From an optimization exercise on the open Yosys and OpenROAD flow, aimed at small area and a short achievable clock period; shortcuts taken in it are not production practice. At most, simulation tests tie the RTL to the original design; equivalence was not proved. The series may have gaps, and a smaller design here may also do less where the tests do not look. Only the layout flow was run in runs 3 to 6; the RTL was not checked for function there.

==> flow/constraint.sdc <==
create_clock -name core_clock -period 9.5 [get_ports {clk}]
set_input_delay 1.9000 -clock core_clock [delete_from_list [all_inputs] [get_ports {clk}]]
set_output_delay 1.9000 -clock core_clock [all_outputs]
set_load 0.01 [all_outputs]
==> flow/run.sh <==
#!/bin/bash
# synth_recipe.tcl (not shown) runs the flow's synth.tcl, then flattens the netlist and writes it again
# the make line also repeats each setting of config.mk as NAME=value (left out here)
make -C /OpenROAD-flow-scripts/flow DESIGN_CONFIG=/design/flow/config.mk WORK_HOME=/design/flow/orfs CLKGATE_MAP_FILE= SYNTH_SCRIPT=/design/flow/synth_recipe.tcl finish
==> flow/design.v <==
module cmplxmul #(
 parameter DBW = 3
) (
 input  [2*DBW-1:0] op1,
 input  [2*DBW-1:0] op2,
 output [4*DBW-1:0] prod
);
wire signed [  DBW-1:0] op1_re, op1_im, op2_re, op2_im;
wire signed [2*DBW-1:0] prod_re, prod_im;
assign {op1_im, op1_re} = op1;
assign {op2_im, op2_re} = op2;
assign prod_re = op1_re * op2_re - op1_im * op2_im;
assign prod_im = op1_re * op2_im + op1_im * op2_re;
assign prod = {prod_im, prod_re};
endmodule
module halfrate #(
 parameter DBW = 3,
 parameter CBW = 3 ) (
 input            clk,
 input  [CBW-1:0] cnt,
 input  [DBW-1:0] din,
 output [DBW-1:0] dout );
reg  [DBW-1:0] mem [(1<<(CBW-1))- 2:0];
reg  [DBW-1:0] mem_rd;
wire [CBW-1:0] cnt_half = {~cnt[CBW-1], cnt[CBW-2:0]};
wire mem_wren = cnt[CBW-1] && |cnt[CBW-2:1];
wire [CBW-2:0] mem_waddr = cnt[CBW-2:0] - 2;
always @(posedge clk)
  if (mem_wren)
    mem[mem_waddr] <= din;
wire mem_rden = cnt[0] && 3 <= cnt_half && !(&cnt_half);
wire [CBW-2:0] mem_raddr = cnt_half[CBW-1:1] - {{(CBW-1){1'b0}}, 1'b1};
always @(posedge clk)
  if (mem_rden)
    mem_rd <= mem[mem_raddr];
reg [DBW-1:0] din_d1;
always @(posedge clk)
  if (cnt[CBW-1] && cnt[CBW-2:1] == 0) din_d1 <= din;
assign dout
 = !cnt[CBW-1]                              ? mem_rd
 : (cnt[CBW-2:0] == 0)                      ? din
 : (1 <= cnt[CBW-2:0] && cnt[CBW-2:0] <= 3) ? din_d1
 :                                            mem_rd;
endmodule
module stage1 #(
 parameter DBW = 4,
 parameter CBW = 3,
 parameter FBW = 2 ) (
 input                           clk,
 input  [               CBW-1:0] cnt,
 input  [2*DBW*(1<<(CBW-1))-1:0] trigon,
 input  [             2*DBW-1:0] din,     
 output [             2*DBW-1:0] dout );  
function [DBW*2:0] addsub(
 input [  DBW-1:0] din1,
 input [DBW*2-1:0] din2,
 input             sub);
  addsub
   = {{(DBW-FBW+1){din1[DBW-1]}}, din1, {(FBW){1'b0}}}
   + ({(2*DBW+1){sub}} ^ {din2[2*DBW-1], din2})
   + {{(2*DBW){1'b0}}, sub};
endfunction
function [DBW+2:0] round(input [DBW*2:0] din);
  round = {din[2*DBW], din[2*DBW:DBW-1]} + {{(DBW+2){1'b0}}, din[DBW-2]};
endfunction
function [DBW-1:0] clip(input [DBW+2:0] din);
  if      (!din[DBW+2] && din[DBW+1:DBW-1] != 3'b000)
    clip = {1'b0, {(DBW-1){1'b1}}};
  else if ( din[DBW+2] && din[DBW+1:DBW-1] != 3'b111)
    clip = {1'b1, {(DBW-1){1'b0}}};
  else
    clip = din[DBW-1:0];
endfunction
reg [2*DBW-1:0] mem [(1<<(CBW-1))-1:0];
reg [2*DBW-1:0] mem_rd;
wire [CBW-2:0] mem_raddr
 = {~cnt[CBW-1], cnt[CBW-2:1]} + {{(CBW-2){1'b0}}, 1'b1};
always @(posedge clk)
  if (!cnt[CBW-1]) mem[cnt[CBW-2:0]] <= din;
always @(posedge clk)
  if (cnt[0])
    mem_rd <= mem[mem_raddr];
wire [2*DBW-1:0] dout_half;
halfrate #( .DBW(2*DBW), .CBW(CBW) ) halfrate_i (
 .clk  (clk),
 .cnt  (cnt),
 .din  (din),
 .dout (dout_half) );
wire [4*DBW-1:0] prod;  
wire [2*DBW-1:0] trigon1 = trigon >> ({~cnt[CBW-1], cnt[CBW-2:1]}*2*DBW);
cmplxmul #( .DBW(DBW) ) cmplxmul_i (
 .op1  (trigon1),
 .op2  (dout_half),
 .prod (prod) );
wire [2*DBW:0] sum_im
 = addsub(mem_rd[2*DBW-1:DBW], prod[4*DBW-1:2*DBW], cnt[0]);  
wire [DBW+2:0] sum_im_round = round(sum_im);  
assign dout[2*DBW-1:DBW] = clip(sum_im_round);  
wire [2*DBW:0] sum_re
 = addsub(mem_rd[DBW-1:0], prod[2*DBW-1:0], cnt[0]);
wire [DBW+2:0] sum_re_round = round(sum_re);
assign dout[DBW-1:0] = clip(sum_re_round);
endmodule
module fft_3_8 #(
 parameter DBW = 8,
 parameter CBW = 3) (
 input                  clk,
 input                  rstx,
 input                  clear,
 input      [  DBW-1:0] din,
 output reg [2*DBW-1:0] dout );
reg [CBW-1:0] cnt;
always @(posedge clk or negedge rstx)
  if (!rstx)      cnt <= {CBW{1'b0}};
  else if (clear) cnt <= {CBW{1'b0}};
  else            cnt <= cnt + {{(CBW-1){1'b0}}, 1'b1};
wire [2*DBW-1:0] dout_1, dout_2, dout_pre;
reg  [2*DBW-1:0] dout_1_d, dout_2_d;
stage1 #(.DBW(DBW), .CBW(CBW), .FBW(6)) stage1_1 (
 .clk    (clk),
 .cnt    (cnt),
 .trigon ({ 8'h00, 8'h40
          , 8'h00, 8'h40
          , 8'h00, 8'h40
          , 8'h00, 8'h40 }),
 .din    ({{DBW{1'b0}}, din}),
 .dout   (dout_1) );
always @(posedge clk) dout_1_d <= dout_1;
stage1 #(.DBW(DBW), .CBW(CBW), .FBW(6)) stage1_2 (
 .clk    (clk),
 .cnt    (cnt + 3'd3),
 .trigon ({ 8'hC0, 8'h00
          , 8'h00, 8'h40
          , 8'hC0, 8'h00
          , 8'h00, 8'h40 }),
 .din    (dout_1_d),
 .dout   (dout_2) );
always @(posedge clk) dout_2_d <= dout_2;
stage1 #(.DBW(DBW), .CBW(CBW), .FBW(6)) stage1_3 (
 .clk    (clk),
 .cnt    (cnt + 3'd6),
 .trigon ({ 8'hD3, 8'hD3
          , 8'hD3, 8'h2D
          , 8'hC0, 8'h00
          , 8'h00, 8'h40 }),
 .din    (dout_2_d),
 .dout   (dout_pre) );
always @(posedge clk) dout <= dout_pre;
endmodule
==> flow/config.mk <==
export PLATFORM = sky130hd
export DESIGN_NAME = fft_3_8
export DESIGN_NICKNAME = fft_3_8
export VERILOG_FILES = /design/flow/design.v
export SDC_FILE = /design/flow/constraint.sdc
export NUM_CORES = 4
export LEC_CHECK = 0
export CAP_MARGIN = 20
export CORE_MARGIN = 2
export CORE_UTILIZATION = 40
export SLEW_MARGIN = 20
Fig. 1: run 1, sequential cells grouped by signal name
Bar = 100 microns. Other sequential cells in the stronger gray, the rest of the logic in the fainter gray.
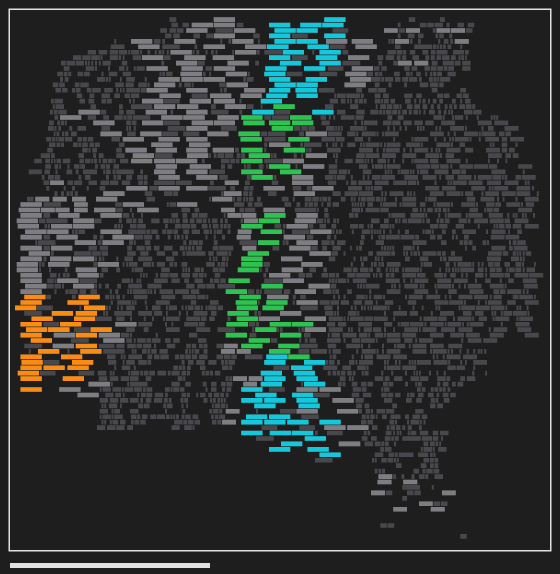
- stage1_2.mem: orange (sequential cells 32; where west)
- stage1_3.mem: cyan (sequential cells 64; where a column down the middle)
- stage1_3.halfrate_i.mem: green (sequential cells 48)
- not colored: 219

Fig. 2: run 1, signal wires on met3
Bar = 100 microns.
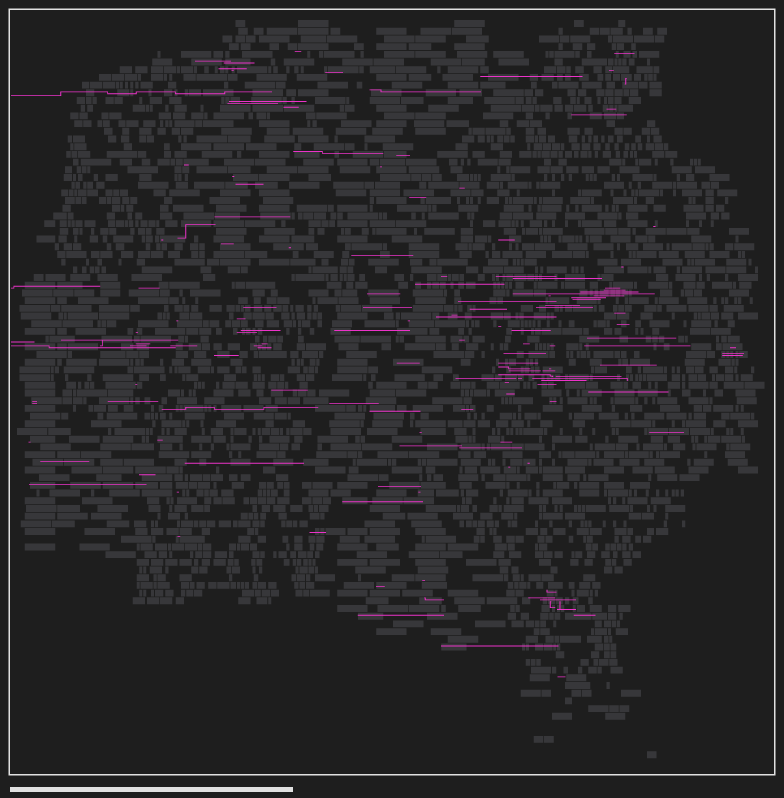
- wire length on this layer: 1860 microns
- longest straight run: 49.9 microns
- share of all routed wire: 3.2%
vias after detailed routing: 17200
met3 usage: 1.90%

Fig. 3: run 1, congestion heat map
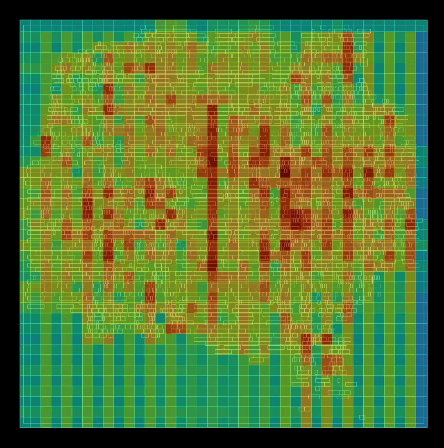
grt met1 use: 21.5%
drt wl/cell: 16.6 microns
layer with the highest usage: met2
Final Core Density: 44.4%

==> impl_results.md, run 1 <==
* Synth warn at 3
* Initial antenna violation count at 2
* Share of flip-flops with an asynchronous set or reset at 0.826%
* Met2 Usage GRT at 28.0%
* Post-Syn Nets at about 3000
* Slew Limit Fails at 0
* Area leader, netlist: edfxtp_1
* Largest family of logic cells by synthesized area: adder cells
* Die W at between 200 and 300 microns
* Die height at 270 microns
* Simple-Gate Fraction of Synth Area at 7.22%
* Die Area at roughly 73000 sq um
* Slew @ Worst Pin at roughly 1100 ps
* Vias in the first global route at 18000
* Clk sinks at 363
* Clock slew at reported path FFs at 70 ps
* Crit path required time at ~9900 ps
* Crit path from: cnt[1]$_DFF_PN0_
* Yosys top cell area share at 34.0%
* #FFs+latches synth at 363
* Largest cells by area after synthesis: edfxtp_1 34%, fa_1 16%, ha_1 13%, inv_1 6.0%, xnor2_1 4.7%
* Setup crit end kind: flip-flop
* Adder-cell share of the synthesized area at just under 30%
* Hold_sp: stage1_1.halfrate_i.mem[2][4]$_DFFE_PP_
* Starting Density at 40.4%
* Routability-driven placement congestion ratio at 0.888
* Clock Latency Late Sink at 570 ps
* CP most frequent cell: inv_1
* Final ANT Viol Nets at 0
* Mapped cell area at 28300 sq um
* Sequential share of the synthesized area at between 30% and 40%
* CTS root buffer: clkbuf_16
* Min Tclk post-route at a little under 9000 ps
* Relative slew margins at 29.1%
* Max Clk Rate at 112 MHz
* Post-Route Setup TNS at 0 ps
* Global-route usage over all layers at 16.1%
* Final wirelength at 57500 microns
* Largest net degree at the start of global routing at 55
* Clock skew at 33.9 ps
* Syn_area_per_cell at ~12 sq um
* Layout area overhead at 9.84%
* Post-synthesis cell count at 2458
* Status: timing/DRC/antenna clean
* IO Port Bufs at 26
run 1: synth_stat cells (4+ instances only):
master	count
a211o_1	4
a211oi_1	9
a21boi_0	9
a21o_1	41
a21oi_1	74
a31oi_1	12
and2_1	38
and3_1	10
buf_1	8
buf_2	5
clkbuf_1	41
dfxtp_1	40
edfxtp_1	320
fa_1	222
ha_1	301
inv_1	449
mux2i_1	66
mux4_2	32
nand2_1	101
nand2b_1	16
nand3_1	17
nand4_1	8
nor2_1	108
nor2b_1	27
nor3_1	20
nor3b_1	5
nor4_1	5
o211ai_1	6
o211ai_2	4
o21a_1	17
o21ai_0	86
o21ai_1	23
o21bai_1	10
or2_2	13
or3_1	9
xnor2_1	153
xor2_1	55
run 1: per-layer routing:
layer / vias up / share of wire [%]
li1: 8376 / -
met4: 4 / 1.8
met2: 241 / 50
met3: 70 / 3.2
met1: 8476 / 45
met5: - / 0.047
run 1: logic make-up (layout without fill, tap and decap cells):
| group | Yosys count | count (layout) |
|---|---|---|
| xor gates and xnor gates | 209 | 209 |
| buffers and inverters | 509 | 578 |
| muxes | 100 | 100 |
| AOI/OAI and AO/OA | 348 | 348 |
| and+or+nand+nor | 403 | 403 |
| DFF | 363 | 363 |
| adders and majority gates | 526 | 526 |
run 1: registers in the layout, summed over array words and instances, names as in the netlist:
register                    flops
stage1_1.halfrate_i.mem        24
stage1_1.mem_rd                 8
dout_1_d                        8
stage1_3.halfrate_i.mem        48
stage1_3.mem_rd                16
stage1_3.halfrate_i.din_d1     16
stage1_2.halfrate_i.mem_rd      8
stage1_2.mem                   32
stage1_2.mem_rd                 8
cnt                             3
stage1_1.halfrate_i.mem_rd      8
stage1_2.halfrate_i.din_d1      8
stage1_3.mem                   64
stage1_3.halfrate_i.mem_rd     16
dout_2_d                       16
stage1_1.mem                   32
dout                           16
stage1_1.halfrate_i.din_d1      8
stage1_2.halfrate_i.mem        24
run 1: placed cells by master (no fill, tap or decap), types with 32 or more instances in the layout:
cell,netlist,layout
a21o_1,41,41
a21oi_1,74,73
and2_1,38,37
clkbuf_16,0,39
dfxtp_1,40,40
edfxtp_1,320,320
fa_1,222,222
ha_1,301,299
inv_1,449,449
mux2i_1,66,66
mux4_2,32,32
nand2_1,101,101
nor2_1,108,105
o21ai_0,86,85
xnor2_1,153,153
xor2_1,55,54
run 1: metrics by stage:
step / utilization, % / area (sq um) / worst slack (ps) / cells / hold WS, ps
after floorplan: - / 28300 / 53.5 / 2458 / 496
after global placement: 42.4 / 29700 / 681 / 3395 / 503
after detailed placement: 42.4 / 29700 / 452 / 3395 / 505
after CTS: 44.3 / 31000 / 380 / 3467 / 517
after global routing: 44.4 / 31100 / 7.94 / 3467 / 536
final: 44.4 / 31100 / 596 / 3467 / 514
run 1: path summary, 6_finish.rpt:
check / to / slack, ps / cells after the start
worst max register to register: dout[2]$_SDFF_PP1_ / 600 / 36
max in group asynchronous: cnt[0]$_DFF_PN0_ / 7800 / 1
min in group asynchronous: cnt[1]$_DFF_PN0_ / 1520 / 1
worst min-delay path: stage1_1.halfrate_i.mem_rd[4]$_DFFE_PP_ / 510 / 2
worst max-delay path: dout[2]$_SDFF_PP1_ / 600 / 36
worst min register to register: stage1_1.halfrate_i.mem_rd[4]$_DFFE_PP_ / 510 / 2
run 1: cell type report:
cell class	instances	area [sq um]	area share, %
Clock buffer	44	995	3.20
Clock inverter	28	327	1.05
Inverter	451	1690	5.45
Multi-Input combinational cell	1586	15900	51.2
Sequential cell	363	10500	33.8
Tap cell	940	1180	3.78
Timing Repair Buffer	55	478	1.54
run 1: critical path, delay by kind of cell, from the launching register on:
kind	cells	cell delay (ps)
flops	1	450
xor+xnor	2	290
fa+ha+maj	9	4050
simple gates	5	680
buf+inv	9	930
compound gates	11	2340
run 1: repair_timing:
| action | in CTS | in global routing |
|---|---|---|
| endpoints found under the hold margin | 0 | 0 |
| endpoints found under the setup margin | 0 | 13 |
| gates resized for setup | 0 | 11 |
Fig. 4: run 1, sizing map
Bar = 100 microns.
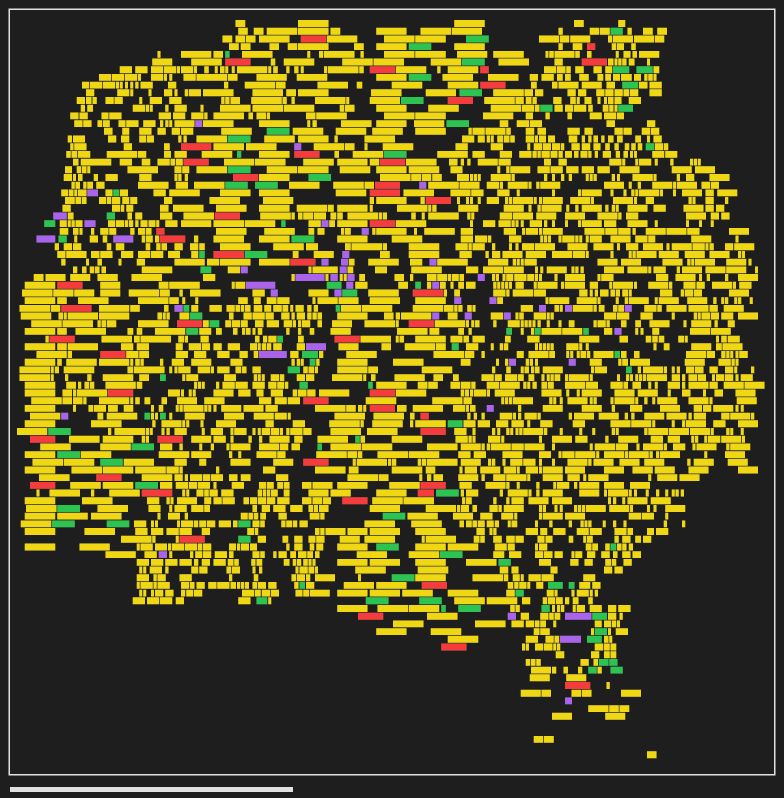

## Run 2: what changed since run 1
==> flow/design.v (replaced) <==
module fft_3_8 #(
 parameter DBW = 8,
 parameter CBW = 3) (
 input                  clk,
 input                  rstx,
 input                  clear,
 input      [  DBW-1:0] din,
 output reg [2*DBW-1:0] dout );
reg [2:0] cnt;
always @(posedge clk or negedge rstx)
  if (!rstx)      cnt <= 3'd0;
  else if (clear) cnt <= 3'd0;
  else            cnt <= cnt + 3'd1;
wire ph0 = cnt == 3'd0;
wire ph1 = cnt == 3'd1;
wire ph2 = cnt == 3'd2;
wire ph3 = cnt == 3'd3;
wire ph4 = cnt == 3'd4;
wire ph5 = cnt == 3'd5;
wire ph6 = cnt == 3'd6;
wire ph7 = cnt == 3'd7;
reg [7:0] din_r, sr1, sr2, sr3, sr4;
wire st1 = ph5 | ph6 | ph7 | ph0;
wire [7:0] opb = (ph1 | ph2) ? sr2 : din_r;
wire [9:0] sum  = {{2{sr4[7]}}, sr4} + {{2{opb[7]}}, opb} + 10'd1;
wire [9:0] diff = {{2{sr4[7]}}, sr4} - {{2{opb[7]}}, opb} + 10'd1;
wire [7:0] s = sum[8:1];
wire [7:0] d = (!diff[9] && diff[8]) ? 8'h7f : diff[8:1];
always @(posedge clk) begin
  din_r <= din;
  sr1   <= st1 ? s : din_r;
  sr2   <= sr1;
  sr3   <= sr2;
  sr4   <= sr3;
end
reg [7:0] d0, d1, d2, d3;       
reg [7:0] c0, c1, c4, c5;
always @(posedge clk) begin
  if (ph5) d0 <= d;
  if (ph6) d1 <= d;
  if (ph7) d2 <= d;
  if (ph0) d3 <= d;
  if (ph1) begin c0 <= s; c1 <= d; end
  if (ph2) begin c4 <= s; c5 <= d; end
end
wire [9:0] w2 = {{2{d1[7]}}, d1} + {9'd0, d1[0]};        
wire [8:0] w  = w2[9:1];
wire [8:0] m7 = -{{2{d3[7]}}, d3[7:1]};
wire [8:0] tsum = (cnt[0] ? -w : w) + m7;    
reg  [8:0] t;
always @(posedge clk) t <= tsum;
wire [13:0] tx = {{5{t[8]}}, t};
wire [13:0] p45 = (tx << 5) + (tx << 3) + (tx << 2) + tx;
reg [13:0] wp1, wp2;
reg [7:0] wa1, wa5;
reg       we;
always @(posedge clk) begin
  if (ph5) begin wp1 <= p45; wa1 <= d0; wa5 <= d2; we <= d3[0]; end
  if (ph6) wp2 <= p45;
end
wire real_a  = ph6 | ph7;           
wire real_b  = ph0 | ph1;           
wire cplx    = ph2 | ph3 | ph4 | ph5;
wire [15:0] are = real_a ? {{2{c0[7]}}, c0, 6'd0}
                       : real_b ? {{2{c1[7]}}, c1, 6'd0}
                       :          {{3{wa1[7]}}, wa1, 5'd0};
wire [15:0] pre = real_a ? {{2{c4[7]}}, c4, 6'd0}
                       : cplx   ? {{2{wp1[13]}}, wp1}
                       :          16'd0;
wire neg_re = ph7 | ph3 | ph4;
wire [15:0] kre = 16'd64 + (cplx ? {10'd0, wa1[0], 5'd0} : 16'd0)
                       + (ph4 & we ? 16'd45 : 16'd0)
                       - (ph5 & we ? 16'd45 : 16'd0);
wire [15:0] vre = are + (neg_re ? -pre : pre) + kre;
wire [7:0] xre = (!vre[15] && vre[14]) ? 8'h7f : vre[14:7];
wire neg_a5 = ph2 | ph3;
wire [15:0] aim = cplx ? {{3{wa5[7]}}, wa5, 5'd0} : 16'd0;
wire [15:0] pim = real_b ? {{2{c5[7]}}, c5, 6'd0}
                       : cplx   ? {{2{wp2[13]}}, wp2}
                       :          16'd0;
wire neg_im = ph0 | ph3 | ph5;
wire [15:0] kim = 16'd64 + (cplx ? {10'd0, wa5[0], 5'd0} : 16'd0)
                       - (ph4 & we ? 16'd45 : 16'd0)
                       + (ph5 & we ? 16'd45 : 16'd0);
wire [15:0] vim = (neg_a5 ? -aim : aim) + (neg_im ? -pim : pim) + kim;
wire [7:0] xim = vim[14:7];
always @(posedge clk) dout <= {xim, xre};
endmodule
Fig. 5: run 2, sizing map
Bar = 50 microns.
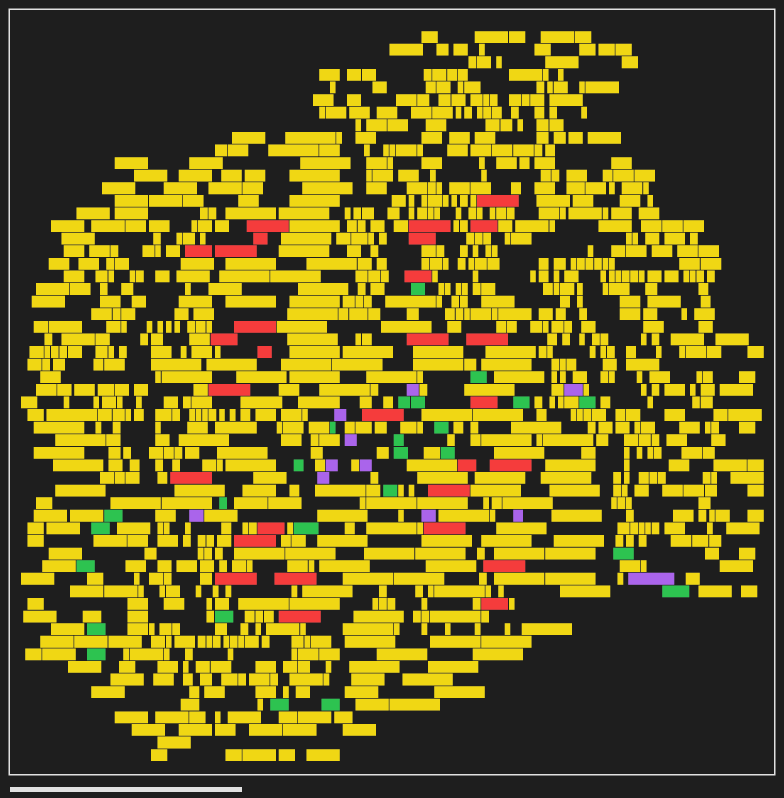
- _6 and larger: red (cells 29; most used clkbuf_16)
- _3 and _4 cells: purple (cells 11; most used buf_4)
- _0 and _1 cells: yellow (cells 923; most used ha_1)
- _2 cells: green (cells 25; most used mux2_2)

==> run 2 against run 1 <==
Against the previous run:
- clock-buffer cell count shrank 26
- die area shrank 63%
- sequential share of layout area grew 6.2 points
- sequential cell count shrank 186
- critical path depth shrank 13
- core utilization grew 1.6 points
- synthesized cell count shrank 62%
- maximum frequency grew 38%
- wire length shrank 63%
- first-iteration DRC count shrank 45%
- register-to-register slack gained 2500 ps
==> impl_results.md, run 2 <==
* Global-route usage over all layers at 16.9% (+0.78 points)
* # placed instances at 1285 (-62%)
* Final WS setup at 3050 ps (+2460 ps)
* Top-count cell post-synth: ha_1
* Post-synth top cells: 129 x ha_1, 109 x edfxtp_1, 86 x nand2_1
* Clk sinks at 177 (-51%)
* Max Clk Rate at 155 MHz (+38%)
* Synth warn at 1 (-2)
* Slew @ Worst Pin at 1020 ps (-40.3 ps)
* Post-CTS sizing at 0 (unchanged)
* Biggest register: dout
* Layout area overhead at 12.3%
* Min Tclk post-route at 6450 ps (-2460 ps)
* Slew Limit Fails at 0 (unchanged)
* Routability-driven placement congestion ratio at 0.880 (-0.86%)
* Final ANT Viol Nets at 0 (unchanged)
* Clock Latency Late Sink at 440 ps (-130 ps)
* Starting Density at 40.9% (+0.51 points)
* Yosys top cell area share at 31.6% (-2.4 points)
* Die Area at 27200 sq um (-63%)
* Post-Syn Nets at 1107 (-63%)
* IO Port Bufs at 26 (unchanged)
* Post-route insts no fill at 1318 (-62%)
* Worst slack, placed at 3110 ps (+2660 ps)
* Largest cells by area after synthesis: edfxtp_1 32%, ha_1 16%, dfxtp_1 13%, fa_1 4.8%, xnor2_1 4.6%
* Setup crit end kind: flip-flop
* Post-synthesis cell count at 942 (-62%)
* Share of flip-flops with an asynchronous set or reset at 1.69% (+0.87 points)
* Mapped cell area at 10400 sq um (-63%)
* Area leader, netlist: edfxtp_1
* DRC Markers at 0
* Number of flip-flops in the largest register at 16 (-75%)
* Die height at 165 microns (-39%)
* Hold_sp: sr3[7]$_DFF_P_
* Relative slew margins at 32.1% (+3.0 points)
* Syn_area_per_cell at 11.0 sq um (-4.4%)
* Status: timing/DRC/antenna clean
* Final wirelength at 21300 microns (-63%)
* Crit path required time at 9870 ps (-50 ps)
* Final setup fails at 0
* Top flop regs: dout x16, wp1 x14, wp2 x14
* Max_cap viols at 0
* Vias in the first global route at 6458 (-64%)
* #FFs+latches synth at 177 (-51%)
* CTS root buffer: clkbuf_16
* Commonest non-fill, non-tap cell in the layout: ha_1
* Initial antenna violation count at 0 (-2)
* Post-Route Setup TNS at 0 ps (unchanged)
* Vias after detailed routing at 6766 (-61%)
* Commonest cells after routing, fill and taps aside: 129 x ha_1, 109 x edfxtp_1, 86 x nand2_1, 70 x inv_1, 65 x dfxtp_1
* Final hold vios at 0
* Largest net degree at the start of global routing at 43 (-22%)
* Die W at 165 microns (-39%)
* Clock skew at 17.8 ps (-16.2 ps)
Fig. 6: run 2, congestion heat map
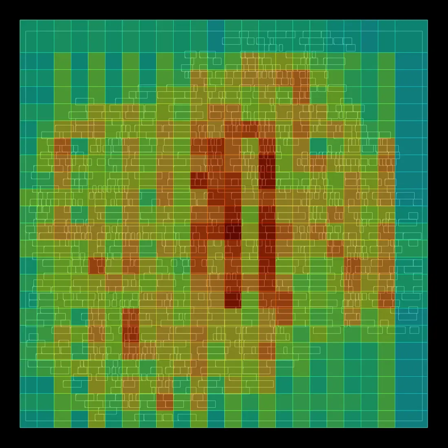
Final Core Density: 46.0%
grt met1 use: 23.8%

-- run 2: changes by cell type in the layout (fill, tap and decap cells not counted), moves of 32 or more --
| cell | delta |
|---|---|
| fa_1 | -197 |
| ha_1 | -170 |
| mux2i_1 | -61 |
| o21ai_0 | -48 |
| mux4_2 | -32 |
| xnor2_1 | -98 |
| edfxtp_1 | -211 |
| nor2_1 | -53 |
| inv_1 | -379 |
-- run 2: path summary, 6_finish.rpt --
kind / to / slack (ps) / cells past startpoint
worst max-delay path: dout[2]$_SDFF_PP1_ / 3050 / 23
worst min-delay path: sr4[7]$_DFF_P_ / 330 / 0
worst max register to register: dout[2]$_SDFF_PP1_ / 3050 / 23
worst min register to register: sr4[7]$_DFF_P_ / 330 / 0
max in group asynchronous: cnt[2]$_DFF_PN0_ / 7640 / 1
min in group asynchronous: cnt[0]$_DFF_PN0_ / 1680 / 1
-- run 2: layer usage --
layer | global-route usage (%) | share of wire (%)
met1 | 23.8 | 49
met5 | 0 | 0
met2 | 26.1 | 44
met3 | 2.41 | 3.8
met4 | 6.80 | 2.8
-- run 2: stage by stage --
step / area, sq um
final: 11600
after global routing: 11600
after CTS: 11600
after detailed placement: 11000
after global placement: 11000
after floorplan: 10400
-- run 2: layout make-up --
class | count | area [sq um] | share of cell area (%)
tap | 330 | 413 | 3.55
inverter | 71 | 267 | 2.29
clock buffer | 18 | 450 | 3.87
clock inverter | 14 | 183 | 1.57
timing repair buffer | 33 | 310 | 2.67
multi-input combinational | 675 | 5370 | 46.1
sequential | 177 | 4650 | 39.9
-- run 2: kinds of logic (layout without fill, tap and decap cells) --
logic type / count (synthesis) / after routing / synth area share [%]
xor+xnor: 80 / 80 / 7.01
buf+inv: 90 / 136 / 3.37
flops: 177 / 177 / 44.9
compound gates: 197 / 197 / 12.2
fa+ha+maj: 154 / 154 / 20.4
mux: 17 / 17 / 1.79
simple gates: 227 / 227 / 10.3
-- run 2: worst max-delay path, cell delays in order (launching register included) --
cell	delay, ps
dfrtp_1	520
ha_1	290
ha_1	350
a21o_1	490
a21oi_2	650
nand2_1	160
ha_1	270
o21ai_0	200
o21ai_0	170
o31ai_1	220
o21a_1	150
a21oi_1	40
ha_1	280
inv_1	40
ha_1	280
ha_1	300
ha_1	360
a21o_1	210
a2111oi_0	380
o21a_1	200
nor2_1	70
o311a_1	340
or2_1	300
o21ai_1	100
Fig. 7: run 2, signal wires on met3
Bar = 50 microns.
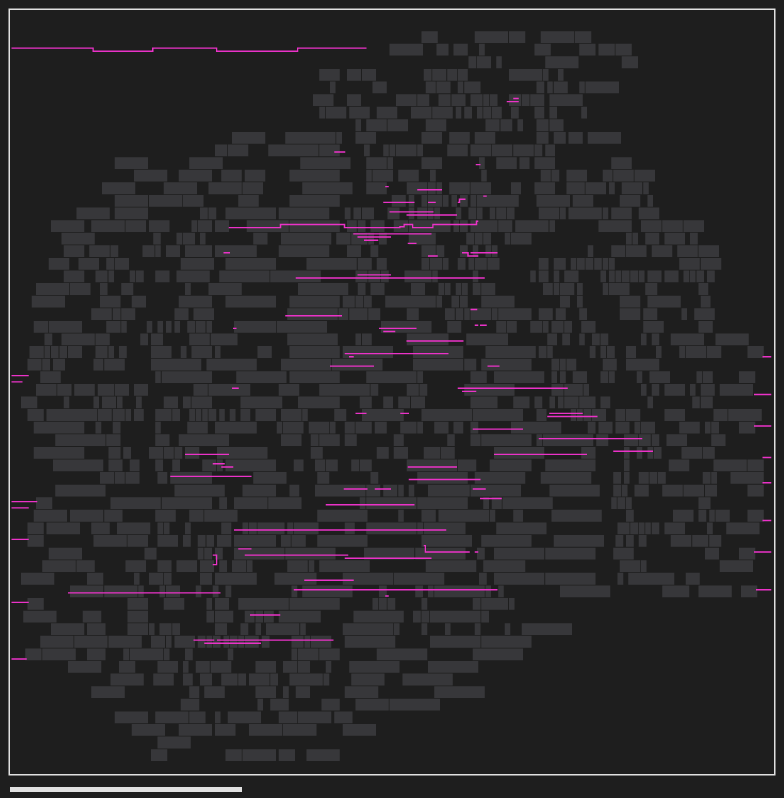

## Run 3: what changed since run 2
==> flow/design.v (replaced) <==
module fft_3_8 #(
 parameter DBW = 8,
 parameter CBW = 3) (
 input                  clk,
 input                  rstx,
 input                  clear,
 input      [  DBW-1:0] din,
 output reg [2*DBW-1:0] dout );
reg [7:0] ph;
always @(posedge clk or negedge rstx)
  if (!rstx)      ph <= 8'd1;
  else if (clear) ph <= 8'd1;
  else            ph <= {ph[6:0], ph[7]};
reg [7:0] din_r, sr1, sr2, sr3, sr4;
wire st1 = ph[5] | ph[6] | ph[7] | ph[0];
wire [7:0] opb = (ph[1] | ph[2]) ? sr2 : din_r;
wire [9:0] sum  = {{2{sr4[7]}}, sr4} + {{2{opb[7]}}, opb} + 10'd1;
wire [9:0] diff = {{2{sr4[7]}}, sr4} - {{2{opb[7]}}, opb} + 10'd1;
wire [7:0] s = sum[8:1];
wire [7:0] d = (!diff[9] && diff[8]) ? 8'h7f : diff[8:1];
always @(posedge clk) begin
  din_r <= din;
  sr1   <= st1 ? s : din_r;
  sr2   <= sr1;
  sr3   <= sr2;
  sr4   <= sr3;
end
reg [7:0] d0, d1, d2, d3;       
reg [7:0] c0, c1, c4, c5;
always @(posedge clk) begin
  if (ph[5]) d0 <= d;
  if (ph[6]) d1 <= d;
  if (ph[7]) d2 <= d;
  if (ph[0]) d3 <= d;
  if (ph[1]) begin c0 <= s; c1 <= d; end
  if (ph[2]) begin c4 <= s; c5 <= d; end
end
wire       tneg = ph[5];
wire [9:0] ta3  = {{2{d1[7]}}, d1} ^ {10{tneg}};
wire [9:0] ta7  = ~{{2{d3[7]}}, d3};
wire [1:0] tk   = tneg ? (2'd2 - d1[0] + d3[0]) : (2'd1 + d1[0] + d3[0]);
wire [9:0] t2   = ta3 + ta7 + {8'd0, tk};
reg  [8:0] t;
always @(posedge clk) t <= t2[9:1];
wire [13:0] tx  = {{5{t[8]}}, t};
wire [13:0] p45 = (tx << 5) + (tx << 3) + (tx << 2) + tx;
reg [13:0] wp1, wp2;
reg [7:0]  wa1, wa5;
reg        we;
always @(posedge clk) begin
  if (ph[5]) begin wp1 <= p45; wa1 <= d0; wa5 <= d2; we <= d3[0]; end
  if (ph[6]) wp2 <= p45;
end
wire rA = ph[6] | ph[7];                
wire rB = ph[0] | ph[1];                
wire cx = ph[2] | ph[3] | ph[4] | ph[5];
wire [15:0] are = ({16{rA}} & {{2{c0[7]}}, c0, 6'd0})
                | ({16{rB}} & {{2{c1[7]}}, c1, 6'd0})
                | ({16{cx}} & {{3{wa1[7]}}, wa1, 5'd0});
wire [15:0] pre = ({16{rA}} & {{2{c4[7]}}, c4, 6'd0})
                | ({16{cx}} & {{2{wp1[13]}}, wp1});
wire nre = ph[7] | ph[3] | ph[4];
wire [7:0] kre = (ph[2] | ph[6] | rB) ? 8'd64
               : ph[5] ? (we ? 8'd19 : 8'd64)
               : ph[4] ? (we ? 8'd110 : 8'd65)
               :         8'd65;
wire [7:0] kre2 = kre + {2'd0, cx & wa1[0], 5'd0};
wire [15:0] vre = are + (pre ^ {16{nre}}) + {8'd0, kre2};
wire [7:0] xre = (!vre[15] && vre[14]) ? 8'h7f : vre[14:7];
wire nai = ph[2] | ph[3];
wire [15:0] aim = {16{cx}} & ({{3{wa5[7]}}, wa5, 5'd0} ^ {16{nai}});
wire [15:0] pim = ({16{rB}} & {{2{c5[7]}}, c5, 6'd0})
                | ({16{cx}} & {{2{wp2[13]}}, wp2});
wire nim = ph[0] | ph[3] | ph[5];
wire [7:0] kim = (ph[6] | ph[7]) ? 8'd0
               : ph[0] ? 8'd65
               : ph[1] ? 8'd64
               : ph[2] ? 8'd65
               : ph[3] ? 8'd66
               : ph[4] ? (we ? 8'd19 : 8'd64)
               :         (we ? 8'd110 : 8'd65);
wire [7:0] kim2 = kim + {2'd0, cx & wa5[0], 5'd0};
wire [15:0] vim = aim + (pim ^ {16{nim}}) + {8'd0, kim2};
wire [7:0] xim = vim[14:7];
always @(posedge clk) dout <= {xim, xre};
endmodule
Fig. 8: run 3, signal wires on met3
Bar = 50 microns.
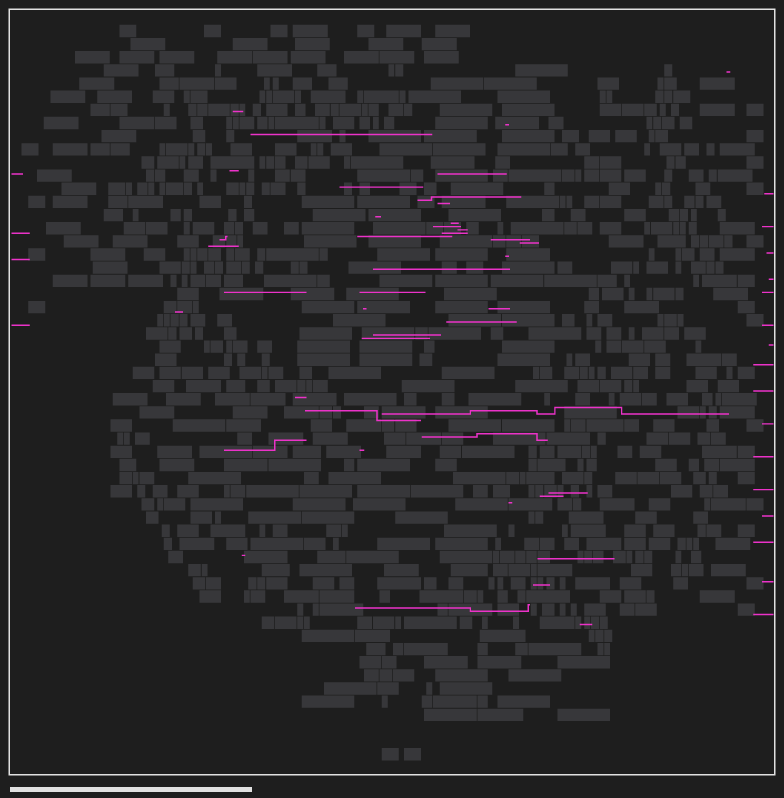
- longest straight run: 37.3 microns
- share of all routed wire: 3.0%
- wire length on this layer: 531 microns
- main direction: horizontal
- nets with wire on the layer: 48

==> run 3 against run 2 <==
Against the previous run:
- die area is 8.2% lower
- still clean
- clock skew is 0.79 ps lower
- first-iteration DRC count fell by 26%
- critical endpoint is now dout[6]$_SDFF_PP1_
- design area shrank 8.0%
- sequential cell count rose by 5
- non-clock buffer count down 1
==> impl_results.md, run 3 <==
* Setup crit end kind: flip-flop
* Std cell rows at 56
* Final ANT Viol Nets at 0 (unchanged)
* Arrival @ worst endpoint at 5290 ps
* Die W at 158 microns (-4.2%)
* Clock skew at 17.0 ps (-0.792 ps)
* Post-CTS sizing at 0 (unchanged)
* Final Core Density at 45.8% (-0.18 points)
* Slew @ Worst Pin at 883 ps (-135 ps)
* Multi-input gate area at 4370 sq um (-19%)
* Post-synth top cells: 110 x ha_1, 109 x edfxtp_1, 73 x inv_1
* Yosys top cell area share at 34.5% (+2.9 points)
* Layout area overhead at 12.9%
* Top flop regs: dout x16, wp1 x14, wp2 x14
* Post-route cell area at 10700 sq um (-8.0%)
* Buffers & Inverters on Critical Path at 5 (+4)
* CTS tree: built
* Largest net degree at the start of global routing at 61 (+42%)
* Commonest cells after routing, fill and taps aside: 110 x ha_1, 109 x edfxtp_1, 73 x inv_1, 65 x dfxtp_1
* Clk sinks at 182 (+2.8%)
* Min Tclk post-route at 4980 ps (-1470 ps)
* Seq. cell area at 4780 sq um (+2.7%)
* Biggest register: dout
* Tcrit/Tclk final at ~52%
* IO Port Bufs at 26 (unchanged)
* Worst Reg-to-Reg Cells at 19 (-17%)
* Starting Density at 40.5% (-0.37 points)
* Worst slack, placed at 4460 ps (+1350 ps)
* Max_cap viols at 0 (unchanged)
* Fill cells at 2132
* Top-count cell post-synth: ha_1
* Global-route usage over all layers at 15.4% (-1.5 points)
* Die Area at 25000 sq um (-8.2%)
* DRC Markers at 0 (unchanged)
* Post-synthesis cell count at 773 (-18%)
* Slew Limit Fails at 0 (unchanged)
* Clock slew at reported path FFs at 70 ps
* #FFs+latches synth at 182 (+2.8%)
* Final wirelength at 17800 microns (-16%)
* Max Clk Rate at 201 MHz (+29%)
* Routability-driven placement congestion ratio at 0.772 (-12%)
* Final hold vios at 0 (unchanged)
* CTS root buffer: clkbuf_16
* Crit-path cells: buf_4, nor2_1, inv_1, or3_1, buf_4, and2_1, ha_1, ha_1, inv_1, fa_1, inv_1, ha_1, a211oi_1, nand2_1, a31oi_4, nor3_4, o211ai_2, a221o_1, o211ai_1
* Hold Path Cell Cnt at 0 (unchanged)
* Mapped cell area at 9490 sq um (-8.4%)
* CP max-delay cell: fa_1
* Status: timing/DRC/antenna clean
* Initial antenna violation count at 0 (unchanged)
* Final WS setup at 4520 ps (+1470 ps)
* Clock Latency Late Sink at 450 ps (about the same)
* Post-CTS Hold Buffers at 0
* Number of flip-flops in the largest register at 16 (unchanged)
* Synth warn at 1 (unchanged)
* Crit-path max cell delay at 470 ps (-180 ps)
* Post-Route Setup TNS at 0 ps (unchanged)
* Final setup fails at 0 (unchanged)
* Vias in the first global route at 5464 (-15%)
* Syn_area_per_cell at 12.3 sq um (+12%)
* Placed Area at 10100 sq um (-8.0%)
* R2R setup slack at 4520 ps (+1470 ps)
* Share of flip-flops with an asynchronous set or reset at 4.40% (+2.7 points)
* Area leader, netlist: edfxtp_1
* Post-Syn Nets at 921 (-17%)
* Num CTS Buffers at 17
* Vias after detailed routing at 5628 (-17%)
* Largest cells by area after synthesis: edfxtp_1 34%, ha_1 15%, dfxtp_1 14%, fa_1 5.7%, xor2_1 3.6%
* Crit path required time at 9810 ps (-60 ps)
* Total stage count of the critical path at 19 (-17%)
* Crit path max-delay family: compound AO/OA/AOI/OAI gates
* Relative slew margins at 41.1% (+9.0 points)
* Die height at 158 microns (-4.2%)
Fig. 9: run 3, logic cells by family
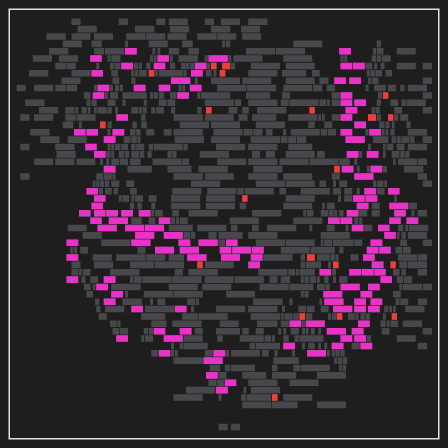
- AND and OR gates: red (cells 20)
- adder and majority cells: magenta (cells 137)
commonest non-fill, non-tap cell in the layout: ha_1
multi-input gate share of total cell area: 40.8%

-- run 3: cell count changes after synthesis, moves of 7 or more --
cell	change
ha_1	-19
xnor2_1	-22
nand2_1	-50
o21ai_0	-19
nor2_1	-20
a21oi_1	-18
o21ai_1	-11
xor2_1	+16
a22oi_1	+11
or3_1	-7
nand3_1	+9
-- run 3: logic make-up (layout without fill, tap and decap cells) --
kind of cell	after synthesis	after routing	share of synthesized area [%]
DFF	182	182	50.3
and+or+nand+nor	144	144	7.85
adders and majority gates	137	137	20.2
AOI/OAI and AO/OA	132	132	9.41
buffers and inverters	90	137	3.68
xor gates and xnor gates	72	72	6.65
muxes	16	16	1.89
-- run 3: routing by layer --
| layer | GRT usage, % | vias to the layer above | routed length [microns] |
|---|---|---|---|
| met4 | 5.45 | 0 | 263 |
| li1 | - | 2826 | - |
| met3 | 2.55 | 18 | 531 |
| met5 | 0 | - | 0 |
| met1 | 21.2 | 2686 | 8830 |
| met2 | 24.6 | 98 | 8190 |
-- run 3: path summary, 6_finish.rpt --
path / start / to
max in group asynchronous: rstx / ph[0]$_DFF_PN1_
worst max register to register: ph[2]$_DFF_PN0_ / dout[6]$_SDFF_PP1_
min in group asynchronous: rstx / ph[4]$_DFF_PN0_
worst min register to register: sr3[1]$_DFF_P_ / sr4[1]$_DFF_P_
worst min-delay path: sr3[1]$_DFF_P_ / sr4[1]$_DFF_P_
worst max-delay path: ph[2]$_DFF_PN0_ / dout[6]$_SDFF_PP1_
-- run 3: per-stage QoR --
step                cells  hold slack, ps
floorplan             773             310
global placement     1107             310
detailed placement   1107             313
CTS                  1139             326
global route         1139             332
finish               1139             324
-- run 3: layout make-up --
| class | instances | area share (%) |
|---|---|---|
| Multi-Input combinational cell | 501 | 40.8 |
| Sequential cell | 182 | 44.6 |
| Tap cell | 319 | 3.73 |
| Clock inverter | 14 | 1.47 |
| Inverter | 73 | 2.56 |
| Clock buffer | 18 | 4.01 |
| Timing Repair Buffer | 32 | 2.85 |
Fig. 10: run 3, sizing map
Bar = 50 microns.
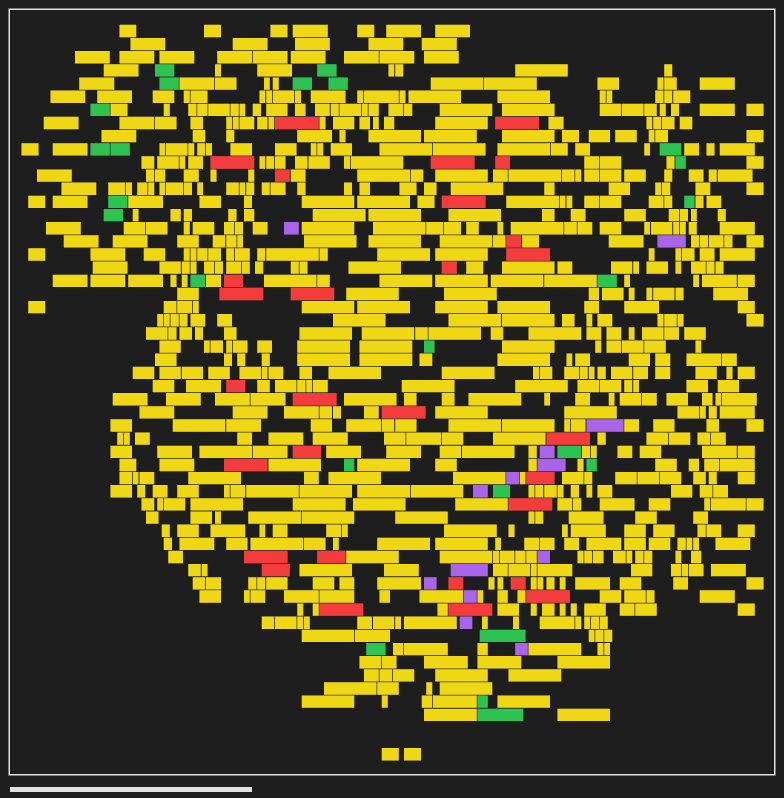

## Run 4: what changed since run 3
--- a/flow/config.mk
+++ b/flow/config.mk
@@ -6,6 +6,8 @@
 export NUM_CORES = 4
 export LEC_CHECK = 0
+export ABC_CLOCK_PERIOD_IN_PS = 3500
 export CAP_MARGIN = 20
 export CORE_MARGIN = 2
 export CORE_UTILIZATION = 40
+export SETUP_SLACK_MARGIN = 5
 export SLEW_MARGIN = 20
Fig. 11: run 4, sizing map
Bar = 50 microns.
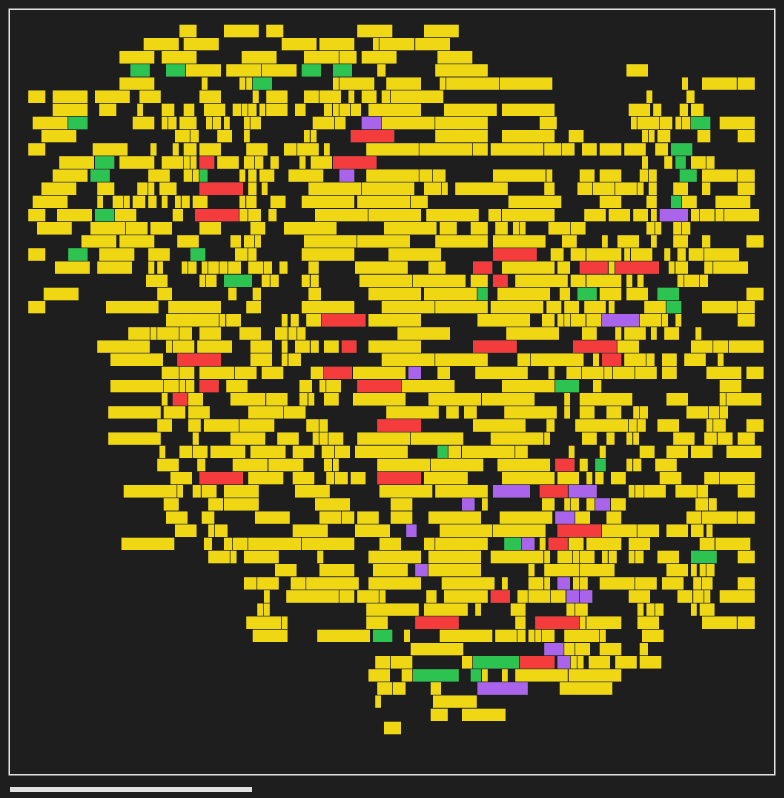
- _3 and _4 cells: purple (cells 19; most used buf_4)
- _0 and _1 cells: yellow (cells 742; most used ha_1)
- _2 cells: green (cells 31; most used mux2_2)
- _6 and larger: red (cells 31; most used clkbuf_16)
Layout area overhead: 13.9%
post-route cell area: 10800 sq um

Fig. 12: run 4, signal wires on met3
Bar = 50 microns.
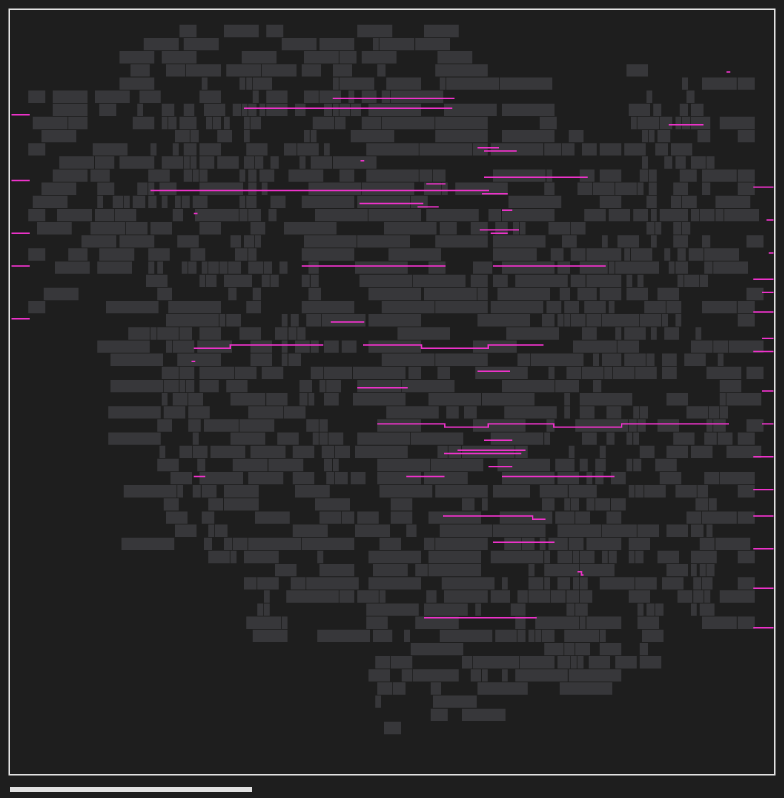
- share of all routed wire: 3.5%
- main direction: horizontal

==> run 4 against run 3 <==
Against the previous run:
- critical path depth fell by 1
- sequential cell count is the same
- maximum frequency rose by 18%
- first-iteration DRC count is 7.8% lower
- cell count increased by 0.26%
- setup slack better by 750 ps
- critical endpoint unchanged
==> impl_results.md, run 4 <==
* Num CTS Buffers at 17 (unchanged)
* Setup crit end kind: flip-flop
* Commonest non-fill, non-tap cell in the layout: ha_1
* Std cell rows at 56 (unchanged)
* Mux contribution to synthesized area at 1.89% (unchanged)
* Top flop regs: dout x16, wp1 x14, wp2 x14
* Vias after detailed routing at 5643 (+0.27%)
* Mapped cell area at 9490 sq um (unchanged)
* Share of flip-flops with an asynchronous set or reset at 4.40% (unchanged)
* Number of flip-flops in the largest register at 16 (unchanged)
* Arrival @ worst endpoint at 4550 ps (-740 ps)
* Post-synthesis cell count at 773 (unchanged)
* Initial antenna violation count at 0 (unchanged)
* XOR/XNOR Fraction of Synth Area at 6.65% (unchanged)
* Routability-driven placement congestion ratio at 0.772 (about the same)
* Final ANT Viol Nets at 0 (unchanged)
* Clock slew at reported path FFs at 70 ps (about the same)
* Post-Syn Nets at 921 (unchanged)
* Largest family of logic cells by synthesized area: adder cells
* Crit path required time at 9820 ps (about the same)
* Relative slew margins at 39.5% (-1.6 points)
* Largest net degree at the start of global routing at 33 (-46%)
* Synth warn at 1 (unchanged)
* Area leader, netlist: edfxtp_1
* Compound-Gate Fraction of Synth Area at 9.41% (unchanged)
* Top-count cell post-synth: ha_1
* #FFs+latches synth at 182 (unchanged)
* Vias in the first global route at 5531 (+1.2%)
* Final wirelength at 18000 microns (+0.91%)
* Global-route usage over all layers at 15.4% (+0.021 points)
* Status: timing/DRC/antenna clean
* Die Area at 25000 sq um (unchanged)
* Clk sinks at 182 (unchanged)
* Max Clk Rate at 236 MHz (+18%)
* Yosys top cell area share at 34.5% (unchanged)
* Min Tclk post-route at 4230 ps (-747 ps)
* Post-synth top cells: 110 x ha_1, 109 x edfxtp_1, 73 x inv_1
* Tcrit/Tclk final at 44.6% (-7.9 points)
* Final WS setup at 5270 ps (+747 ps)
* Post-Route Setup TNS at 0 ps (unchanged)
* Buffers & Inverters on Critical Path at 4 (-1)
* Biggest register: dout
* CTS root buffer: clkbuf_16
* Adder-cell share of the synthesized area at 20.2% (unchanged)
* DRC Markers at 0 (unchanged)
* CTS tree: built
* Slew @ Worst Pin at 908 ps (+24.4 ps)
==> run 4: cell count changes in the layout (fill, tap and decap cells not counted), moves of 2 or more <==
| cell | before | now |
|---|---|---|
| buf_6 | 0 | 2 |
| clkinvlp_4 | 0 | 2 |
| inv_6 | 6 | 4 |
| inv_8 | 2 | 4 |
| nor2_1 | 32 | 30 |
| nor2_4 | 0 | 2 |
| o21ai_0 | 18 | 16 |
==> run 4: path summary, 6_finish.rpt <==
path / start / slack [ps] / to / cells past startpoint
setup / recovery: ph[3]$_DFF_PN0_ / 5270 / dout[6]$_SDFF_PP1_ / 18
hold / removal: sr1[5]$_DFF_P_ / 330 / sr2[5]$_DFF_P_ / 0
hold reg to reg: sr1[5]$_DFF_P_ / 330 / sr2[5]$_DFF_P_ / 0
min in group asynchronous: rstx / 1750 / ph[5]$_DFF_PN0_ / 1
max in group asynchronous: rstx / 7440 / ph[0]$_DFF_PN1_ / 1
setup reg to reg: ph[3]$_DFF_PN0_ / 5270 / dout[6]$_SDFF_PP1_ / 18
==> run 4: kinds of logic (layout without fill, tap and decap cells) <==
logic type                 after synthesis  after routing
DFF                                    182            182
adders and majority gates              137            137
xor gates and xnor gates                72             72
and+or+nand+nor                        144            144
muxes                                   16             16
AOI/OAI and AO/OA                      132            132
buffers and inverters                   90            140
==> run 4: repair_timing <==
item / in CTS / in global routing
gates resized for setup: 5 / 11
hold endpoints to repair: 0 / 0
pin swaps: 1 / 3
endpoints found under the setup margin: 54 / 61
buffers inserted: 2 / 2
==> run 4: metrics by stage <==
step	hold slack (ps)	cells	util [%]
6_report	329	1142	46.2
5_1_grt	334	1142	46.2
4_1_cts	330	1140	45.9
3_5_place_dp	312	1106	43.3
3_3_place_gp	310	1106	43.3
2_1_floorplan	310	773	-
==> run 4: final cells by class <==
class	count	area [sq um]	area share, %
inverters	73	278	2.57
clock buffers	17	425	3.94
flip-flops and latches	182	4780	44.2
repair buffers	35	348	3.22
multi-input cells	501	4420	40.9
well taps	319	399	3.69
clock inverters	15	156	1.45
==> run 4: metal layers <==
layer	routed length, microns	vias to the layer above	part of all wire (%)	global-route usage, %
met1	8630	2707	48	20.4
met5	0	-	0	0
met2	8460	86	47	25.1
met4	264	0	1.5	5.23
met3	629	19	3.5	3.31
li1	-	2831	-	-
Fig. 13: run 4, logic cells by family
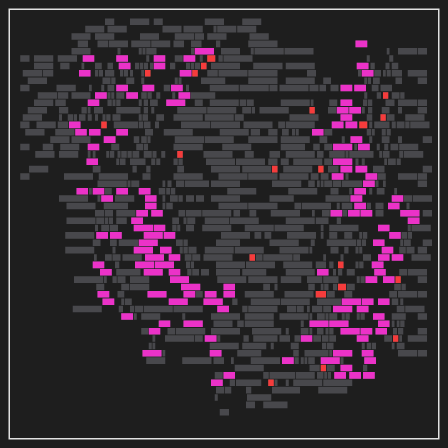

## Run 5: what changed since run 4
--- a/flow/design.v
+++ b/flow/design.v
@@ -18,5 +18,6 @@
 wire [9:0] diff = {{2{sr4[7]}}, sr4} - {{2{opb[7]}}, opb} + 10'd1;
 wire [7:0] s = sum[8:1];
-wire [7:0] d = (!diff[9] && diff[8]) ? 8'h7f : diff[8:1];
+wire       dsat = (sr4 == 8'h7f) && (opb == 8'h80);
+wire [7:0] d = dsat ? 8'h7f : diff[8:1];
 always @(posedge clk) begin
   din_r <= din;
@@ -52,7 +53,23 @@
   if (ph[6]) wp2 <= p45;
 end
-wire rA = ph[6] | ph[7];                
-wire rB = ph[0] | ph[1];                
-wire cx = ph[2] | ph[3] | ph[4] | ph[5];
+wire [7:0] phn = clear ? 8'd1 : {ph[6:0], ph[7]};
+reg rA, rB, cx, nre, nim, nai, k4, k5, sat4;
+always @(posedge clk or negedge rstx)
+  if (!rstx) begin
+    rA <= 1'b0; rB <= 1'b1; cx <= 1'b0; nre <= 1'b0; nim <= 1'b1; nai <= 1'b0;
+    k4 <= 1'b0; k5 <= 1'b0;
+  end else begin
+    rA  <= phn[6] | phn[7];                       
+    rB  <= phn[0] | phn[1];                       
+    cx  <= phn[2] | phn[3] | phn[4] | phn[5];     
+    nre <= phn[7] | phn[3] | phn[4];
+    nim <= phn[0] | phn[3] | phn[5];
+    nai <= phn[2] | phn[3];
+    k4  <= phn[4];
+    k5  <= phn[5];
+  end
+reg x4s;
+always @(posedge clk) if (ph[3]) x4s <= (c0 == 8'h7f) && (c4 == 8'h80);
+always @(posedge clk) sat4 <= x4s & phn[7];
 wire [15:0] are = ({16{rA}} & {{2{c0[7]}}, c0, 6'd0})
                 | ({16{rB}} & {{2{c1[7]}}, c1, 6'd0})
@@ -60,25 +77,15 @@
 wire [15:0] pre = ({16{rA}} & {{2{c4[7]}}, c4, 6'd0})
                 | ({16{cx}} & {{2{wp1[13]}}, wp1});
-wire nre = ph[7] | ph[3] | ph[4];
-wire [7:0] kre = (ph[2] | ph[6] | rB) ? 8'd64
-               : ph[5] ? (we ? 8'd19 : 8'd64)
-               : ph[4] ? (we ? 8'd110 : 8'd65)
-               :         8'd65;
-wire [7:0] kre2 = kre + {2'd0, cx & wa1[0], 5'd0};
+wire       ken = k4 & we, kep = k5 & we;
+wire [7:0] kre2 = (ken ? 8'd110 : kep ? 8'd19 : {7'd32, nre})
+                + {2'd0, cx & wa1[0], 5'd0};
 wire [15:0] vre = are + (pre ^ {16{nre}}) + {8'd0, kre2};
-wire [7:0] xre = (!vre[15] && vre[14]) ? 8'h7f : vre[14:7];
-wire nai = ph[2] | ph[3];
+wire [7:0] xre = sat4 ? 8'h7f : vre[14:7];
 wire [15:0] aim = {16{cx}} & ({{3{wa5[7]}}, wa5, 5'd0} ^ {16{nai}});
 wire [15:0] pim = ({16{rB}} & {{2{c5[7]}}, c5, 6'd0})
                 | ({16{cx}} & {{2{wp2[13]}}, wp2});
-wire nim = ph[0] | ph[3] | ph[5];
-wire [7:0] kim = (ph[6] | ph[7]) ? 8'd0
-               : ph[0] ? 8'd65
-               : ph[1] ? 8'd64
-               : ph[2] ? 8'd65
-               : ph[3] ? 8'd66
-               : ph[4] ? (we ? 8'd19 : 8'd64)
-               :         (we ? 8'd110 : 8'd65);
-wire [7:0] kim2 = kim + {2'd0, cx & wa5[0], 5'd0};
+wire [7:0] kim2 = (rA ? 8'd0 : ken ? 8'd19 : kep ? 8'd110
+                 : 8'd64 + {6'd0, nai & nim, nai ^ nim})
+                + {2'd0, cx & wa5[0], 5'd0};
 wire [15:0] vim = aim + (pim ^ {16{nim}}) + {8'd0, kim2};
 wire [7:0] xim = vim[14:7];
Fig. 14: run 5, logic cells by family
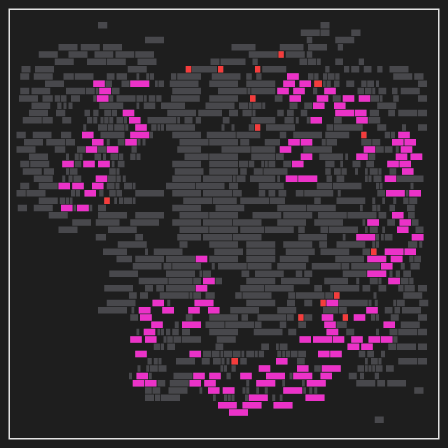
- adder and majority cells: magenta (cells 133; where all over the die)
- AND and OR gates: red (cells 15)
multi-input gate share of total cell area: 40.0%
commonest non-fill, non-tap cell in the layout: edfxtp_1
post-route insts no fill: 1128

==> run 5 against run 4 <==
Against the previous run:
- global-route usage is 0.52 points lower
- setup slack better by 380 ps
- maximum frequency is 10% higher
- register-to-register slack better by 380 ps
==> impl_results.md, run 5 <==
* Post-synth top cells: 110 x edfxtp_1, 109 x ha_1, 67 x inv_1
* Final ANT Viol Nets at 0 (unchanged)
* #FFs+latches synth at 190 (+4.4%)
* Via/cell ratio at between 4 and 5
* Crit path required time at 9630 ps (-190 ps)
* Yosys top cell area share at 34.2% (-0.30 points)
* IO Port Bufs at 26
* Crit start category: flip-flop
* Drt initial violations at between 400 and 500
* Clock skew at 18.2 ps
* Htree depth at 4
* Post-Route Setup TNS at 0 ps (unchanged)
* Status: timing/DRC/antenna clean
* Min Tclk post-route at 3850 ps (-384 ps)
* Final wirelength at 18300 microns (+2.1%)
* Total grt overflow at 0
* Worst hold path type: flip-flop to flip-flop
* Top flop regs: dout x16, wp1 x14, wp2 x14
* Layout area overhead at 12.6%
* Share of flip-flops with an asynchronous set or reset at 7.37% (+3.0 points)
* Clock Latency Late Sink at between 400 and 500 ps
* Slew @ Worst Pin at 833 ps (-75.0 ps)
* Layout net count at 940
* Detailed placer's ending HPWL at 13800 microns
* Post-Syn Nets at 910 (-1.2%)
* CTS root buffer: clkbuf_16
* Mapped cell area at 9660 sq um (+1.8%)
* Seq. cell area at 4980 sq um (+4.2%)
* Syn_area_per_cell at ~13 sq um
* Fill cells at between 2000 and 2500
* CP max-delay cell: dfrtp_1
* DR pass1 iterations at 7
* Clk sinks at 190 (+4.4%)
* Main flop type after synthesis: edfxtp_1
* Final WS setup at 5650 ps (+384 ps)
* Clock slew at reported path FFs at 80 ps (about the same)
* Largest cells by area after synthesis: edfxtp_1 34%, ha_1 14%, dfxtp_1 14%, fa_1 5.0%, xnor2_1 4.4%
* Layout cells sized above 1 at 7.42%
* Final hold vios at 0
* Number of placed I/O pins at 27
* Worst Path Max Fanout at 20
* # placed instances at 1096 (-0.90%)
* Crit-path cells: nor2_2, mux2_2, ha_1, inv_1, ha_1, inv_1, fa_1, nor2b_1, o21a_1, o21ai_0, nand2b_1, a21oi_1, xor2_1, nand2_1
* Vias after detailed routing at 5578 (-1.2%)
* Worst Reg-to-Reg Cells at 14 (-4)
* Initial antenna violation count at 0 (unchanged)
* Yosys cell types at just over 60
* Slew Limit Fails at 0
* First-pass GRT wire length at 29400 microns
* RSZ-0062 raised after global routing: no
* Commonest cells after routing, fill and taps aside: 110 x edfxtp_1, 109 x ha_1, 67 x inv_1, 66 x dfxtp_1, 49 x xnor2_1
* Biggest register: dout
* Drt wl/cell at 16.3 microns
* Synth warn at 1 (unchanged)
* Crit-path max cell delay at 700 ps
* Die height at 159 microns
* Largest net degree at the start of global routing at 49 (+48%)
* Tcrit/Tclk final at 40.5% (-4.0 points)
* Crit path kind: flip-flop to flip-flop
* Sequential share of the synthesized area at 51.5%
* Post-CTS Hold Buffers at 0
* DRC Markers at 0 (unchanged)
* Worst slack, placed at 5340 ps
* Area leader, netlist: edfxtp_1
* Maximum clock insertion buffer count at 2
* Crit path max-delay family: simple AND/OR/NAND/NOR gates
* Hold Path Cell Cnt at 0 (unchanged)
* Placeable Area at 23600 sq um
* Max Clk Rate at 260 MHz (+10%)
* Number of synthesized flops with an enable pin at 110
* Arrival @ worst endpoint at 3980 ps (-570 ps)
* Die W at 159 microns
* Std cell rows at 56 (unchanged)
* Die Area at 25400 sq um (+1.7%)
* Top-count cell post-synth: edfxtp_1
* Post-synthesis cell count at 766 (-0.91%)
* Buffers & Inverters on Critical Path at 2 (-2)
* Vias in the first global route at 5517 (-0.25%)
* Final setup fails at 0
* Final Core Density at 46.1% (-0.10 points)
* Routability-driven placement congestion ratio at 0.807 (+4.6%)
* Num CTS Buffers at 17 (unchanged)
* Total stage count of the critical path at 14 (-4)
* Setup crit end kind: flip-flop
* Max_cap viols at 0
* Multi-input gate area at 4350 sq um (-1.6%)
* Number of flip-flops in the largest register at 16 (unchanged)
* CTS tree: built
* Diodes inserted at 0
* Relative slew margins at 44.5% (+5.0 points)
* Starting Density at 40.9%
Fig. 15: run 5, congestion heat map
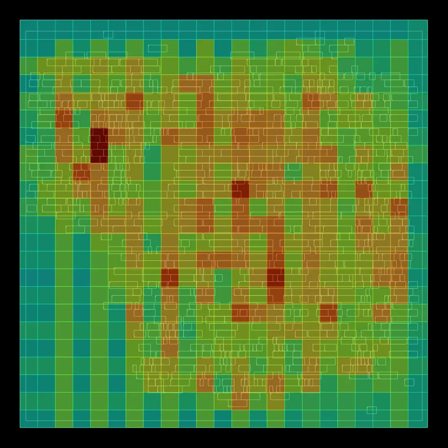
met3 usage: 2.76%
global-route usage over all layers: 14.9%

-- run 5: cell count changes in the layout (fill, tap and decap cells not counted), sizes merged, moves of 6 or more --
cell,change
nand4,+7
a21oi,-13
xnor2,+16
nand2b,+8
inv,-7
nand3,-22
buf,-6
o21ai,-8
-- run 5: repair_timing --
action                                  in CTS  in global routing
gates resized for setup                      0                  1
buffers inserted                             0                  0
endpoints found under the setup margin       0                  6
-- run 5: final timing paths --
kind	slack, ps	from	end
worst max-delay path	5650	ph[2]$_DFF_PN0_	d3[6]$_DFFE_PP_
worst min-delay path	330	sr3[7]$_DFF_P_	sr4[7]$_DFF_P_
worst max register to register	5650	ph[2]$_DFF_PN0_	d3[6]$_DFFE_PP_
worst min register to register	330	sr3[7]$_DFF_P_	sr4[7]$_DFF_P_
max in group asynchronous	7010	rstx	ph[5]$_DFF_PN0_
min in group asynchronous	1930	rstx	ph[2]$_DFF_PN0_
-- run 5: layout make-up --
type                    count  area share [%]
flip-flops and latches    190            45.8
well taps                 319            3.67
clock buffers              18            4.14
clock inverters            14            1.50
inverters                  68            2.35
multi-input cells         490            40.0
repair buffers             29            2.60
-- run 5: cell families (layout without fill, tap and decap cells) --
group / after synthesis / count (layout) / share of synthesized area [%]
DFF: 190 / 190 / 51.5
muxes: 15 / 15 / 1.67
AOI/OAI and AO/OA: 117 / 117 / 8.94
adders and majority gates: 133 / 133 / 19.1
and+or+nand+nor: 134 / 134 / 7.03
buffers and inverters: 86 / 129 / 3.47
xor gates and xnor gates: 91 / 91 / 8.25
-- run 5: worst register-to-register path, cell delays in order (launching register included) --
cell	delay (ps)
dfrtp_1	700
nor2_2	640
mux2_2	460
ha_1	300
inv_1	90
ha_1	170
inv_1	50
fa_1	370
nor2b_1	150
o21a_1	140
o21ai_0	80
nand2b_1	80
a21oi_1	70
xor2_1	130
nand2_1	140
-- run 5: metrics by stage --
step / hold WS, ps / instance area [sq um]
floorplan: 310 / 9660
global placement: 310 / 10300
detailed placement: 312 / 10300
CTS: 328 / 10900
global route: 332 / 10900
finish: 328 / 10900
-- run 5: metal layers --
metal / vias up / part of all wire, % / track usage, %
met5: - / 0 / 0
met4: 0 / 1.1 / 3.97
met3: 12 / 2.8 / 2.76
met2: 98 / 49 / 25.1
met1: 2704 / 47 / 19.7
li1: 2764 / - / -
Fig. 16: run 5, the metal 2 layer
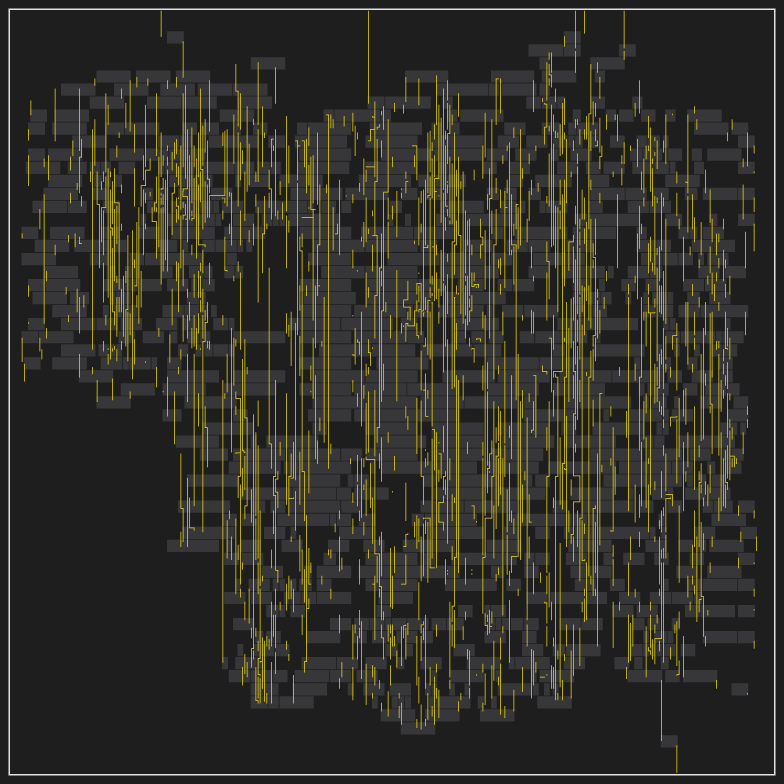

## Run 6: what changed since run 5
--- a/flow/design.v
+++ b/flow/design.v
@@ -14,5 +14,6 @@
 reg [7:0] din_r, sr1, sr2, sr3, sr4;
 wire st1 = ph[5] | ph[6] | ph[7] | ph[0];
-wire [7:0] opb = (ph[1] | ph[2]) ? sr2 : din_r;
+reg [7:0] opb;
+always @(posedge clk) opb <= (ph[0] | ph[1]) ? sr1 : din;
 wire [9:0] sum  = {{2{sr4[7]}}, sr4} + {{2{opb[7]}}, opb} + 10'd1;
 wire [9:0] diff = {{2{sr4[7]}}, sr4} - {{2{opb[7]}}, opb} + 10'd1;
@@ -45,5 +46,10 @@
 always @(posedge clk) t <= t2[9:1];
 wire [13:0] tx  = {{5{t[8]}}, t};
-wire [13:0] p45 = (tx << 5) + (tx << 3) + (tx << 2) + tx;
+wire [13:0] q1 = tx << 5, q2 = tx << 3, q3 = tx << 2;
+wire [13:0] ps1 = q1 ^ q2 ^ q3;
+wire [13:0] pc1 = {(q1[12:0] & q2[12:0]) | (q1[12:0] & q3[12:0]) | (q2[12:0] & q3[12:0]), 1'b0};
+wire [13:0] ps2 = ps1 ^ pc1 ^ tx;
+wire [13:0] pc2 = {(ps1[12:0] & pc1[12:0]) | (ps1[12:0] & tx[12:0]) | (pc1[12:0] & tx[12:0]), 1'b0};
+wire [13:0] p45 = ps2 + pc2;
 reg [13:0] wp1, wp2;
 reg [7:0]  wa1, wa5;
Fig. 17: run 6, the metal 2 layer
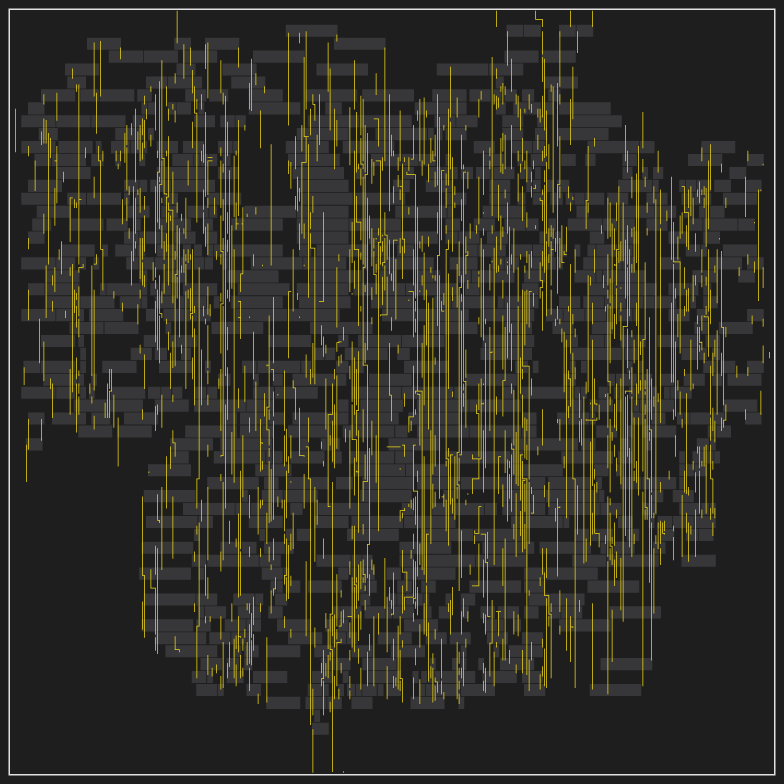
- main direction: vertical
- wire length on this layer: 9180 microns
- longest straight run: 66.6 microns
met2 Usage GRT: 26.1%
final wirelength: 18700 microns
vias after detailed routing: 5752

Fig. 18: run 6, congestion heat map
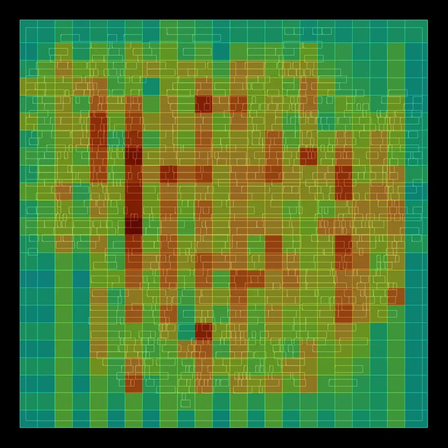
Final Core Density: 45.6%
met3 usage: 3.18%

==> run 6 against run 5 <==
Against the previous run:
- die area is 1.7% higher
- still clean
- clock-buffer cell count is 1 lower
- global-route usage is 0.25 points higher
- synthesized cell count is 3.1% higher
- largest cell class unchanged
==> impl_results.md, run 6 <==
* Status: timing/DRC/antenna clean
* Layout cells sized above 1 at 6.46% (-0.96 points)
* Arrival @ worst endpoint at 4290 ps (+310 ps)
* Diodes inserted at 0 (unchanged)
* Final ANT Viol Nets at 0 (unchanged)
* Total grt overflow at 0 (unchanged)
* Drt wl/cell at 16.1 microns (-0.99%)
* Clk sinks at 198 (+4.2%)
* Crit path kind: flip-flop to flip-flop
* Placeable Area at 24200 sq um (+2.7%)
* Clock Latency Late Sink at 440 ps (about the same)
* Crit path required time at 9860 ps (+230 ps)
* Die Area at 25800 sq um (+1.7%)
* Num CTS Buffers at 17 (unchanged)
* Top flop regs: dout x16, wp1 x14, wp2 x14
* First-pass GRT wire length at 30000 microns (+2.1%)
* Largest cells by area after synthesis: edfxtp_1 34%, dfxtp_1 15%, ha_1 14%, fa_1 4.9%, xnor2_1 4.3%
* Area leader, netlist: edfxtp_1
* Final setup fails at 0 (unchanged)
* Setup crit end kind: flip-flop
* Largest net degree at the start of global routing at 56 (+14%)
* Detailed placer's ending HPWL at 14000 microns (+1.6%)
* Syn_area_per_cell at 12.4 sq um (-1.3%)
* # Post-CTS Setup Buffers at 0 (unchanged)
* Slew @ Worst Pin at 812 ps (-20.4 ps)
* Number of synthesized flops with an enable pin at 110 (unchanged)
* Max_cap viols at 0 (unchanged)
* Min Tclk post-route at 3930 ps (+78.2 ps)
* Std cell rows at 57 (+1.8%)
* Initial antenna violation count at 0 (unchanged)
* Slew Limit Fails at 0 (unchanged)
* Main flop type after synthesis: edfxtp_1
* Worst Path Max Fanout at 22 (+10%)
* DRC Markers at 0 (unchanged)
* #FFs+latches synth at 198 (+4.2%)
* Vias in the first global route at 5726 (+3.8%)
* Die height at 161 microns (+0.86%)
* Starting Density at 40.5% (-0.37 points)
* Mapped cell area at 9830 sq um (+1.8%)
* Sequential share of the synthesized area at 52.3% (+0.73 points)
* Layout net count at 968 (+3.0%)
* Number of placed I/O pins at 27 (unchanged)
* Post-Syn Nets at 935 (+2.7%)
* Tcrit/Tclk final at 41.3% (+0.82 points)
* Global-route usage over all layers at 15.1% (+0.25 points)
* Synth warn at 1 (unchanged)
* Clock skew at 17.9 ps (-0.216 ps)
* Drt initial violations at 340 (-15%)
* Routability-driven placement congestion ratio at 0.807 (about the same)
* Worst hold path type: flip-flop to flip-flop
* RSZ-0062 raised after global routing: no
* Via/cell ratio at 4.96 (+0.27%)
* Yosys cell types at 65 (+4.8%)
* IO Port Bufs at 26 (unchanged)
* Crit-path max cell delay at 820 ps (+120 ps)
* Final hold vios at 0 (unchanged)
* Biggest register: dout
* Number of flip-flops in the largest register at 16 (unchanged)
* Post-CTS Hold Buffers at 0 (unchanged)
* Post-synth top cells: 110 x edfxtp_1, 110 x ha_1, 74 x dfxtp_1
* Relative slew margins at 45.7% (+1.2 points)
* Share of flip-flops with an asynchronous set or reset at 7.07% (-0.30 points)
* Final hold slack at 331 ps (+2.68 ps)
* Die W at 161 microns (+0.86%)
* Yosys top cell area share at 33.6% (-0.60 points)
* Max Clk Rate at 255 MHz (-2.0%)
* CP max-delay cell: dfrtp_1
* DR pass1 iterations at 7 (unchanged)
* Post-Route Setup TNS at 0 ps (unchanged)
* Htree depth at 4 (unchanged)
-- run 6: cell count changes in the layout (fill, tap and decap cells not counted), moves of 4 or more --
cell      change
nand2_1      +15
nor2_1        +5
a21oi_1       +4
nand2b_1      -4
dfxtp_1       +8
inv_1         -6
mux2i_1       -5
xor2_1        -4
o21ai_1       +9
-- run 6: cell type report --
cell class,count,area (sq um)
Timing Repair Buffer,30,290
Tap cell,324,405
Multi-Input combinational cell,512,4390
Sequential cell,198,5140
Inverter,64,240
Clock inverter,15,170
Fill cell,2246,13200
Clock buffer,17,425
-- run 6: worst paths after layout --
check | start | to | slack, ps | depth (start not counted)
worst min register to register | sr3[3]$_DFF_P_ | sr4[3]$_DFF_P_ | 330 | 0
worst max-delay path | rA$_DFF_PN0_ | dout[7]$_SDFF_PP0_ | 5570 | 12
min in group asynchronous | rstx | ph[7]$_DFF_PN0_ | 1840 | 1
worst min-delay path | sr3[3]$_DFF_P_ | sr4[3]$_DFF_P_ | 330 | 0
worst max register to register | rA$_DFF_PN0_ | dout[7]$_SDFF_PP0_ | 5570 | 12
max in group asynchronous | rstx | ph[5]$_DFF_PN0_ | 7240 | 1
-- run 6: through the flow --
stage	setup slack, ps	cells
final	5570	1160
after global routing	5360	1160
after CTS	5590	1160
after detailed placement	5620	1128
after global placement	5710	1128
after floorplan	5310	790
-- run 6: critical path, delay by kind of cell, from the launching register on --
kind                     cells  cell delay (ps)
AO/OA/AOI/OAI                6             1290
adder cells (fa/ha/maj)      3             1150
AND/OR/NAND/NOR              2              400
XOR/XNOR                     1              200
flip-flops                   1              820
-- run 6: kinds of logic (layout without fill, tap and decap cells) --
kind of cell	after synthesis	after routing	synth area share, %
AOI/OAI and AO/OA	127	127	8.90
xor gates and xnor gates	86	86	7.66
adders and majority gates	134	134	18.9
buffers and inverters	80	126	3.11
DFF	198	198	52.3
muxes	14	14	1.59
and+or+nand+nor	151	151	7.59
-- run 6: metal layers --
layer	vias up	GRT usage (%)	wire, microns
met3	17	3.18	572
met1	2774	19.4	8610
met2	86	26.1	9180
met4	0	4.10	320
li1	2875	-	-
met5	-	0	0
Fig. 19: run 6, sizing map
Bar = 50 microns.
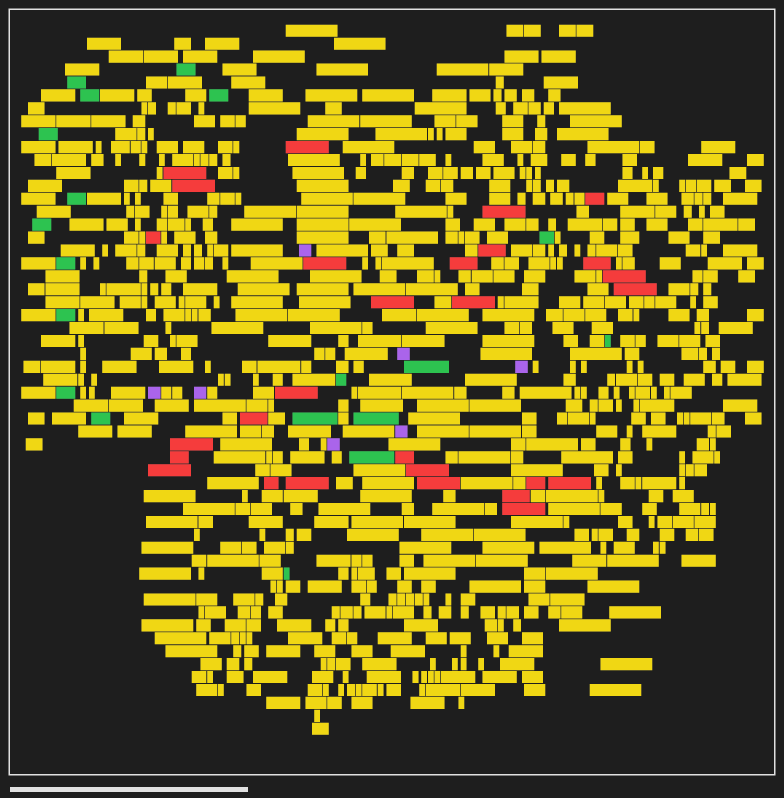

==> run 7: a larger rewrite; changed files in full <==
==> flow/design.v <==
module fft_3_8 #(
 parameter DBW = 8,
 parameter CBW = 3) (
 input                  clk,
 input                  rstx,
 input                  clear,
 input      [  DBW-1:0] din,
 output reg [2*DBW-1:0] dout );
reg [7:0] ph;
always @(posedge clk or negedge rstx)
  if (!rstx)      ph <= 8'd1;
  else if (clear) ph <= 8'd1;
  else            ph <= {ph[6:0], ph[7]};
wire [7:0] phn = clear ? 8'd1 : {ph[6:0], ph[7]};    
reg [7:0] din_r, sr1, sr2, sr3, sr4;
wire st1 = ph[5] | ph[6] | ph[7] | ph[0];
reg [7:0] opb;
always @(posedge clk) opb <= (ph[0] | ph[1]) ? sr1 : din;
wire [9:0] sum  = {{2{sr4[7]}}, sr4} + {{2{opb[7]}}, opb} + 10'd1;
wire [9:0] diff = {{2{sr4[7]}}, sr4} - {{2{opb[7]}}, opb} + 10'd1;
wire [7:0] s = sum[8:1];
wire       dsat = (sr4 == 8'h7f) && (opb == 8'h80);
wire [7:0] d = dsat ? 8'h7f : diff[8:1];
always @(posedge clk) begin
  din_r <= din;
  sr1   <= st1 ? s : din_r;
  sr2   <= sr1;
  sr3   <= sr2;
  sr4   <= sr3;
end
reg [7:0] d0, d1, d2, d3;       
reg [7:0] c0, c1, c4, c5;
always @(posedge clk) begin
  if (ph[5]) d0 <= d;
  if (ph[6]) d1 <= d;
  if (ph[7]) d2 <= d;
  if (ph[0]) d3 <= d;
  if (ph[1]) begin c0 <= s; c1 <= d; end
  if (ph[2]) begin c4 <= s; c5 <= d; end
end
reg        tneg;                   
always @(posedge clk) tneg <= phn[5] | phn[6];
wire [9:0] ta3  = {{2{d1[7]}}, d1} ^ {10{tneg}};
wire [9:0] ta7  = ~{{2{d3[7]}}, d3};
wire [1:0] tk   = tneg ? (2'd2 - d1[0] + d3[0]) : (2'd1 + d1[0] + d3[0]);
wire [9:0] t2   = ta3 + ta7 + {8'd0, tk};
reg  [8:0] t;
always @(posedge clk) t <= t2[9:1];
wire [13:0] tx  = {{5{t[8]}}, t};
wire [13:0] q1 = tx << 5, q2 = tx << 3, q3 = tx << 2;
wire [13:0] ps1 = q1 ^ q2 ^ q3;
wire [13:0] pc1 = {(q1[12:0] & q2[12:0]) | (q1[12:0] & q3[12:0]) | (q2[12:0] & q3[12:0]), 1'b0};
wire [13:0] ps2 = ps1 ^ pc1 ^ tx;
wire [13:0] pc2 = {(ps1[12:0] & pc1[12:0]) | (ps1[12:0] & tx[12:0]) | (pc1[12:0] & tx[12:0]), 1'b0};
wire [13:0] p45 = ps2 + pc2;
reg [13:0] wp1, wp2;
reg [7:0]  wa1, wa5;
reg        we;
always @(posedge clk) begin
  if (ph[5]) begin wp1 <= p45; wa1 <= d0; wa5 <= d2; we <= d3[0]; end
  if (ph[6]) wp2 <= p45;
end
reg rA, rB, cx, nre, nim, nai, ken, kep, sat4;
always @(posedge clk or negedge rstx)
  if (!rstx) begin
    rA <= 1'b0; rB <= 1'b1; cx <= 1'b0; nre <= 1'b0; nim <= 1'b0; nai <= 1'b0;
    ken <= 1'b0; kep <= 1'b0;
  end else begin
    rA  <= phn[5] | phn[6];                       
    rB  <= phn[7] | phn[0];                       
    cx  <= phn[1] | phn[2] | phn[3] | phn[4];     
    nre <= phn[6] | phn[2] | phn[3];
    nim <= phn[7] | phn[2] | phn[4];
    nai <= phn[1] | phn[2];
    ken <= phn[3] & we;
    kep <= phn[4] & we;
  end
reg x4s;
always @(posedge clk) if (ph[3]) x4s <= (c0 == 8'h7f) && (c4 == 8'h80);
always @(posedge clk) sat4 <= x4s & phn[7];
wire [15:0] are = ({16{rA}} & {{2{c0[7]}}, c0, 6'd0})
                | ({16{rB}} & {{2{c1[7]}}, c1, 6'd0})
                | ({16{cx}} & {{3{wa1[7]}}, wa1, 5'd0});
wire [15:0] pre = (({16{rA}} & {{2{c4[7]}}, c4, 6'd0})
                |  ({16{cx}} & {{2{wp1[13]}}, wp1})) ^ {16{nre}};
wire [7:0] kre = (ken ? 8'd110 : kep ? 8'd19 : {7'd32, nre})
               + {2'd0, cx & wa1[0], 5'd0};
wire [15:0] aim = {16{cx}} & ({{3{wa5[7]}}, wa5, 5'd0} ^ {16{nai}});
wire [15:0] pim = (({16{rB}} & {{2{c5[7]}}, c5, 6'd0})
                |  ({16{cx}} & {{2{wp2[13]}}, wp2})) ^ {16{nim}};
wire [7:0] kim = (rA ? 8'd0 : ken ? 8'd19 : kep ? 8'd110
                 : 8'd64 + {6'd0, nai & nim, nai ^ nim})
               + {2'd0, cx & wa5[0], 5'd0};
wire [14:0] sre = are[14:0] ^ pre[14:0] ^ {7'd0, kre};
wire [14:0] cre = {(are[13:0] & pre[13:0]) | ((are[13:0] | pre[13:0]) & {6'd0, kre}), 1'b0};
wire [14:0] sim = aim[14:0] ^ pim[14:0] ^ {7'd0, kim};
wire [14:0] cim = {(aim[13:0] & pim[13:0]) | ((aim[13:0] | pim[13:0]) & {6'd0, kim}), 1'b0};
wire [7:0] lre = {1'b0, sre[6:0]} + {1'b0, cre[6:0]};
wire [7:0] lim = {1'b0, sim[6:0]} + {1'b0, cim[6:0]};
reg [7:0] hre_s, hre_c, him_s, him_c;
reg       hre_k, him_k;
always @(posedge clk) begin
  hre_s <= sre[14:7]; hre_c <= cre[14:7]; hre_k <= lre[7];
  him_s <= sim[14:7]; him_c <= cim[14:7]; him_k <= lim[7];
end
wire [7:0] xre = sat4 ? 8'h7f : hre_s + hre_c + {7'd0, hre_k};
wire [7:0] xim = him_s + him_c + {7'd0, him_k};
always @(posedge clk) dout <= {xim, xre};
endmodule
==> flow/config.mk <==
export PLATFORM = sky130hd
export DESIGN_NAME = fft_3_8
export DESIGN_NICKNAME = fft_3_8
export VERILOG_FILES = /design/flow/design.v
export SDC_FILE = /design/flow/constraint.sdc
export NUM_CORES = 4
export LEC_CHECK = 0
export CAP_MARGIN = 20
export CORE_MARGIN = 2
export CORE_UTILIZATION = 40
export SETUP_SLACK_MARGIN = 5
export SLEW_MARGIN = 20
Fig. 20: run 7, sizing map
Bar = 50 microns.
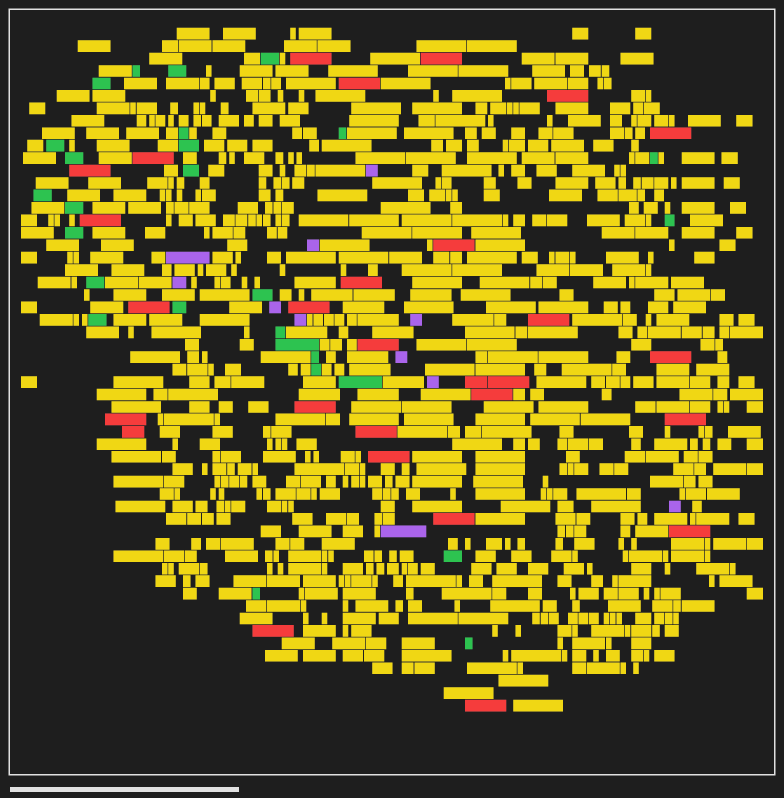
- _3 and _4 cells: purple (cells 11; most used buf_4)
- _6 and larger: red (cells 28; most used clkbuf_16)
- _2 cells: green (cells 27; most used mux2_2)
- _0 and _1 cells: yellow (cells 835; most used edfxtp_1)
post-route cell area: 12100 sq um
Layout area overhead: 13.4%
Final WS setup: 6260 ps

Fig. 21: run 7, logic cells by family
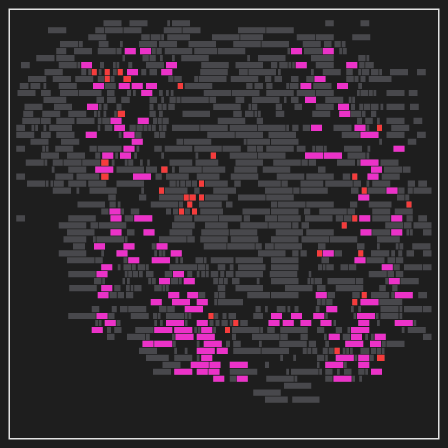
- AND and OR gates: red (cells 34)
- adder and majority cells: magenta (cells 127; where all over the die)
multi-input gate share of total cell area: 36.6%
post-route insts no fill: 1236

==> run 7 against run 6 <==
Against the previous run:
- register-to-register slack improved by 680 ps
- wire length rose by 4.3%
- design area rose by 9.0%
- cell count rose by 6.6%
- die area rose by 7.9%
- highest routed layer unchanged
- critical endpoint is now wp2[12]$_DFFE_PP_
- synthesized area rose by 8.1%
==> impl_results.md, run 7 <==
* CTS root buffer: clkbuf_16
* Min Tclk post-route at 3240 ps (-683 ps)
* Worst hold path type: flip-flop to flip-flop
* First-pass GRT wire length at 32200 microns (+7.2%)
* Routability-driven placement congestion ratio at 0.787 (-2.5%)
* Tcrit/Tclk final at 34.1% (-7.2 points)
* Vias in the first global route at 6131 (+7.1%)
* Number of placed I/O pins at 27 (unchanged)
* Number of synthesized flops with an enable pin at 110 (unchanged)
* Top flop regs: dout x16, wp1 x14, wp2 x14
* Number of flip-flops in the largest register at 16 (unchanged)
* Compound-Gate Fraction of Synth Area at 8.15% (-0.75 points)
* Mux contribution to synthesized area at 1.26% (-0.33 points)
* Die height at 167 microns (+3.9%)
* Max Clk Rate at 308 MHz (+21%)
* Layout net count at 1021 (+5.5%)
* Final wirelength at 19500 microns (+4.3%)
* Yosys cell types at 59 (-9.2%)
* Worst Path Max Fanout at 5 (-77%)
* Syn_area_per_cell at 12.7 sq um (+1.8%)
* Crit path kind: flip-flop to flip-flop
* Adder-cell share of the synthesized area at 17.1% (-1.8 points)
* Relative slew margins at 30.8% (-15 points)
* Clk sinks at 233 (+18%)
* # placed instances at 1191 (+5.6%)
* Clock skew at 10.1 ps (-7.83 ps)
* Worst Reg-to-Reg Cells at 10 (-2)
* Largest cells by area after synthesis: edfxtp_1 31%, dfxtp_1 20%, ha_1 11%, fa_1 5.6%, xnor2_1 3.9%
* Drt wl/cell at 15.8 microns (-2.1%)
* Die Area at 27900 sq um (+7.9%)
* Final setup fails at 0 (unchanged)
* Sequential share of the synthesized area at 55.0% (+2.7 points)
* Htree depth at 1 (-3)
* Initial antenna violation count at 0 (unchanged)
* Yosys top cell area share at 31.1% (-2.5 points)
* Num CTS Buffers at 25 (+8)
* Simple-Gate Fraction of Synth Area at 7.85% (+0.27 points)
* Slew Limit Fails at 0 (unchanged)
* RSZ-0062 raised after global routing: no
* Die W at 167 microns (+3.9%)
* Slew @ Worst Pin at 1030 ps (+222 ps)
* Final hold vios at 0 (unchanged)
* DRC Markers at 0 (unchanged)
* Diodes inserted at 0 (unchanged)
* Setup crit end kind: flip-flop
* Via/cell ratio at 4.91 (-0.90%)
* Mapped cell area at 10600 sq um (+8.1%)
* Drt initial violations at 413 (+21%)
* Post-Route Setup TNS at 0 ps (unchanged)
* #FFs+latches synth at 233 (+18%)
* Layout cells sized above 1 at 7.33% (+0.87 points)
* XOR/XNOR Fraction of Synth Area at 7.09% (-0.58 points)
* Clock Latency Late Sink at 510 ps (+70 ps)
* Post-CTS Hold Buffers at 0 (unchanged)
* Status: timing/DRC/antenna clean
* Share of flip-flops with an asynchronous set or reset at 6.87% (-0.20 points)
* Placeable Area at 26100 sq um (+7.5%)
* Main flop type after synthesis: edfxtp_1
* Area leader, netlist: edfxtp_1
* Detailed placer's ending HPWL at 14200 microns (+1.1%)
* IO Port Bufs at 26 (unchanged)
* Arrival @ worst endpoint at 3500 ps (-790 ps)
* Global-route usage over all layers at 14.4% (-0.75 points)
* Starting Density at 40.8% (+0.25 points)
* DR pass1 iterations at 4 (-3)
* Max_cap viols at 0 (unchanged)
* Biggest register: dout
* Vias after detailed routing at 6074 (+5.6%)
* Crit path required time at 9760 ps (-100 ps)
* Post-synth top cells: 110 x edfxtp_1, 107 x dfxtp_1, 97 x ha_1
* Largest net degree at the start of global routing at 51 (-8.9%)
* Post-Syn Nets at 977 (+4.5%)
* Largest family of logic cells by synthesized area: adder cells
* # Post-CTS Setup Buffers at 0 (unchanged)
* Total grt overflow at 0 (unchanged)
* Hold Path Cell Cnt at 0 (unchanged)
* Final ANT Viol Nets at 0 (unchanged)
* Std cell rows at 59 (+3.5%)
* Synth warn at 1 (unchanged)
run 7: cell count changes after synthesis, moves of 10 or more:
cell	change
dfxtp_1	+33
nand3_1	+10
inv_1	+23
ha_1	-13
o21ai_0	+15
o21ai_1	-14
run 7: layer usage:
metal / global-route usage, % / share of wire [%] / vias up
li1: - / - / 3037
met1: 19.8 / 47 / 2899
met2: 23.5 / 46 / 105
met3: 2.19 / 3.7 / 33
met4: 4.39 / 2.8 / 0
met5: 0 / 0 / -
run 7: path summary, 6_finish.rpt:
check                               startpoint                 to  slack, ps
worst max-delay path              t[3]$_DFF_P_  wp2[12]$_DFFE_PP_       6260
worst min-delay path            sr2[3]$_DFF_P_     sr3[3]$_DFF_P_        320
worst max register to register    t[3]$_DFF_P_  wp2[12]$_DFFE_PP_       6260
worst min register to register  sr2[3]$_DFF_P_     sr3[3]$_DFF_P_        320
max in group asynchronous                 rstx      ken$_DFF_PN0_       7220
min in group asynchronous                 rstx      nai$_DFF_PN0_       1820
run 7: worst max-delay path: stages (launching register included):
cell       delay [ps]
dfxtp_1           430
inv_1             100
fa_1              520
fa_1              510
inv_1              40
ha_1              330
and3_1            240
a2111oi_4         420
o21ai_0           130
a21oi_1           180
xnor2_1            90
run 7: kinds of logic after synthesis:
logic type | after synthesis
adders and majority gates | 127
xor gates and xnor gates | 86
and+or+nand+nor | 160
buffers and inverters | 100
muxes | 12
AOI/OAI and AO/OA | 121
DFF | 233
run 7: layout make-up:
cell class                      count  area, sq um
Inverter                           84          315
Tap cell                          335          419
Fill cell                        2338        14000
Clock buffer                       35          704
Clock inverter                     10         48.8
Sequential cell                   233         5850
Multi-Input combinational cell    506         4410
Timing Repair Buffer               33          313
run 7: per-stage QoR:
step | setup WS [ps] | hold slack (ps) | util, % | cell area, sq um
floorplan | 6440 | 310 | - | 10600
global placement | 6150 | 310 | 43.4 | 11300
detailed placement | 6150 | 313 | 43.4 | 11300
CTS | 6220 | 326 | 46.3 | 12100
global route | 6020 | 330 | 46.3 | 12100
finish | 6260 | 325 | 46.3 | 12100
Fig. 22: run 7, congestion heat map
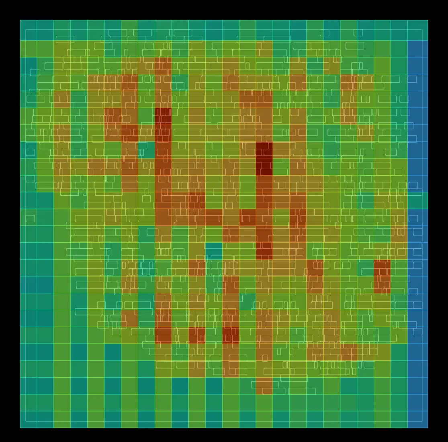

## Run 8: what changed since run 7
--- a/flow/config.mk
+++ b/flow/config.mk
@@ -9,4 +9,6 @@
 export CORE_MARGIN = 2
 export CORE_UTILIZATION = 40
+export CTS_CLUSTER_DIAMETER = 100
+export CTS_CLUSTER_SIZE = 30
 export SETUP_SLACK_MARGIN = 5
 export SLEW_MARGIN = 20
Fig. 23: run 8, congestion heat map
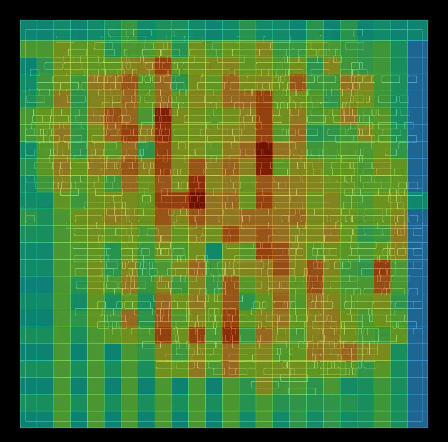
met2 Usage GRT: 23.6%
drt wl/cell: 15.9 microns

Fig. 24: run 8, the metal 2 layer
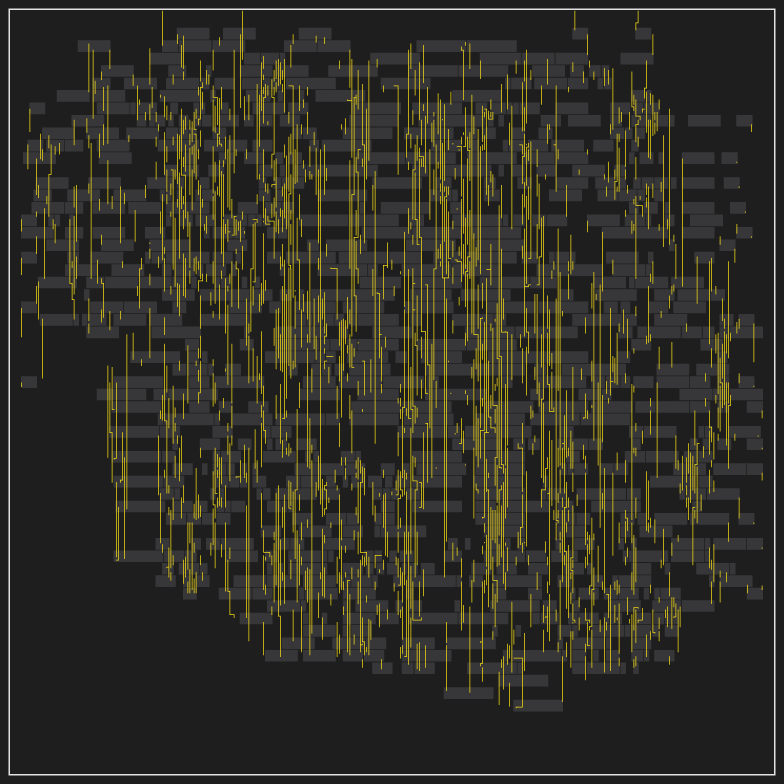
- main direction: vertical
- share of all routed wire: 46%
- nets with wire on the layer: 801

==> run 8 against run 7 <==
Against the previous run:
- still clean
- synthesized area unchanged
- design area decreased by 3.5%
- sequential cell count unchanged
- first-iteration DRC count is 6.3% higher
- non-clock buffer count unchanged
- critical path depth unchanged
- worst hold slack better by 6.2 ps
- global-route usage decreased by 0.26 points
- cell count down 2.3%
- highest routed layer unchanged
==> impl_results.md, run 8 <==
* Number of placed I/O pins at 27 (unchanged)
* Setup crit end kind: flip-flop
* Layout area overhead at 9.43%
* Crit-path cells: inv_1, fa_1, fa_1, inv_1, ha_1, and3_1, a2111oi_4, o21ai_0, a21oi_1, xnor2_1
* # placed instances at 1191 (unchanged)
* R2R setup slack at 6240 ps (about the same)
* Clk sinks at 233 (unchanged)
* Sequential share of the synthesized area at 55.0% (unchanged)
* Max_cap viols at 0 (unchanged)
* Biggest register: dout
* Top flop regs: dout x16, wp1 x14, wp2 x14
* Worst Reg-to-Reg Cells at 10 (unchanged)
* Crit path kind: flip-flop to flip-flop
* Reg-to-Reg Start: t[3]$_DFF_P_
* Arrival @ worst endpoint at 3490 ps (about the same)
* Synth warn at 1 (unchanged)
* Detailed placer's ending HPWL at 14200 microns (unchanged)
* Die height at 167 microns (unchanged)
* Placeable Area at 26100 sq um (unchanged)
* Starting Density at 40.8% (unchanged)
* Layout net count at 1007 (-1.4%)
* Max Clk Rate at 307 MHz (-0.45%)
* Worst hold path type: flip-flop to flip-flop
* Mapped cell area at 10600 sq um (unchanged)
* Post-Syn Nets at 977 (unchanged)
* Hold Path Cell Cnt at 0 (unchanged)
* Number of flip-flops in the largest register at 16 (unchanged)
* Main flop type after synthesis: edfxtp_1
* Post-Route Setup TNS at 0 ps (unchanged)
* Final ANT Viol Nets at 0 (unchanged)
* Largest cells by area after synthesis: edfxtp_1 31%, dfxtp_1 20%, ha_1 11%, fa_1 5.6%, xnor2_1 3.9%
* Std cell rows at 59 (unchanged)
* Syn_area_per_cell at 12.7 sq um (unchanged)
* Largest net degree at the start of global routing at 51 (unchanged)
* CP max-delay cell: fa_1
* Routability-driven placement congestion ratio at 0.787 (unchanged)
* Post-route cell area at 11600 sq um (-3.5%)
* Crit path from: t[3]$_DFF_P_
* Total grt overflow at 0 (unchanged)
* Diodes inserted at 0 (unchanged)
* Area leader, netlist: edfxtp_1
* Htree depth at 1 (unchanged)
* Placed Area at 11300 sq um (unchanged)
* Post-synth top cells: 110 x edfxtp_1, 107 x dfxtp_1, 97 x ha_1
* Slew @ Worst Pin at 1020 ps (-10.6 ps)
* Clock Latency Late Sink at 470 ps (-40 ps)
* Via/cell ratio at 4.91 (-0.18%)
* Clock skew at 11.3 ps (+1.24 ps)
* DRC Markers at 0 (unchanged)
* Worst slack, placed at 6150 ps (unchanged)
* Share of flip-flops with an asynchronous set or reset at 6.87% (unchanged)
* Yosys cell types at 59 (unchanged)
* Final WS setup at 6240 ps (-14.8 ps)
* Layout cells sized above 1 at 5.04% (-2.3 points)
* Final wirelength at 19200 microns (-1.6%)
* Crit path required time at 9730 ps (-30 ps)
* Drt initial violations at 439 (+6.3%)
* Min Tclk post-route at 3260 ps (+14.8 ps)
* Worst Path Max Fanout at 5 (unchanged)
* Hold Path Sink: sr3[3]$_DFF_P_
* CTS root buffer: clkbuf_16
* First-pass GRT wire length at 31600 microns (-1.7%)
* Status: timing/DRC/antenna clean
* Crit-path max cell delay at 520 ps (about the same)
* DR pass1 iterations at 5 (+1)
* Final setup fails at 0 (unchanged)
* Relative slew margins at 31.5% (+0.71 points)
* R2R Path End: wp1[12]$_DFFE_PP_
* Post-CTS Hold Buffers at 0 (unchanged)
* Vias after detailed routing at 5926 (-2.4%)
* Tcrit/Tclk final at 34.3% (+0.16 points)
* RSZ-0062 raised after global routing: no
-- run 8: cell counts after synthesis --
No cell type changed its count.
-- run 8: layout make-up --
class | instances | area (sq um)
sequential | 233 | 5850
inverter | 84 | 315
timing repair buffer | 33 | 313
tap | 335 | 419
fill | 2370 | 14400
clock buffer | 17 | 329
multi-input combinational | 506 | 4410
-- run 8: worst max-delay path: cells and delay by family (launching register included) --
kind,cells,cell delay (ps)
buffers and inverters,2,140
and+or+nand+nor,1,240
adders and majority gates,3,1360
AOI/OAI and AO/OA,3,720
DFF,1,450
xor gates and xnor gates,1,90
-- run 8: kinds of logic (layout without fill, tap and decap cells) --
kind of cell	after synthesis	count (layout)	share of synthesized area, %
buffers and inverters	100	134	3.58
AND/OR/NAND/NOR	160	160	7.85
AO/OA/AOI/OAI	121	121	8.15
adder cells (fa/ha/maj)	127	127	17.1
multiplexers	12	12	1.26
flip-flops	233	233	55.0
XOR/XNOR	86	86	7.09
-- run 8: worst max path at each step --
stage                              endpoint  slack (ps)  cells past startpoint
after floorplan           wp1[12]$_DFFE_PP_        6440                     10
after global placement         cx$_DFF_PN0_        6150                      3
after detailed placement       cx$_DFF_PN0_        6150                      3
after CTS                 wp1[12]$_DFFE_PP_        6220                     10
after global routing      wp2[10]$_DFFE_PP_        6000                     10
final                     wp1[12]$_DFFE_PP_        6240                     10
-- run 8: metal layers --
layer,wire (microns),GRT usage (%)
met2,8910,23.6
met3,673,1.69
met4,323,2.89
met1,9270,19.9
met5,0,0
-- run 8: stage by stage --
step	util (%)	hold slack, ps
global route	44.6	344
CTS	44.6	336
floorplan	-	310
finish	44.6	331
detailed placement	43.4	313
global placement	43.4	310
Fig. 25: run 8, signal wires on met3
Bar = 50 microns.
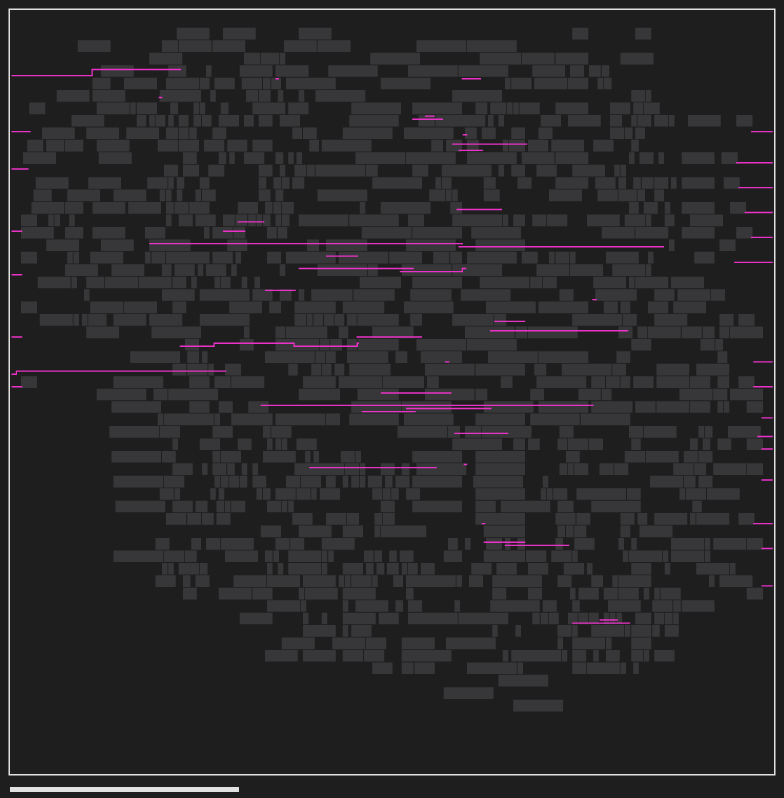

## Run 9: what changed since run 8
--- a/flow/config.mk
+++ b/flow/config.mk
@@ -8,7 +8,6 @@
 export CAP_MARGIN = 20
 export CORE_MARGIN = 2
-export CORE_UTILIZATION = 40
-export CTS_CLUSTER_DIAMETER = 100
-export CTS_CLUSTER_SIZE = 30
+export CORE_UTILIZATION = 60
+export CTS_BUF_LIST = sky130_fd_sc_hd__clkbuf_4 sky130_fd_sc_hd__clkbuf_8
 export SETUP_SLACK_MARGIN = 5
 export SLEW_MARGIN = 20
Fig. 26: run 9, signal wires on met3
Bar = 50 microns.
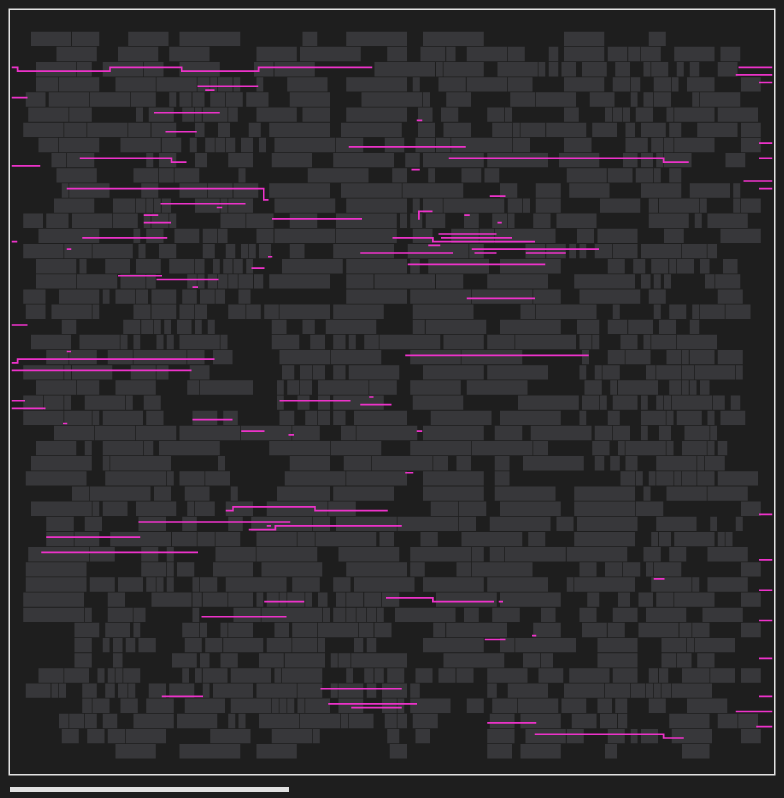
- main direction: horizontal
- nets with wire on the layer: 60
- share of all routed wire: 4.4%
- wire length on this layer: 893 microns
met3 usage: 4.59%
final wirelength: 20200 microns

==> run 9 against run 8 <==
Against the previous run:
- sequential share of layout area is 1.8 points lower
- global-route usage is 8.8 points higher
- die area is 33% lower
- via count is 6.0% higher
- critical endpoint unchanged
- highest routed layer unchanged
==> impl_results.md, run 9 <==
* Number of placed I/O pins at 27 (unchanged)
* Post-route insts no fill at around 1100
* Number of flip-flops in the largest register at 16 (unchanged)
* Yosys top cell area share at 31.1%
* Worst slack, placed at 6150 ps (+4.58 ps)
* DR pass1 iterations at 6 (+1)
* Area leader, netlist: edfxtp_1
* Yosys cell types at 59 (unchanged)
* # placed instances at 1077 (-9.6%)
* Layout cells sized above 1 at 10.7% (+5.7 points)
* Clock slew at reported path FFs at 60 ps
* Post-Route Setup TNS at 0 ps (unchanged)
* Post-synth top cells: 110 x edfxtp_1, 107 x dfxtp_1, 97 x ha_1
* Crit-path max cell delay at 530 ps (about the same)
* Clock skew at 15.9 ps (+4.57 ps)
* Vias in the first global route at between 6000 and 7000
* Setup crit end kind: flip-flop
* Post-Syn Nets at 977 (unchanged)
* Die W at 137 microns
* CTS tree: built
* Mux contribution to synthesized area at 1.26% (unchanged)
* CTS root buffer: clkbuf_8
* Max Clk Rate at 305 MHz (-0.51%)
* Initial antenna violation count at 0
* Crit path kind: flip-flop to flip-flop
* Worst Path Max Fanout at 5 (unchanged)
* Largest cells by area after synthesis: edfxtp_1 31%, dfxtp_1 20%, ha_1 11%, fa_1 5.6%, xnor2_1 3.9%
* Largest family of logic cells by synthesized area: adder cells
* Arrival @ worst endpoint at 3550 ps (+60 ps)
* Global-route usage over all layers at 22.9%
* Tcrit/Tclk final at 34.5% (+0.18 points)
* Layout area overhead at 13.4%
* Top-count cell post-synth: edfxtp_1
* Post-synthesis cell count at 839
* Final hold slack at 325 ps (-6.13 ps)
* Share of flip-flops with an asynchronous set or reset at 6.87% (unchanged)
* XOR/XNOR Fraction of Synth Area at 7.09% (unchanged)
* Total grt overflow at 0 (unchanged)
* Crit path required time at 9770 ps (+40 ps)
* Final setup fails at 0 (unchanged)
* #FFs+latches synth at 233
* CP max-delay cell: fa_1
* Post-CTS sizing at 0
* Vias after detailed routing at 6284 (+6.0%)
* Clock Latency Late Sink at 520 ps (+50 ps)
* Synth warn at 1 (unchanged)
* Placeable Area at 17300 sq um (-34%)
* Top flop regs: dout x16, wp1 x14, wp2 x14
* Simple-Gate Fraction of Synth Area at 7.85% (unchanged)
* Number of synthesized flops with an enable pin at 110
* Seq. cell area at 5850 sq um (about the same)
* Crit start category: flip-flop
* Clk sinks at 233 (unchanged)
* Final ANT Viol Nets at 0 (unchanged)
* Final WS setup at 6220 ps (-16.8 ps)
* RSZ-0062 raised after global routing: no
* Routability-driven placement congestion ratio at 0.851 (+8.2%)
* Max_cap viols at 0 (unchanged)
* Min Tclk post-route at 3280 ps (+16.8 ps)
* Drt wl/cell at 17.6 microns (+11%)
* Drt initial violations at 352 (-20%)
* Post-CTS Hold Buffers at 0 (unchanged)
* Fill cells at 1269 (-46%)
* Commonest cells after routing, fill and taps aside: 110 x edfxtp_1, 107 x dfxtp_1, 97 x ha_1, 84 x inv_1, 49 x nand2_1
* Starting Density at 61.5% (+21 points)
* Adder-cell share of the synthesized area at 17.1% (unchanged)
* Relative slew margins at 36.8% (+5.3 points)
* Main flop type after synthesis: edfxtp_1
* Multi-input gate area at 4410 sq um (unchanged)
* Slew Limit Fails at 0
* Biggest register: dout
* Die height at 137 microns (-18%)
* Std cell rows at 48 (-19%)
* Die Area at 18800 sq um
* Diodes inserted at 0 (unchanged)
* DRC Markers at 0 (unchanged)
* IO Port Bufs at 26
* Layout net count at 1031 (+2.4%)
* Sequential share of the synthesized area at 55.0% (unchanged)
* Detailed placer's ending HPWL at 14800 microns (+4.0%)
* Commonest non-fill, non-tap cell in the layout: edfxtp_1
* First-pass GRT wire length at 32600 microns (+3.1%)
* Mapped cell area at 10600 sq um (unchanged)
* Status: timing/DRC/antenna clean
* Syn_area_per_cell at 12.7 sq um (unchanged)
* Via/cell ratio at 5.47 (+11%)
* Crit-path cells: inv_1, fa_1, fa_1, inv_1, ha_1, and3_1, a2111oi_4, o21ai_0, a21oi_1, xnor2_1
* Maximum clock insertion buffer count at 3
* Largest net degree at the start of global routing at 51 (unchanged)
* Slew @ Worst Pin at 945 ps (-78.9 ps)
* Final hold vios at 0
* Compound-Gate Fraction of Synth Area at 8.15% (unchanged)
* Htree depth at 2 (+1)
* Worst hold path type: flip-flop to flip-flop
* # Post-CTS Setup Buffers at 0
Fig. 27: run 9, logic cells by family
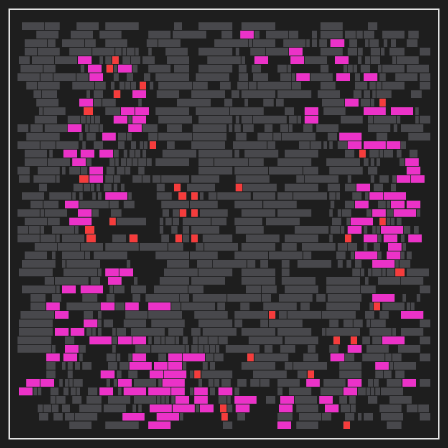
- adder and majority cells: magenta (cells 127; where all over the die)
- AND and OR gates: red (cells 34; where all over the die)

[run 9: changes by cell type in the layout (fill, tap and decap cells not counted)]
cell / change
buf_4: -4
bufinv_16: +6
clkbuf_1: -4
clkbuf_16: -12
clkbuf_4: +13
clkbuf_8: +41
clkinv_1: +1
clkinv_2: +6
clkinvlp_4: +4
dfrtp_1: -1
dfrtp_2: +1
[run 9: cell families (layout without fill, tap and decap cells)]
logic type / after synthesis / count (layout)
flip-flops: 233 / 233
AND/OR/NAND/NOR: 160 / 160
adder cells (fa/ha/maj): 127 / 127
AO/OA/AOI/OAI: 121 / 121
buffers and inverters: 100 / 185
XOR/XNOR: 86 / 86
multiplexers: 12 / 12
[run 9: per-layer routing]
metal	up-vias	share of wire [%]	global-route usage [%]
li1	3057	-	-
met1	3053	44	29.7
met2	131	48	37.3
met3	43	4.4	4.59
met4	0	3.4	10.7
met5	-	0	0
[run 9: path summary, 6_finish.rpt]
kind / from / to / slack (ps) / depth (start not counted)
worst max-delay path: t[3]$_DFF_P_ / wp1[12]$_DFFE_PP_ / 6220 / 10
worst min-delay path: sr3[0]$_DFF_P_ / sr4[0]$_DFF_P_ / 320 / 0
worst max register to register: t[3]$_DFF_P_ / wp1[12]$_DFFE_PP_ / 6220 / 10
worst min register to register: sr3[0]$_DFF_P_ / sr4[0]$_DFF_P_ / 320 / 0
max in group asynchronous: rstx / ph[6]$_DFF_PN0_ / 7200 / 1
min in group asynchronous: rstx / ph[5]$_DFF_PN0_ / 1810 / 1
[run 9: through the flow]
stage,area [sq um],util [%]
4_1_cts,12100,69.7
3_5_place_dp,11100,64.4
2_1_floorplan,10600,-
3_3_place_gp,11100,64.3
6_report,12100,69.7
5_1_grt,12100,69.7
[run 9: area by class of cell]
type,instances,area share (%)
Multi-Input combinational cell,506,36.6
Timing Repair Buffer,29,2.35
Clock inverter,17,2.02
Tap cell,225,2.33
Inverter,84,2.62
Clock buffer,55,5.60
Sequential cell,233,48.5
[run 9: critical path: cells and delay by family (launching register included)]
family / cells / cell delay [ps]
compound gates: 3 / 730
xor+xnor: 1 / 90
fa+ha+maj: 3 / 1380
buf+inv: 2 / 140
flops: 1 / 430
simple gates: 1 / 250
Fig. 28: run 9, the metal 2 layer
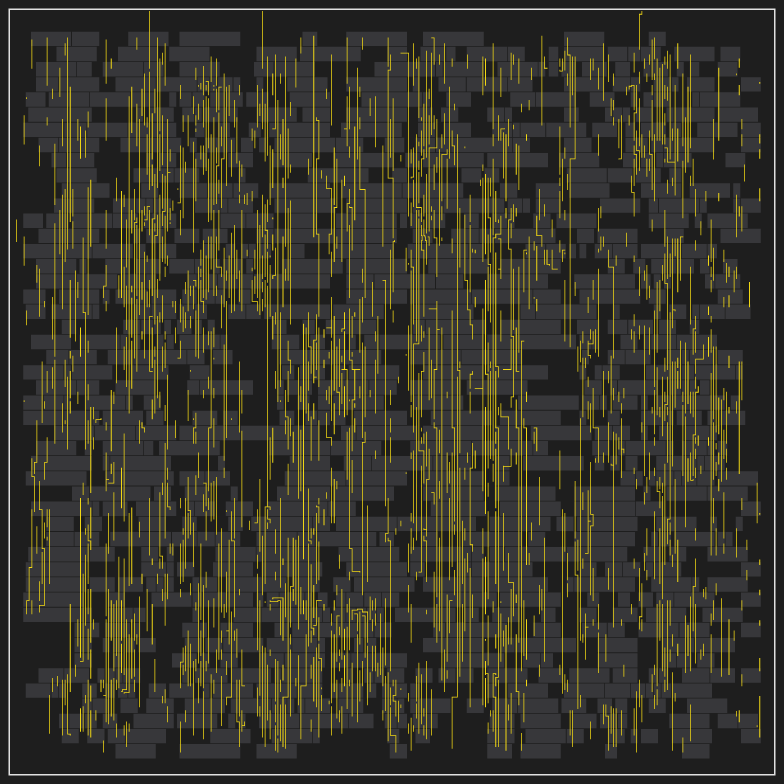

## Run 10: what changed since run 9
==> flow/flow/run.sh (new file) <==
#!/bin/bash
set -euo pipefail
MARGIN=${MARGIN:-8}
sed "s/SETUP_SLACK_MARGIN=[0-9.]*/SETUP_SLACK_MARGIN=$MARGIN/" standard.sh > margin_flow.sh
bash margin_flow.sh > margin_flow.log 2>&1
==> flow/standard.sh (new file) <==
#!/bin/bash
# synth_recipe.tcl (not shown) runs the flow's synth.tcl, then flattens the netlist and writes it again
# the make line also repeats each setting of config.mk as NAME=value (left out here)
make -C /OpenROAD-flow-scripts/flow DESIGN_CONFIG=/design/flow/config.mk WORK_HOME=/design/flow/orfs CLKGATE_MAP_FILE= SYNTH_SCRIPT=/design/flow/synth_recipe.tcl "${@:-finish}"
--- a/flow/config.mk
+++ b/flow/config.mk
@@ -8,6 +8,7 @@
 export CAP_MARGIN = 20
 export CORE_MARGIN = 2
-export CORE_UTILIZATION = 60
-export CTS_BUF_LIST = sky130_fd_sc_hd__clkbuf_4 sky130_fd_sc_hd__clkbuf_8
+export CORE_UTILIZATION = 40
+export CTS_CLUSTER_DIAMETER = 100
+export CTS_CLUSTER_SIZE = 30
 export SETUP_SLACK_MARGIN = 5
 export SLEW_MARGIN = 20
removed: flow/run.sh
Fig. 29: run 10, the metal 2 layer
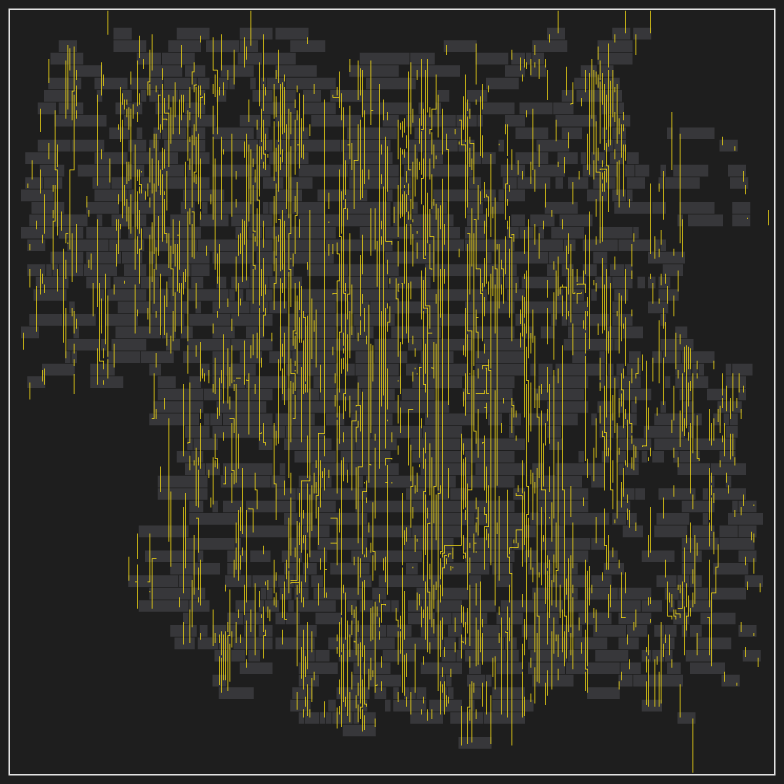
- share of all routed wire: 48%
- wire length on this layer: 10300 microns
- longest straight run: 84.0 microns
- nets with wire on the layer: 905
- main direction: vertical
final wirelength: 21500 microns
vias after detailed routing: 6420
met2 Usage GRT: 24.3%

==> run 10 against run 9 <==
Against the previous run:
- still clean on timing, DRC and antenna
- maximum frequency grew 11%
- register-to-register slack better by 330 ps
- clock-buffer cell count is 39 lower
- clock skew is 2.3 ps higher
- first-iteration DRC count decreased by 6.0%
- synthesized cell count unchanged
- worst hold slack better by 8.5 ps
- critical path type unchanged
- critical endpoint is now wp2[10]$_DFFE_PP_
==> impl_results.md, run 10 <==
* RSZ-0062 raised after global routing: yes
* Slew Limit Fails at 0 (unchanged)
* Status: timing/DRC/antenna clean
* Adder-cell share of the synthesized area at 17.1% (unchanged)
* Placed Area at 11800 sq um (+5.6%)
* Largest cells by area after synthesis: edfxtp_1 31%, dfxtp_1 20%, ha_1 11%, fa_1 5.6%, xnor2_1 3.9%
* Htree depth at 1 (-1)
* Fill cells at 2200 (+73%)
* Final ANT Viol Nets at 0 (unchanged)
* #FFs+latches synth at 233 (unchanged)
* Diodes inserted at 0 (unchanged)
* Area leader, netlist: edfxtp_1
* DR pass1 iterations at 5 (-1)
* Commonest non-fill, non-tap cell in the layout: edfxtp_1
* Post-CTS Hold Buffers at 0 (unchanged)
* Arrival @ worst endpoint at 3180 ps (-370 ps)
* Top-count cell post-synth: edfxtp_1
* Post-route insts no fill at 1292 (+12%)
* Die Area at 27900 sq um (+48%)
* Number of synthesized flops with an enable pin at 110 (unchanged)
* DRC Markers at 0 (unchanged)
* Final Core Density at 53.0% (-17 points)
* Compound-Gate Fraction of Synth Area at 8.15% (unchanged)
* CTS root buffer: clkbuf_16
* Worst slack, placed at 5820 ps (-331 ps)
* Relative slew margins at 45.9% (+9.1 points)
* Mux contribution to synthesized area at 1.26% (unchanged)
* Placeable Area at 26100 sq um (+51%)
* CP max-delay cell: fa_1
* Clock slew at reported path FFs at 110 ps (+50 ps)
* Biggest register: dout
* Setup crit end kind: flip-flop
* Post-synth top cells: 110 x edfxtp_1, 107 x dfxtp_1, 97 x ha_1
* Crit-path max cell delay at 510 ps (-20 ps)
* Die height at 167 microns (+22%)
* Top flop regs: dout x16, wp1 x14, wp2 x14
* Final hold slack at 333 ps (+8.46 ps)
* Initial antenna violation count at 0 (unchanged)
* Number of flip-flops in the largest register at 16 (unchanged)
* # placed instances at 1188 (+10%)
* Detailed placer's ending HPWL at 14100 microns (-4.2%)
* Tcrit/Tclk final at 31.0% (-3.5 points)
* Syn_area_per_cell at 12.7 sq um (unchanged)
* Min Tclk post-route at 2940 ps (-331 ps)
* Worst hold path type: flip-flop to flip-flop
* Post-Syn Nets at 977 (unchanged)
* Share of flip-flops with an asynchronous set or reset at 6.87% (unchanged)
* CTS tree: built
* Crit start category: flip-flop
* Global-route usage over all layers at 15.0% (-7.9 points)
* Layout cells sized above 1 at 38.9% (+28 points)
* Layout area overhead at 29.9%
* IO Port Bufs at 26 (unchanged)
* Synth warn at 1 (unchanged)
* Sequential share of the synthesized area at 55.0% (unchanged)
* Max Clk Rate at 340 MHz (+11%)
* First-pass GRT wire length at 33500 microns (+2.6%)
Fig. 30: run 10, signal wires on met3
Bar = 50 microns.
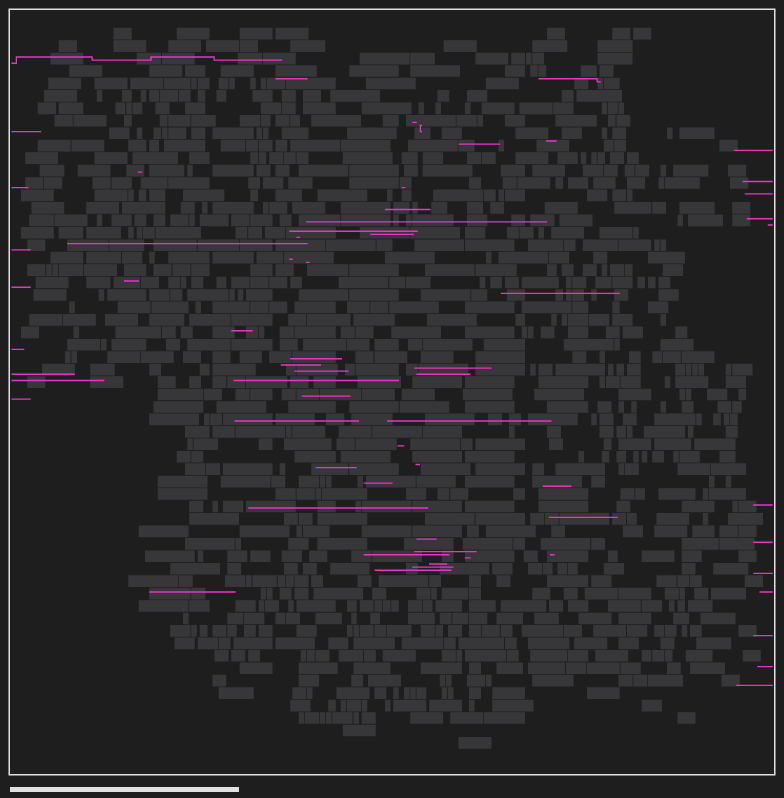
- longest straight run: 52.4 microns
- main direction: horizontal
met3 usage: 1.76%

[run 10: critical path: cells and delay by family (launching register included)]
kind	cells	cell delay, ps
DFF	1	400
and+or+nand+nor	1	160
buffers and inverters	2	90
xor gates and xnor gates	1	100
AOI/OAI and AO/OA	3	720
adders and majority gates	3	1220
[run 10: kinds of logic (layout without fill, tap and decap cells)]
kind of cell             after synthesis  count (layout)
multiplexers                          12              12
flip-flops                           233             233
buffers and inverters                100             218
AO/OA/AOI/OAI                        121             121
adder cells (fa/ha/maj)              127             127
XOR/XNOR                              86              86
AND/OR/NAND/NOR                      160             160
[run 10: layer usage]
layer	wire length, microns	global-route usage, %	vias up
met5	0	0	-
met3	725	1.76	25
li1	-	-	3150
met2	10300	24.3	94
met4	461	4.16	0
met1	10100	21.4	3151
[run 10: final cells by class]
class                      count  area [sq um]  share of cell area (%)
clock inverter                 4          52.6                   0.380
sequential                   233          5930                    43.0
inverter                      84           323                    2.34
clock buffer                  16           337                    2.44
tap                          335           419                    3.03
multi-input combinational    506          5510                    39.9
timing repair buffer         114          1240                    8.97
[run 10: worst paths after layout]
path | start | to | slack (ps) | depth (start not counted)
max | t[2]$_DFF_P_ | wp2[10]$_DFFE_PP_ | 6560 | 10
min | sr3[1]$_DFF_P_ | sr4[1]$_DFF_P_ | 330 | 0
max reg2reg | t[2]$_DFF_P_ | wp2[10]$_DFFE_PP_ | 6560 | 10
min reg2reg | sr3[1]$_DFF_P_ | sr4[1]$_DFF_P_ | 330 | 0
max in group asynchronous | rstx | rB$_DFF_PN1_ | 8050 | 1
min in group asynchronous | rstx | ph[2]$_DFF_PN0_ | 1210 | 1
[run 10: timing repair]
item,4_1_cts,5_1_grt
endpoints found under the hold margin,0,0
cloned,0,2
setup endpoints to repair,204,186
gates resized for setup,244,100
pin swaps,42,63
setup buffers,47,35

[afterwards: timing with drivers on the ports]
Ports are ideal in the flow. The routed layouts listed here were re-timed in OpenROAD. Step 1 assumes that a clkbuf_16 drives the clock port and a buf_2 every other input. Step 2 moves the port delays by t, midway between the first and last clock arrival at a register: inputs arrive t later, outputs are due t later. That takes back most of the time a late clock gives input paths. a / b / c = no drivers / after step 1 / after step 2; a / b = the first two.
run	t (ns)	slack for setup (ns)	hold slack, ns	worst slew at a driven data input, ns
run 1	0.609	0.596 / 0.596 / 0.596	0.514 / 0.514 / 0.514	0.10
run 2	0.479	3.053 / 3.053 / 3.053	0.330 / 0.330 / 0.330	0.03
run 3	0.485	4.520 / 4.520 / 4.520	0.324 / 0.324 / 0.324	0.03
run 4	0.482	5.267 / 5.267 / 5.267	0.329 / 0.329 / 0.329	0.03
run 5	0.465	5.651 / 5.651 / 5.651	0.328 / 0.328 / 0.328	0.03
run 6	0.468	5.573 / 5.573 / 5.573	0.331 / 0.331 / 0.331	0.06
run 7	0.551	6.256 / 6.212 / 6.114	0.325 / 0.325 / 0.325	0.08
run 8	0.508	6.241 / 6.236 / 6.122	0.331 / 0.331 / 0.331	0.07
run 9	0.554	6.225 / 6.218 / 6.110	0.325 / 0.325 / 0.325	0.05
run 10	0.520	6.556 / 6.556 / 6.556	0.333 / 0.333 / 0.333	0.10
After both steps every run listed still meets setup and hold. The setup slack of run 7, which loses most, moves by -0.044 ns with the drivers and by -0.142 ns with both steps.
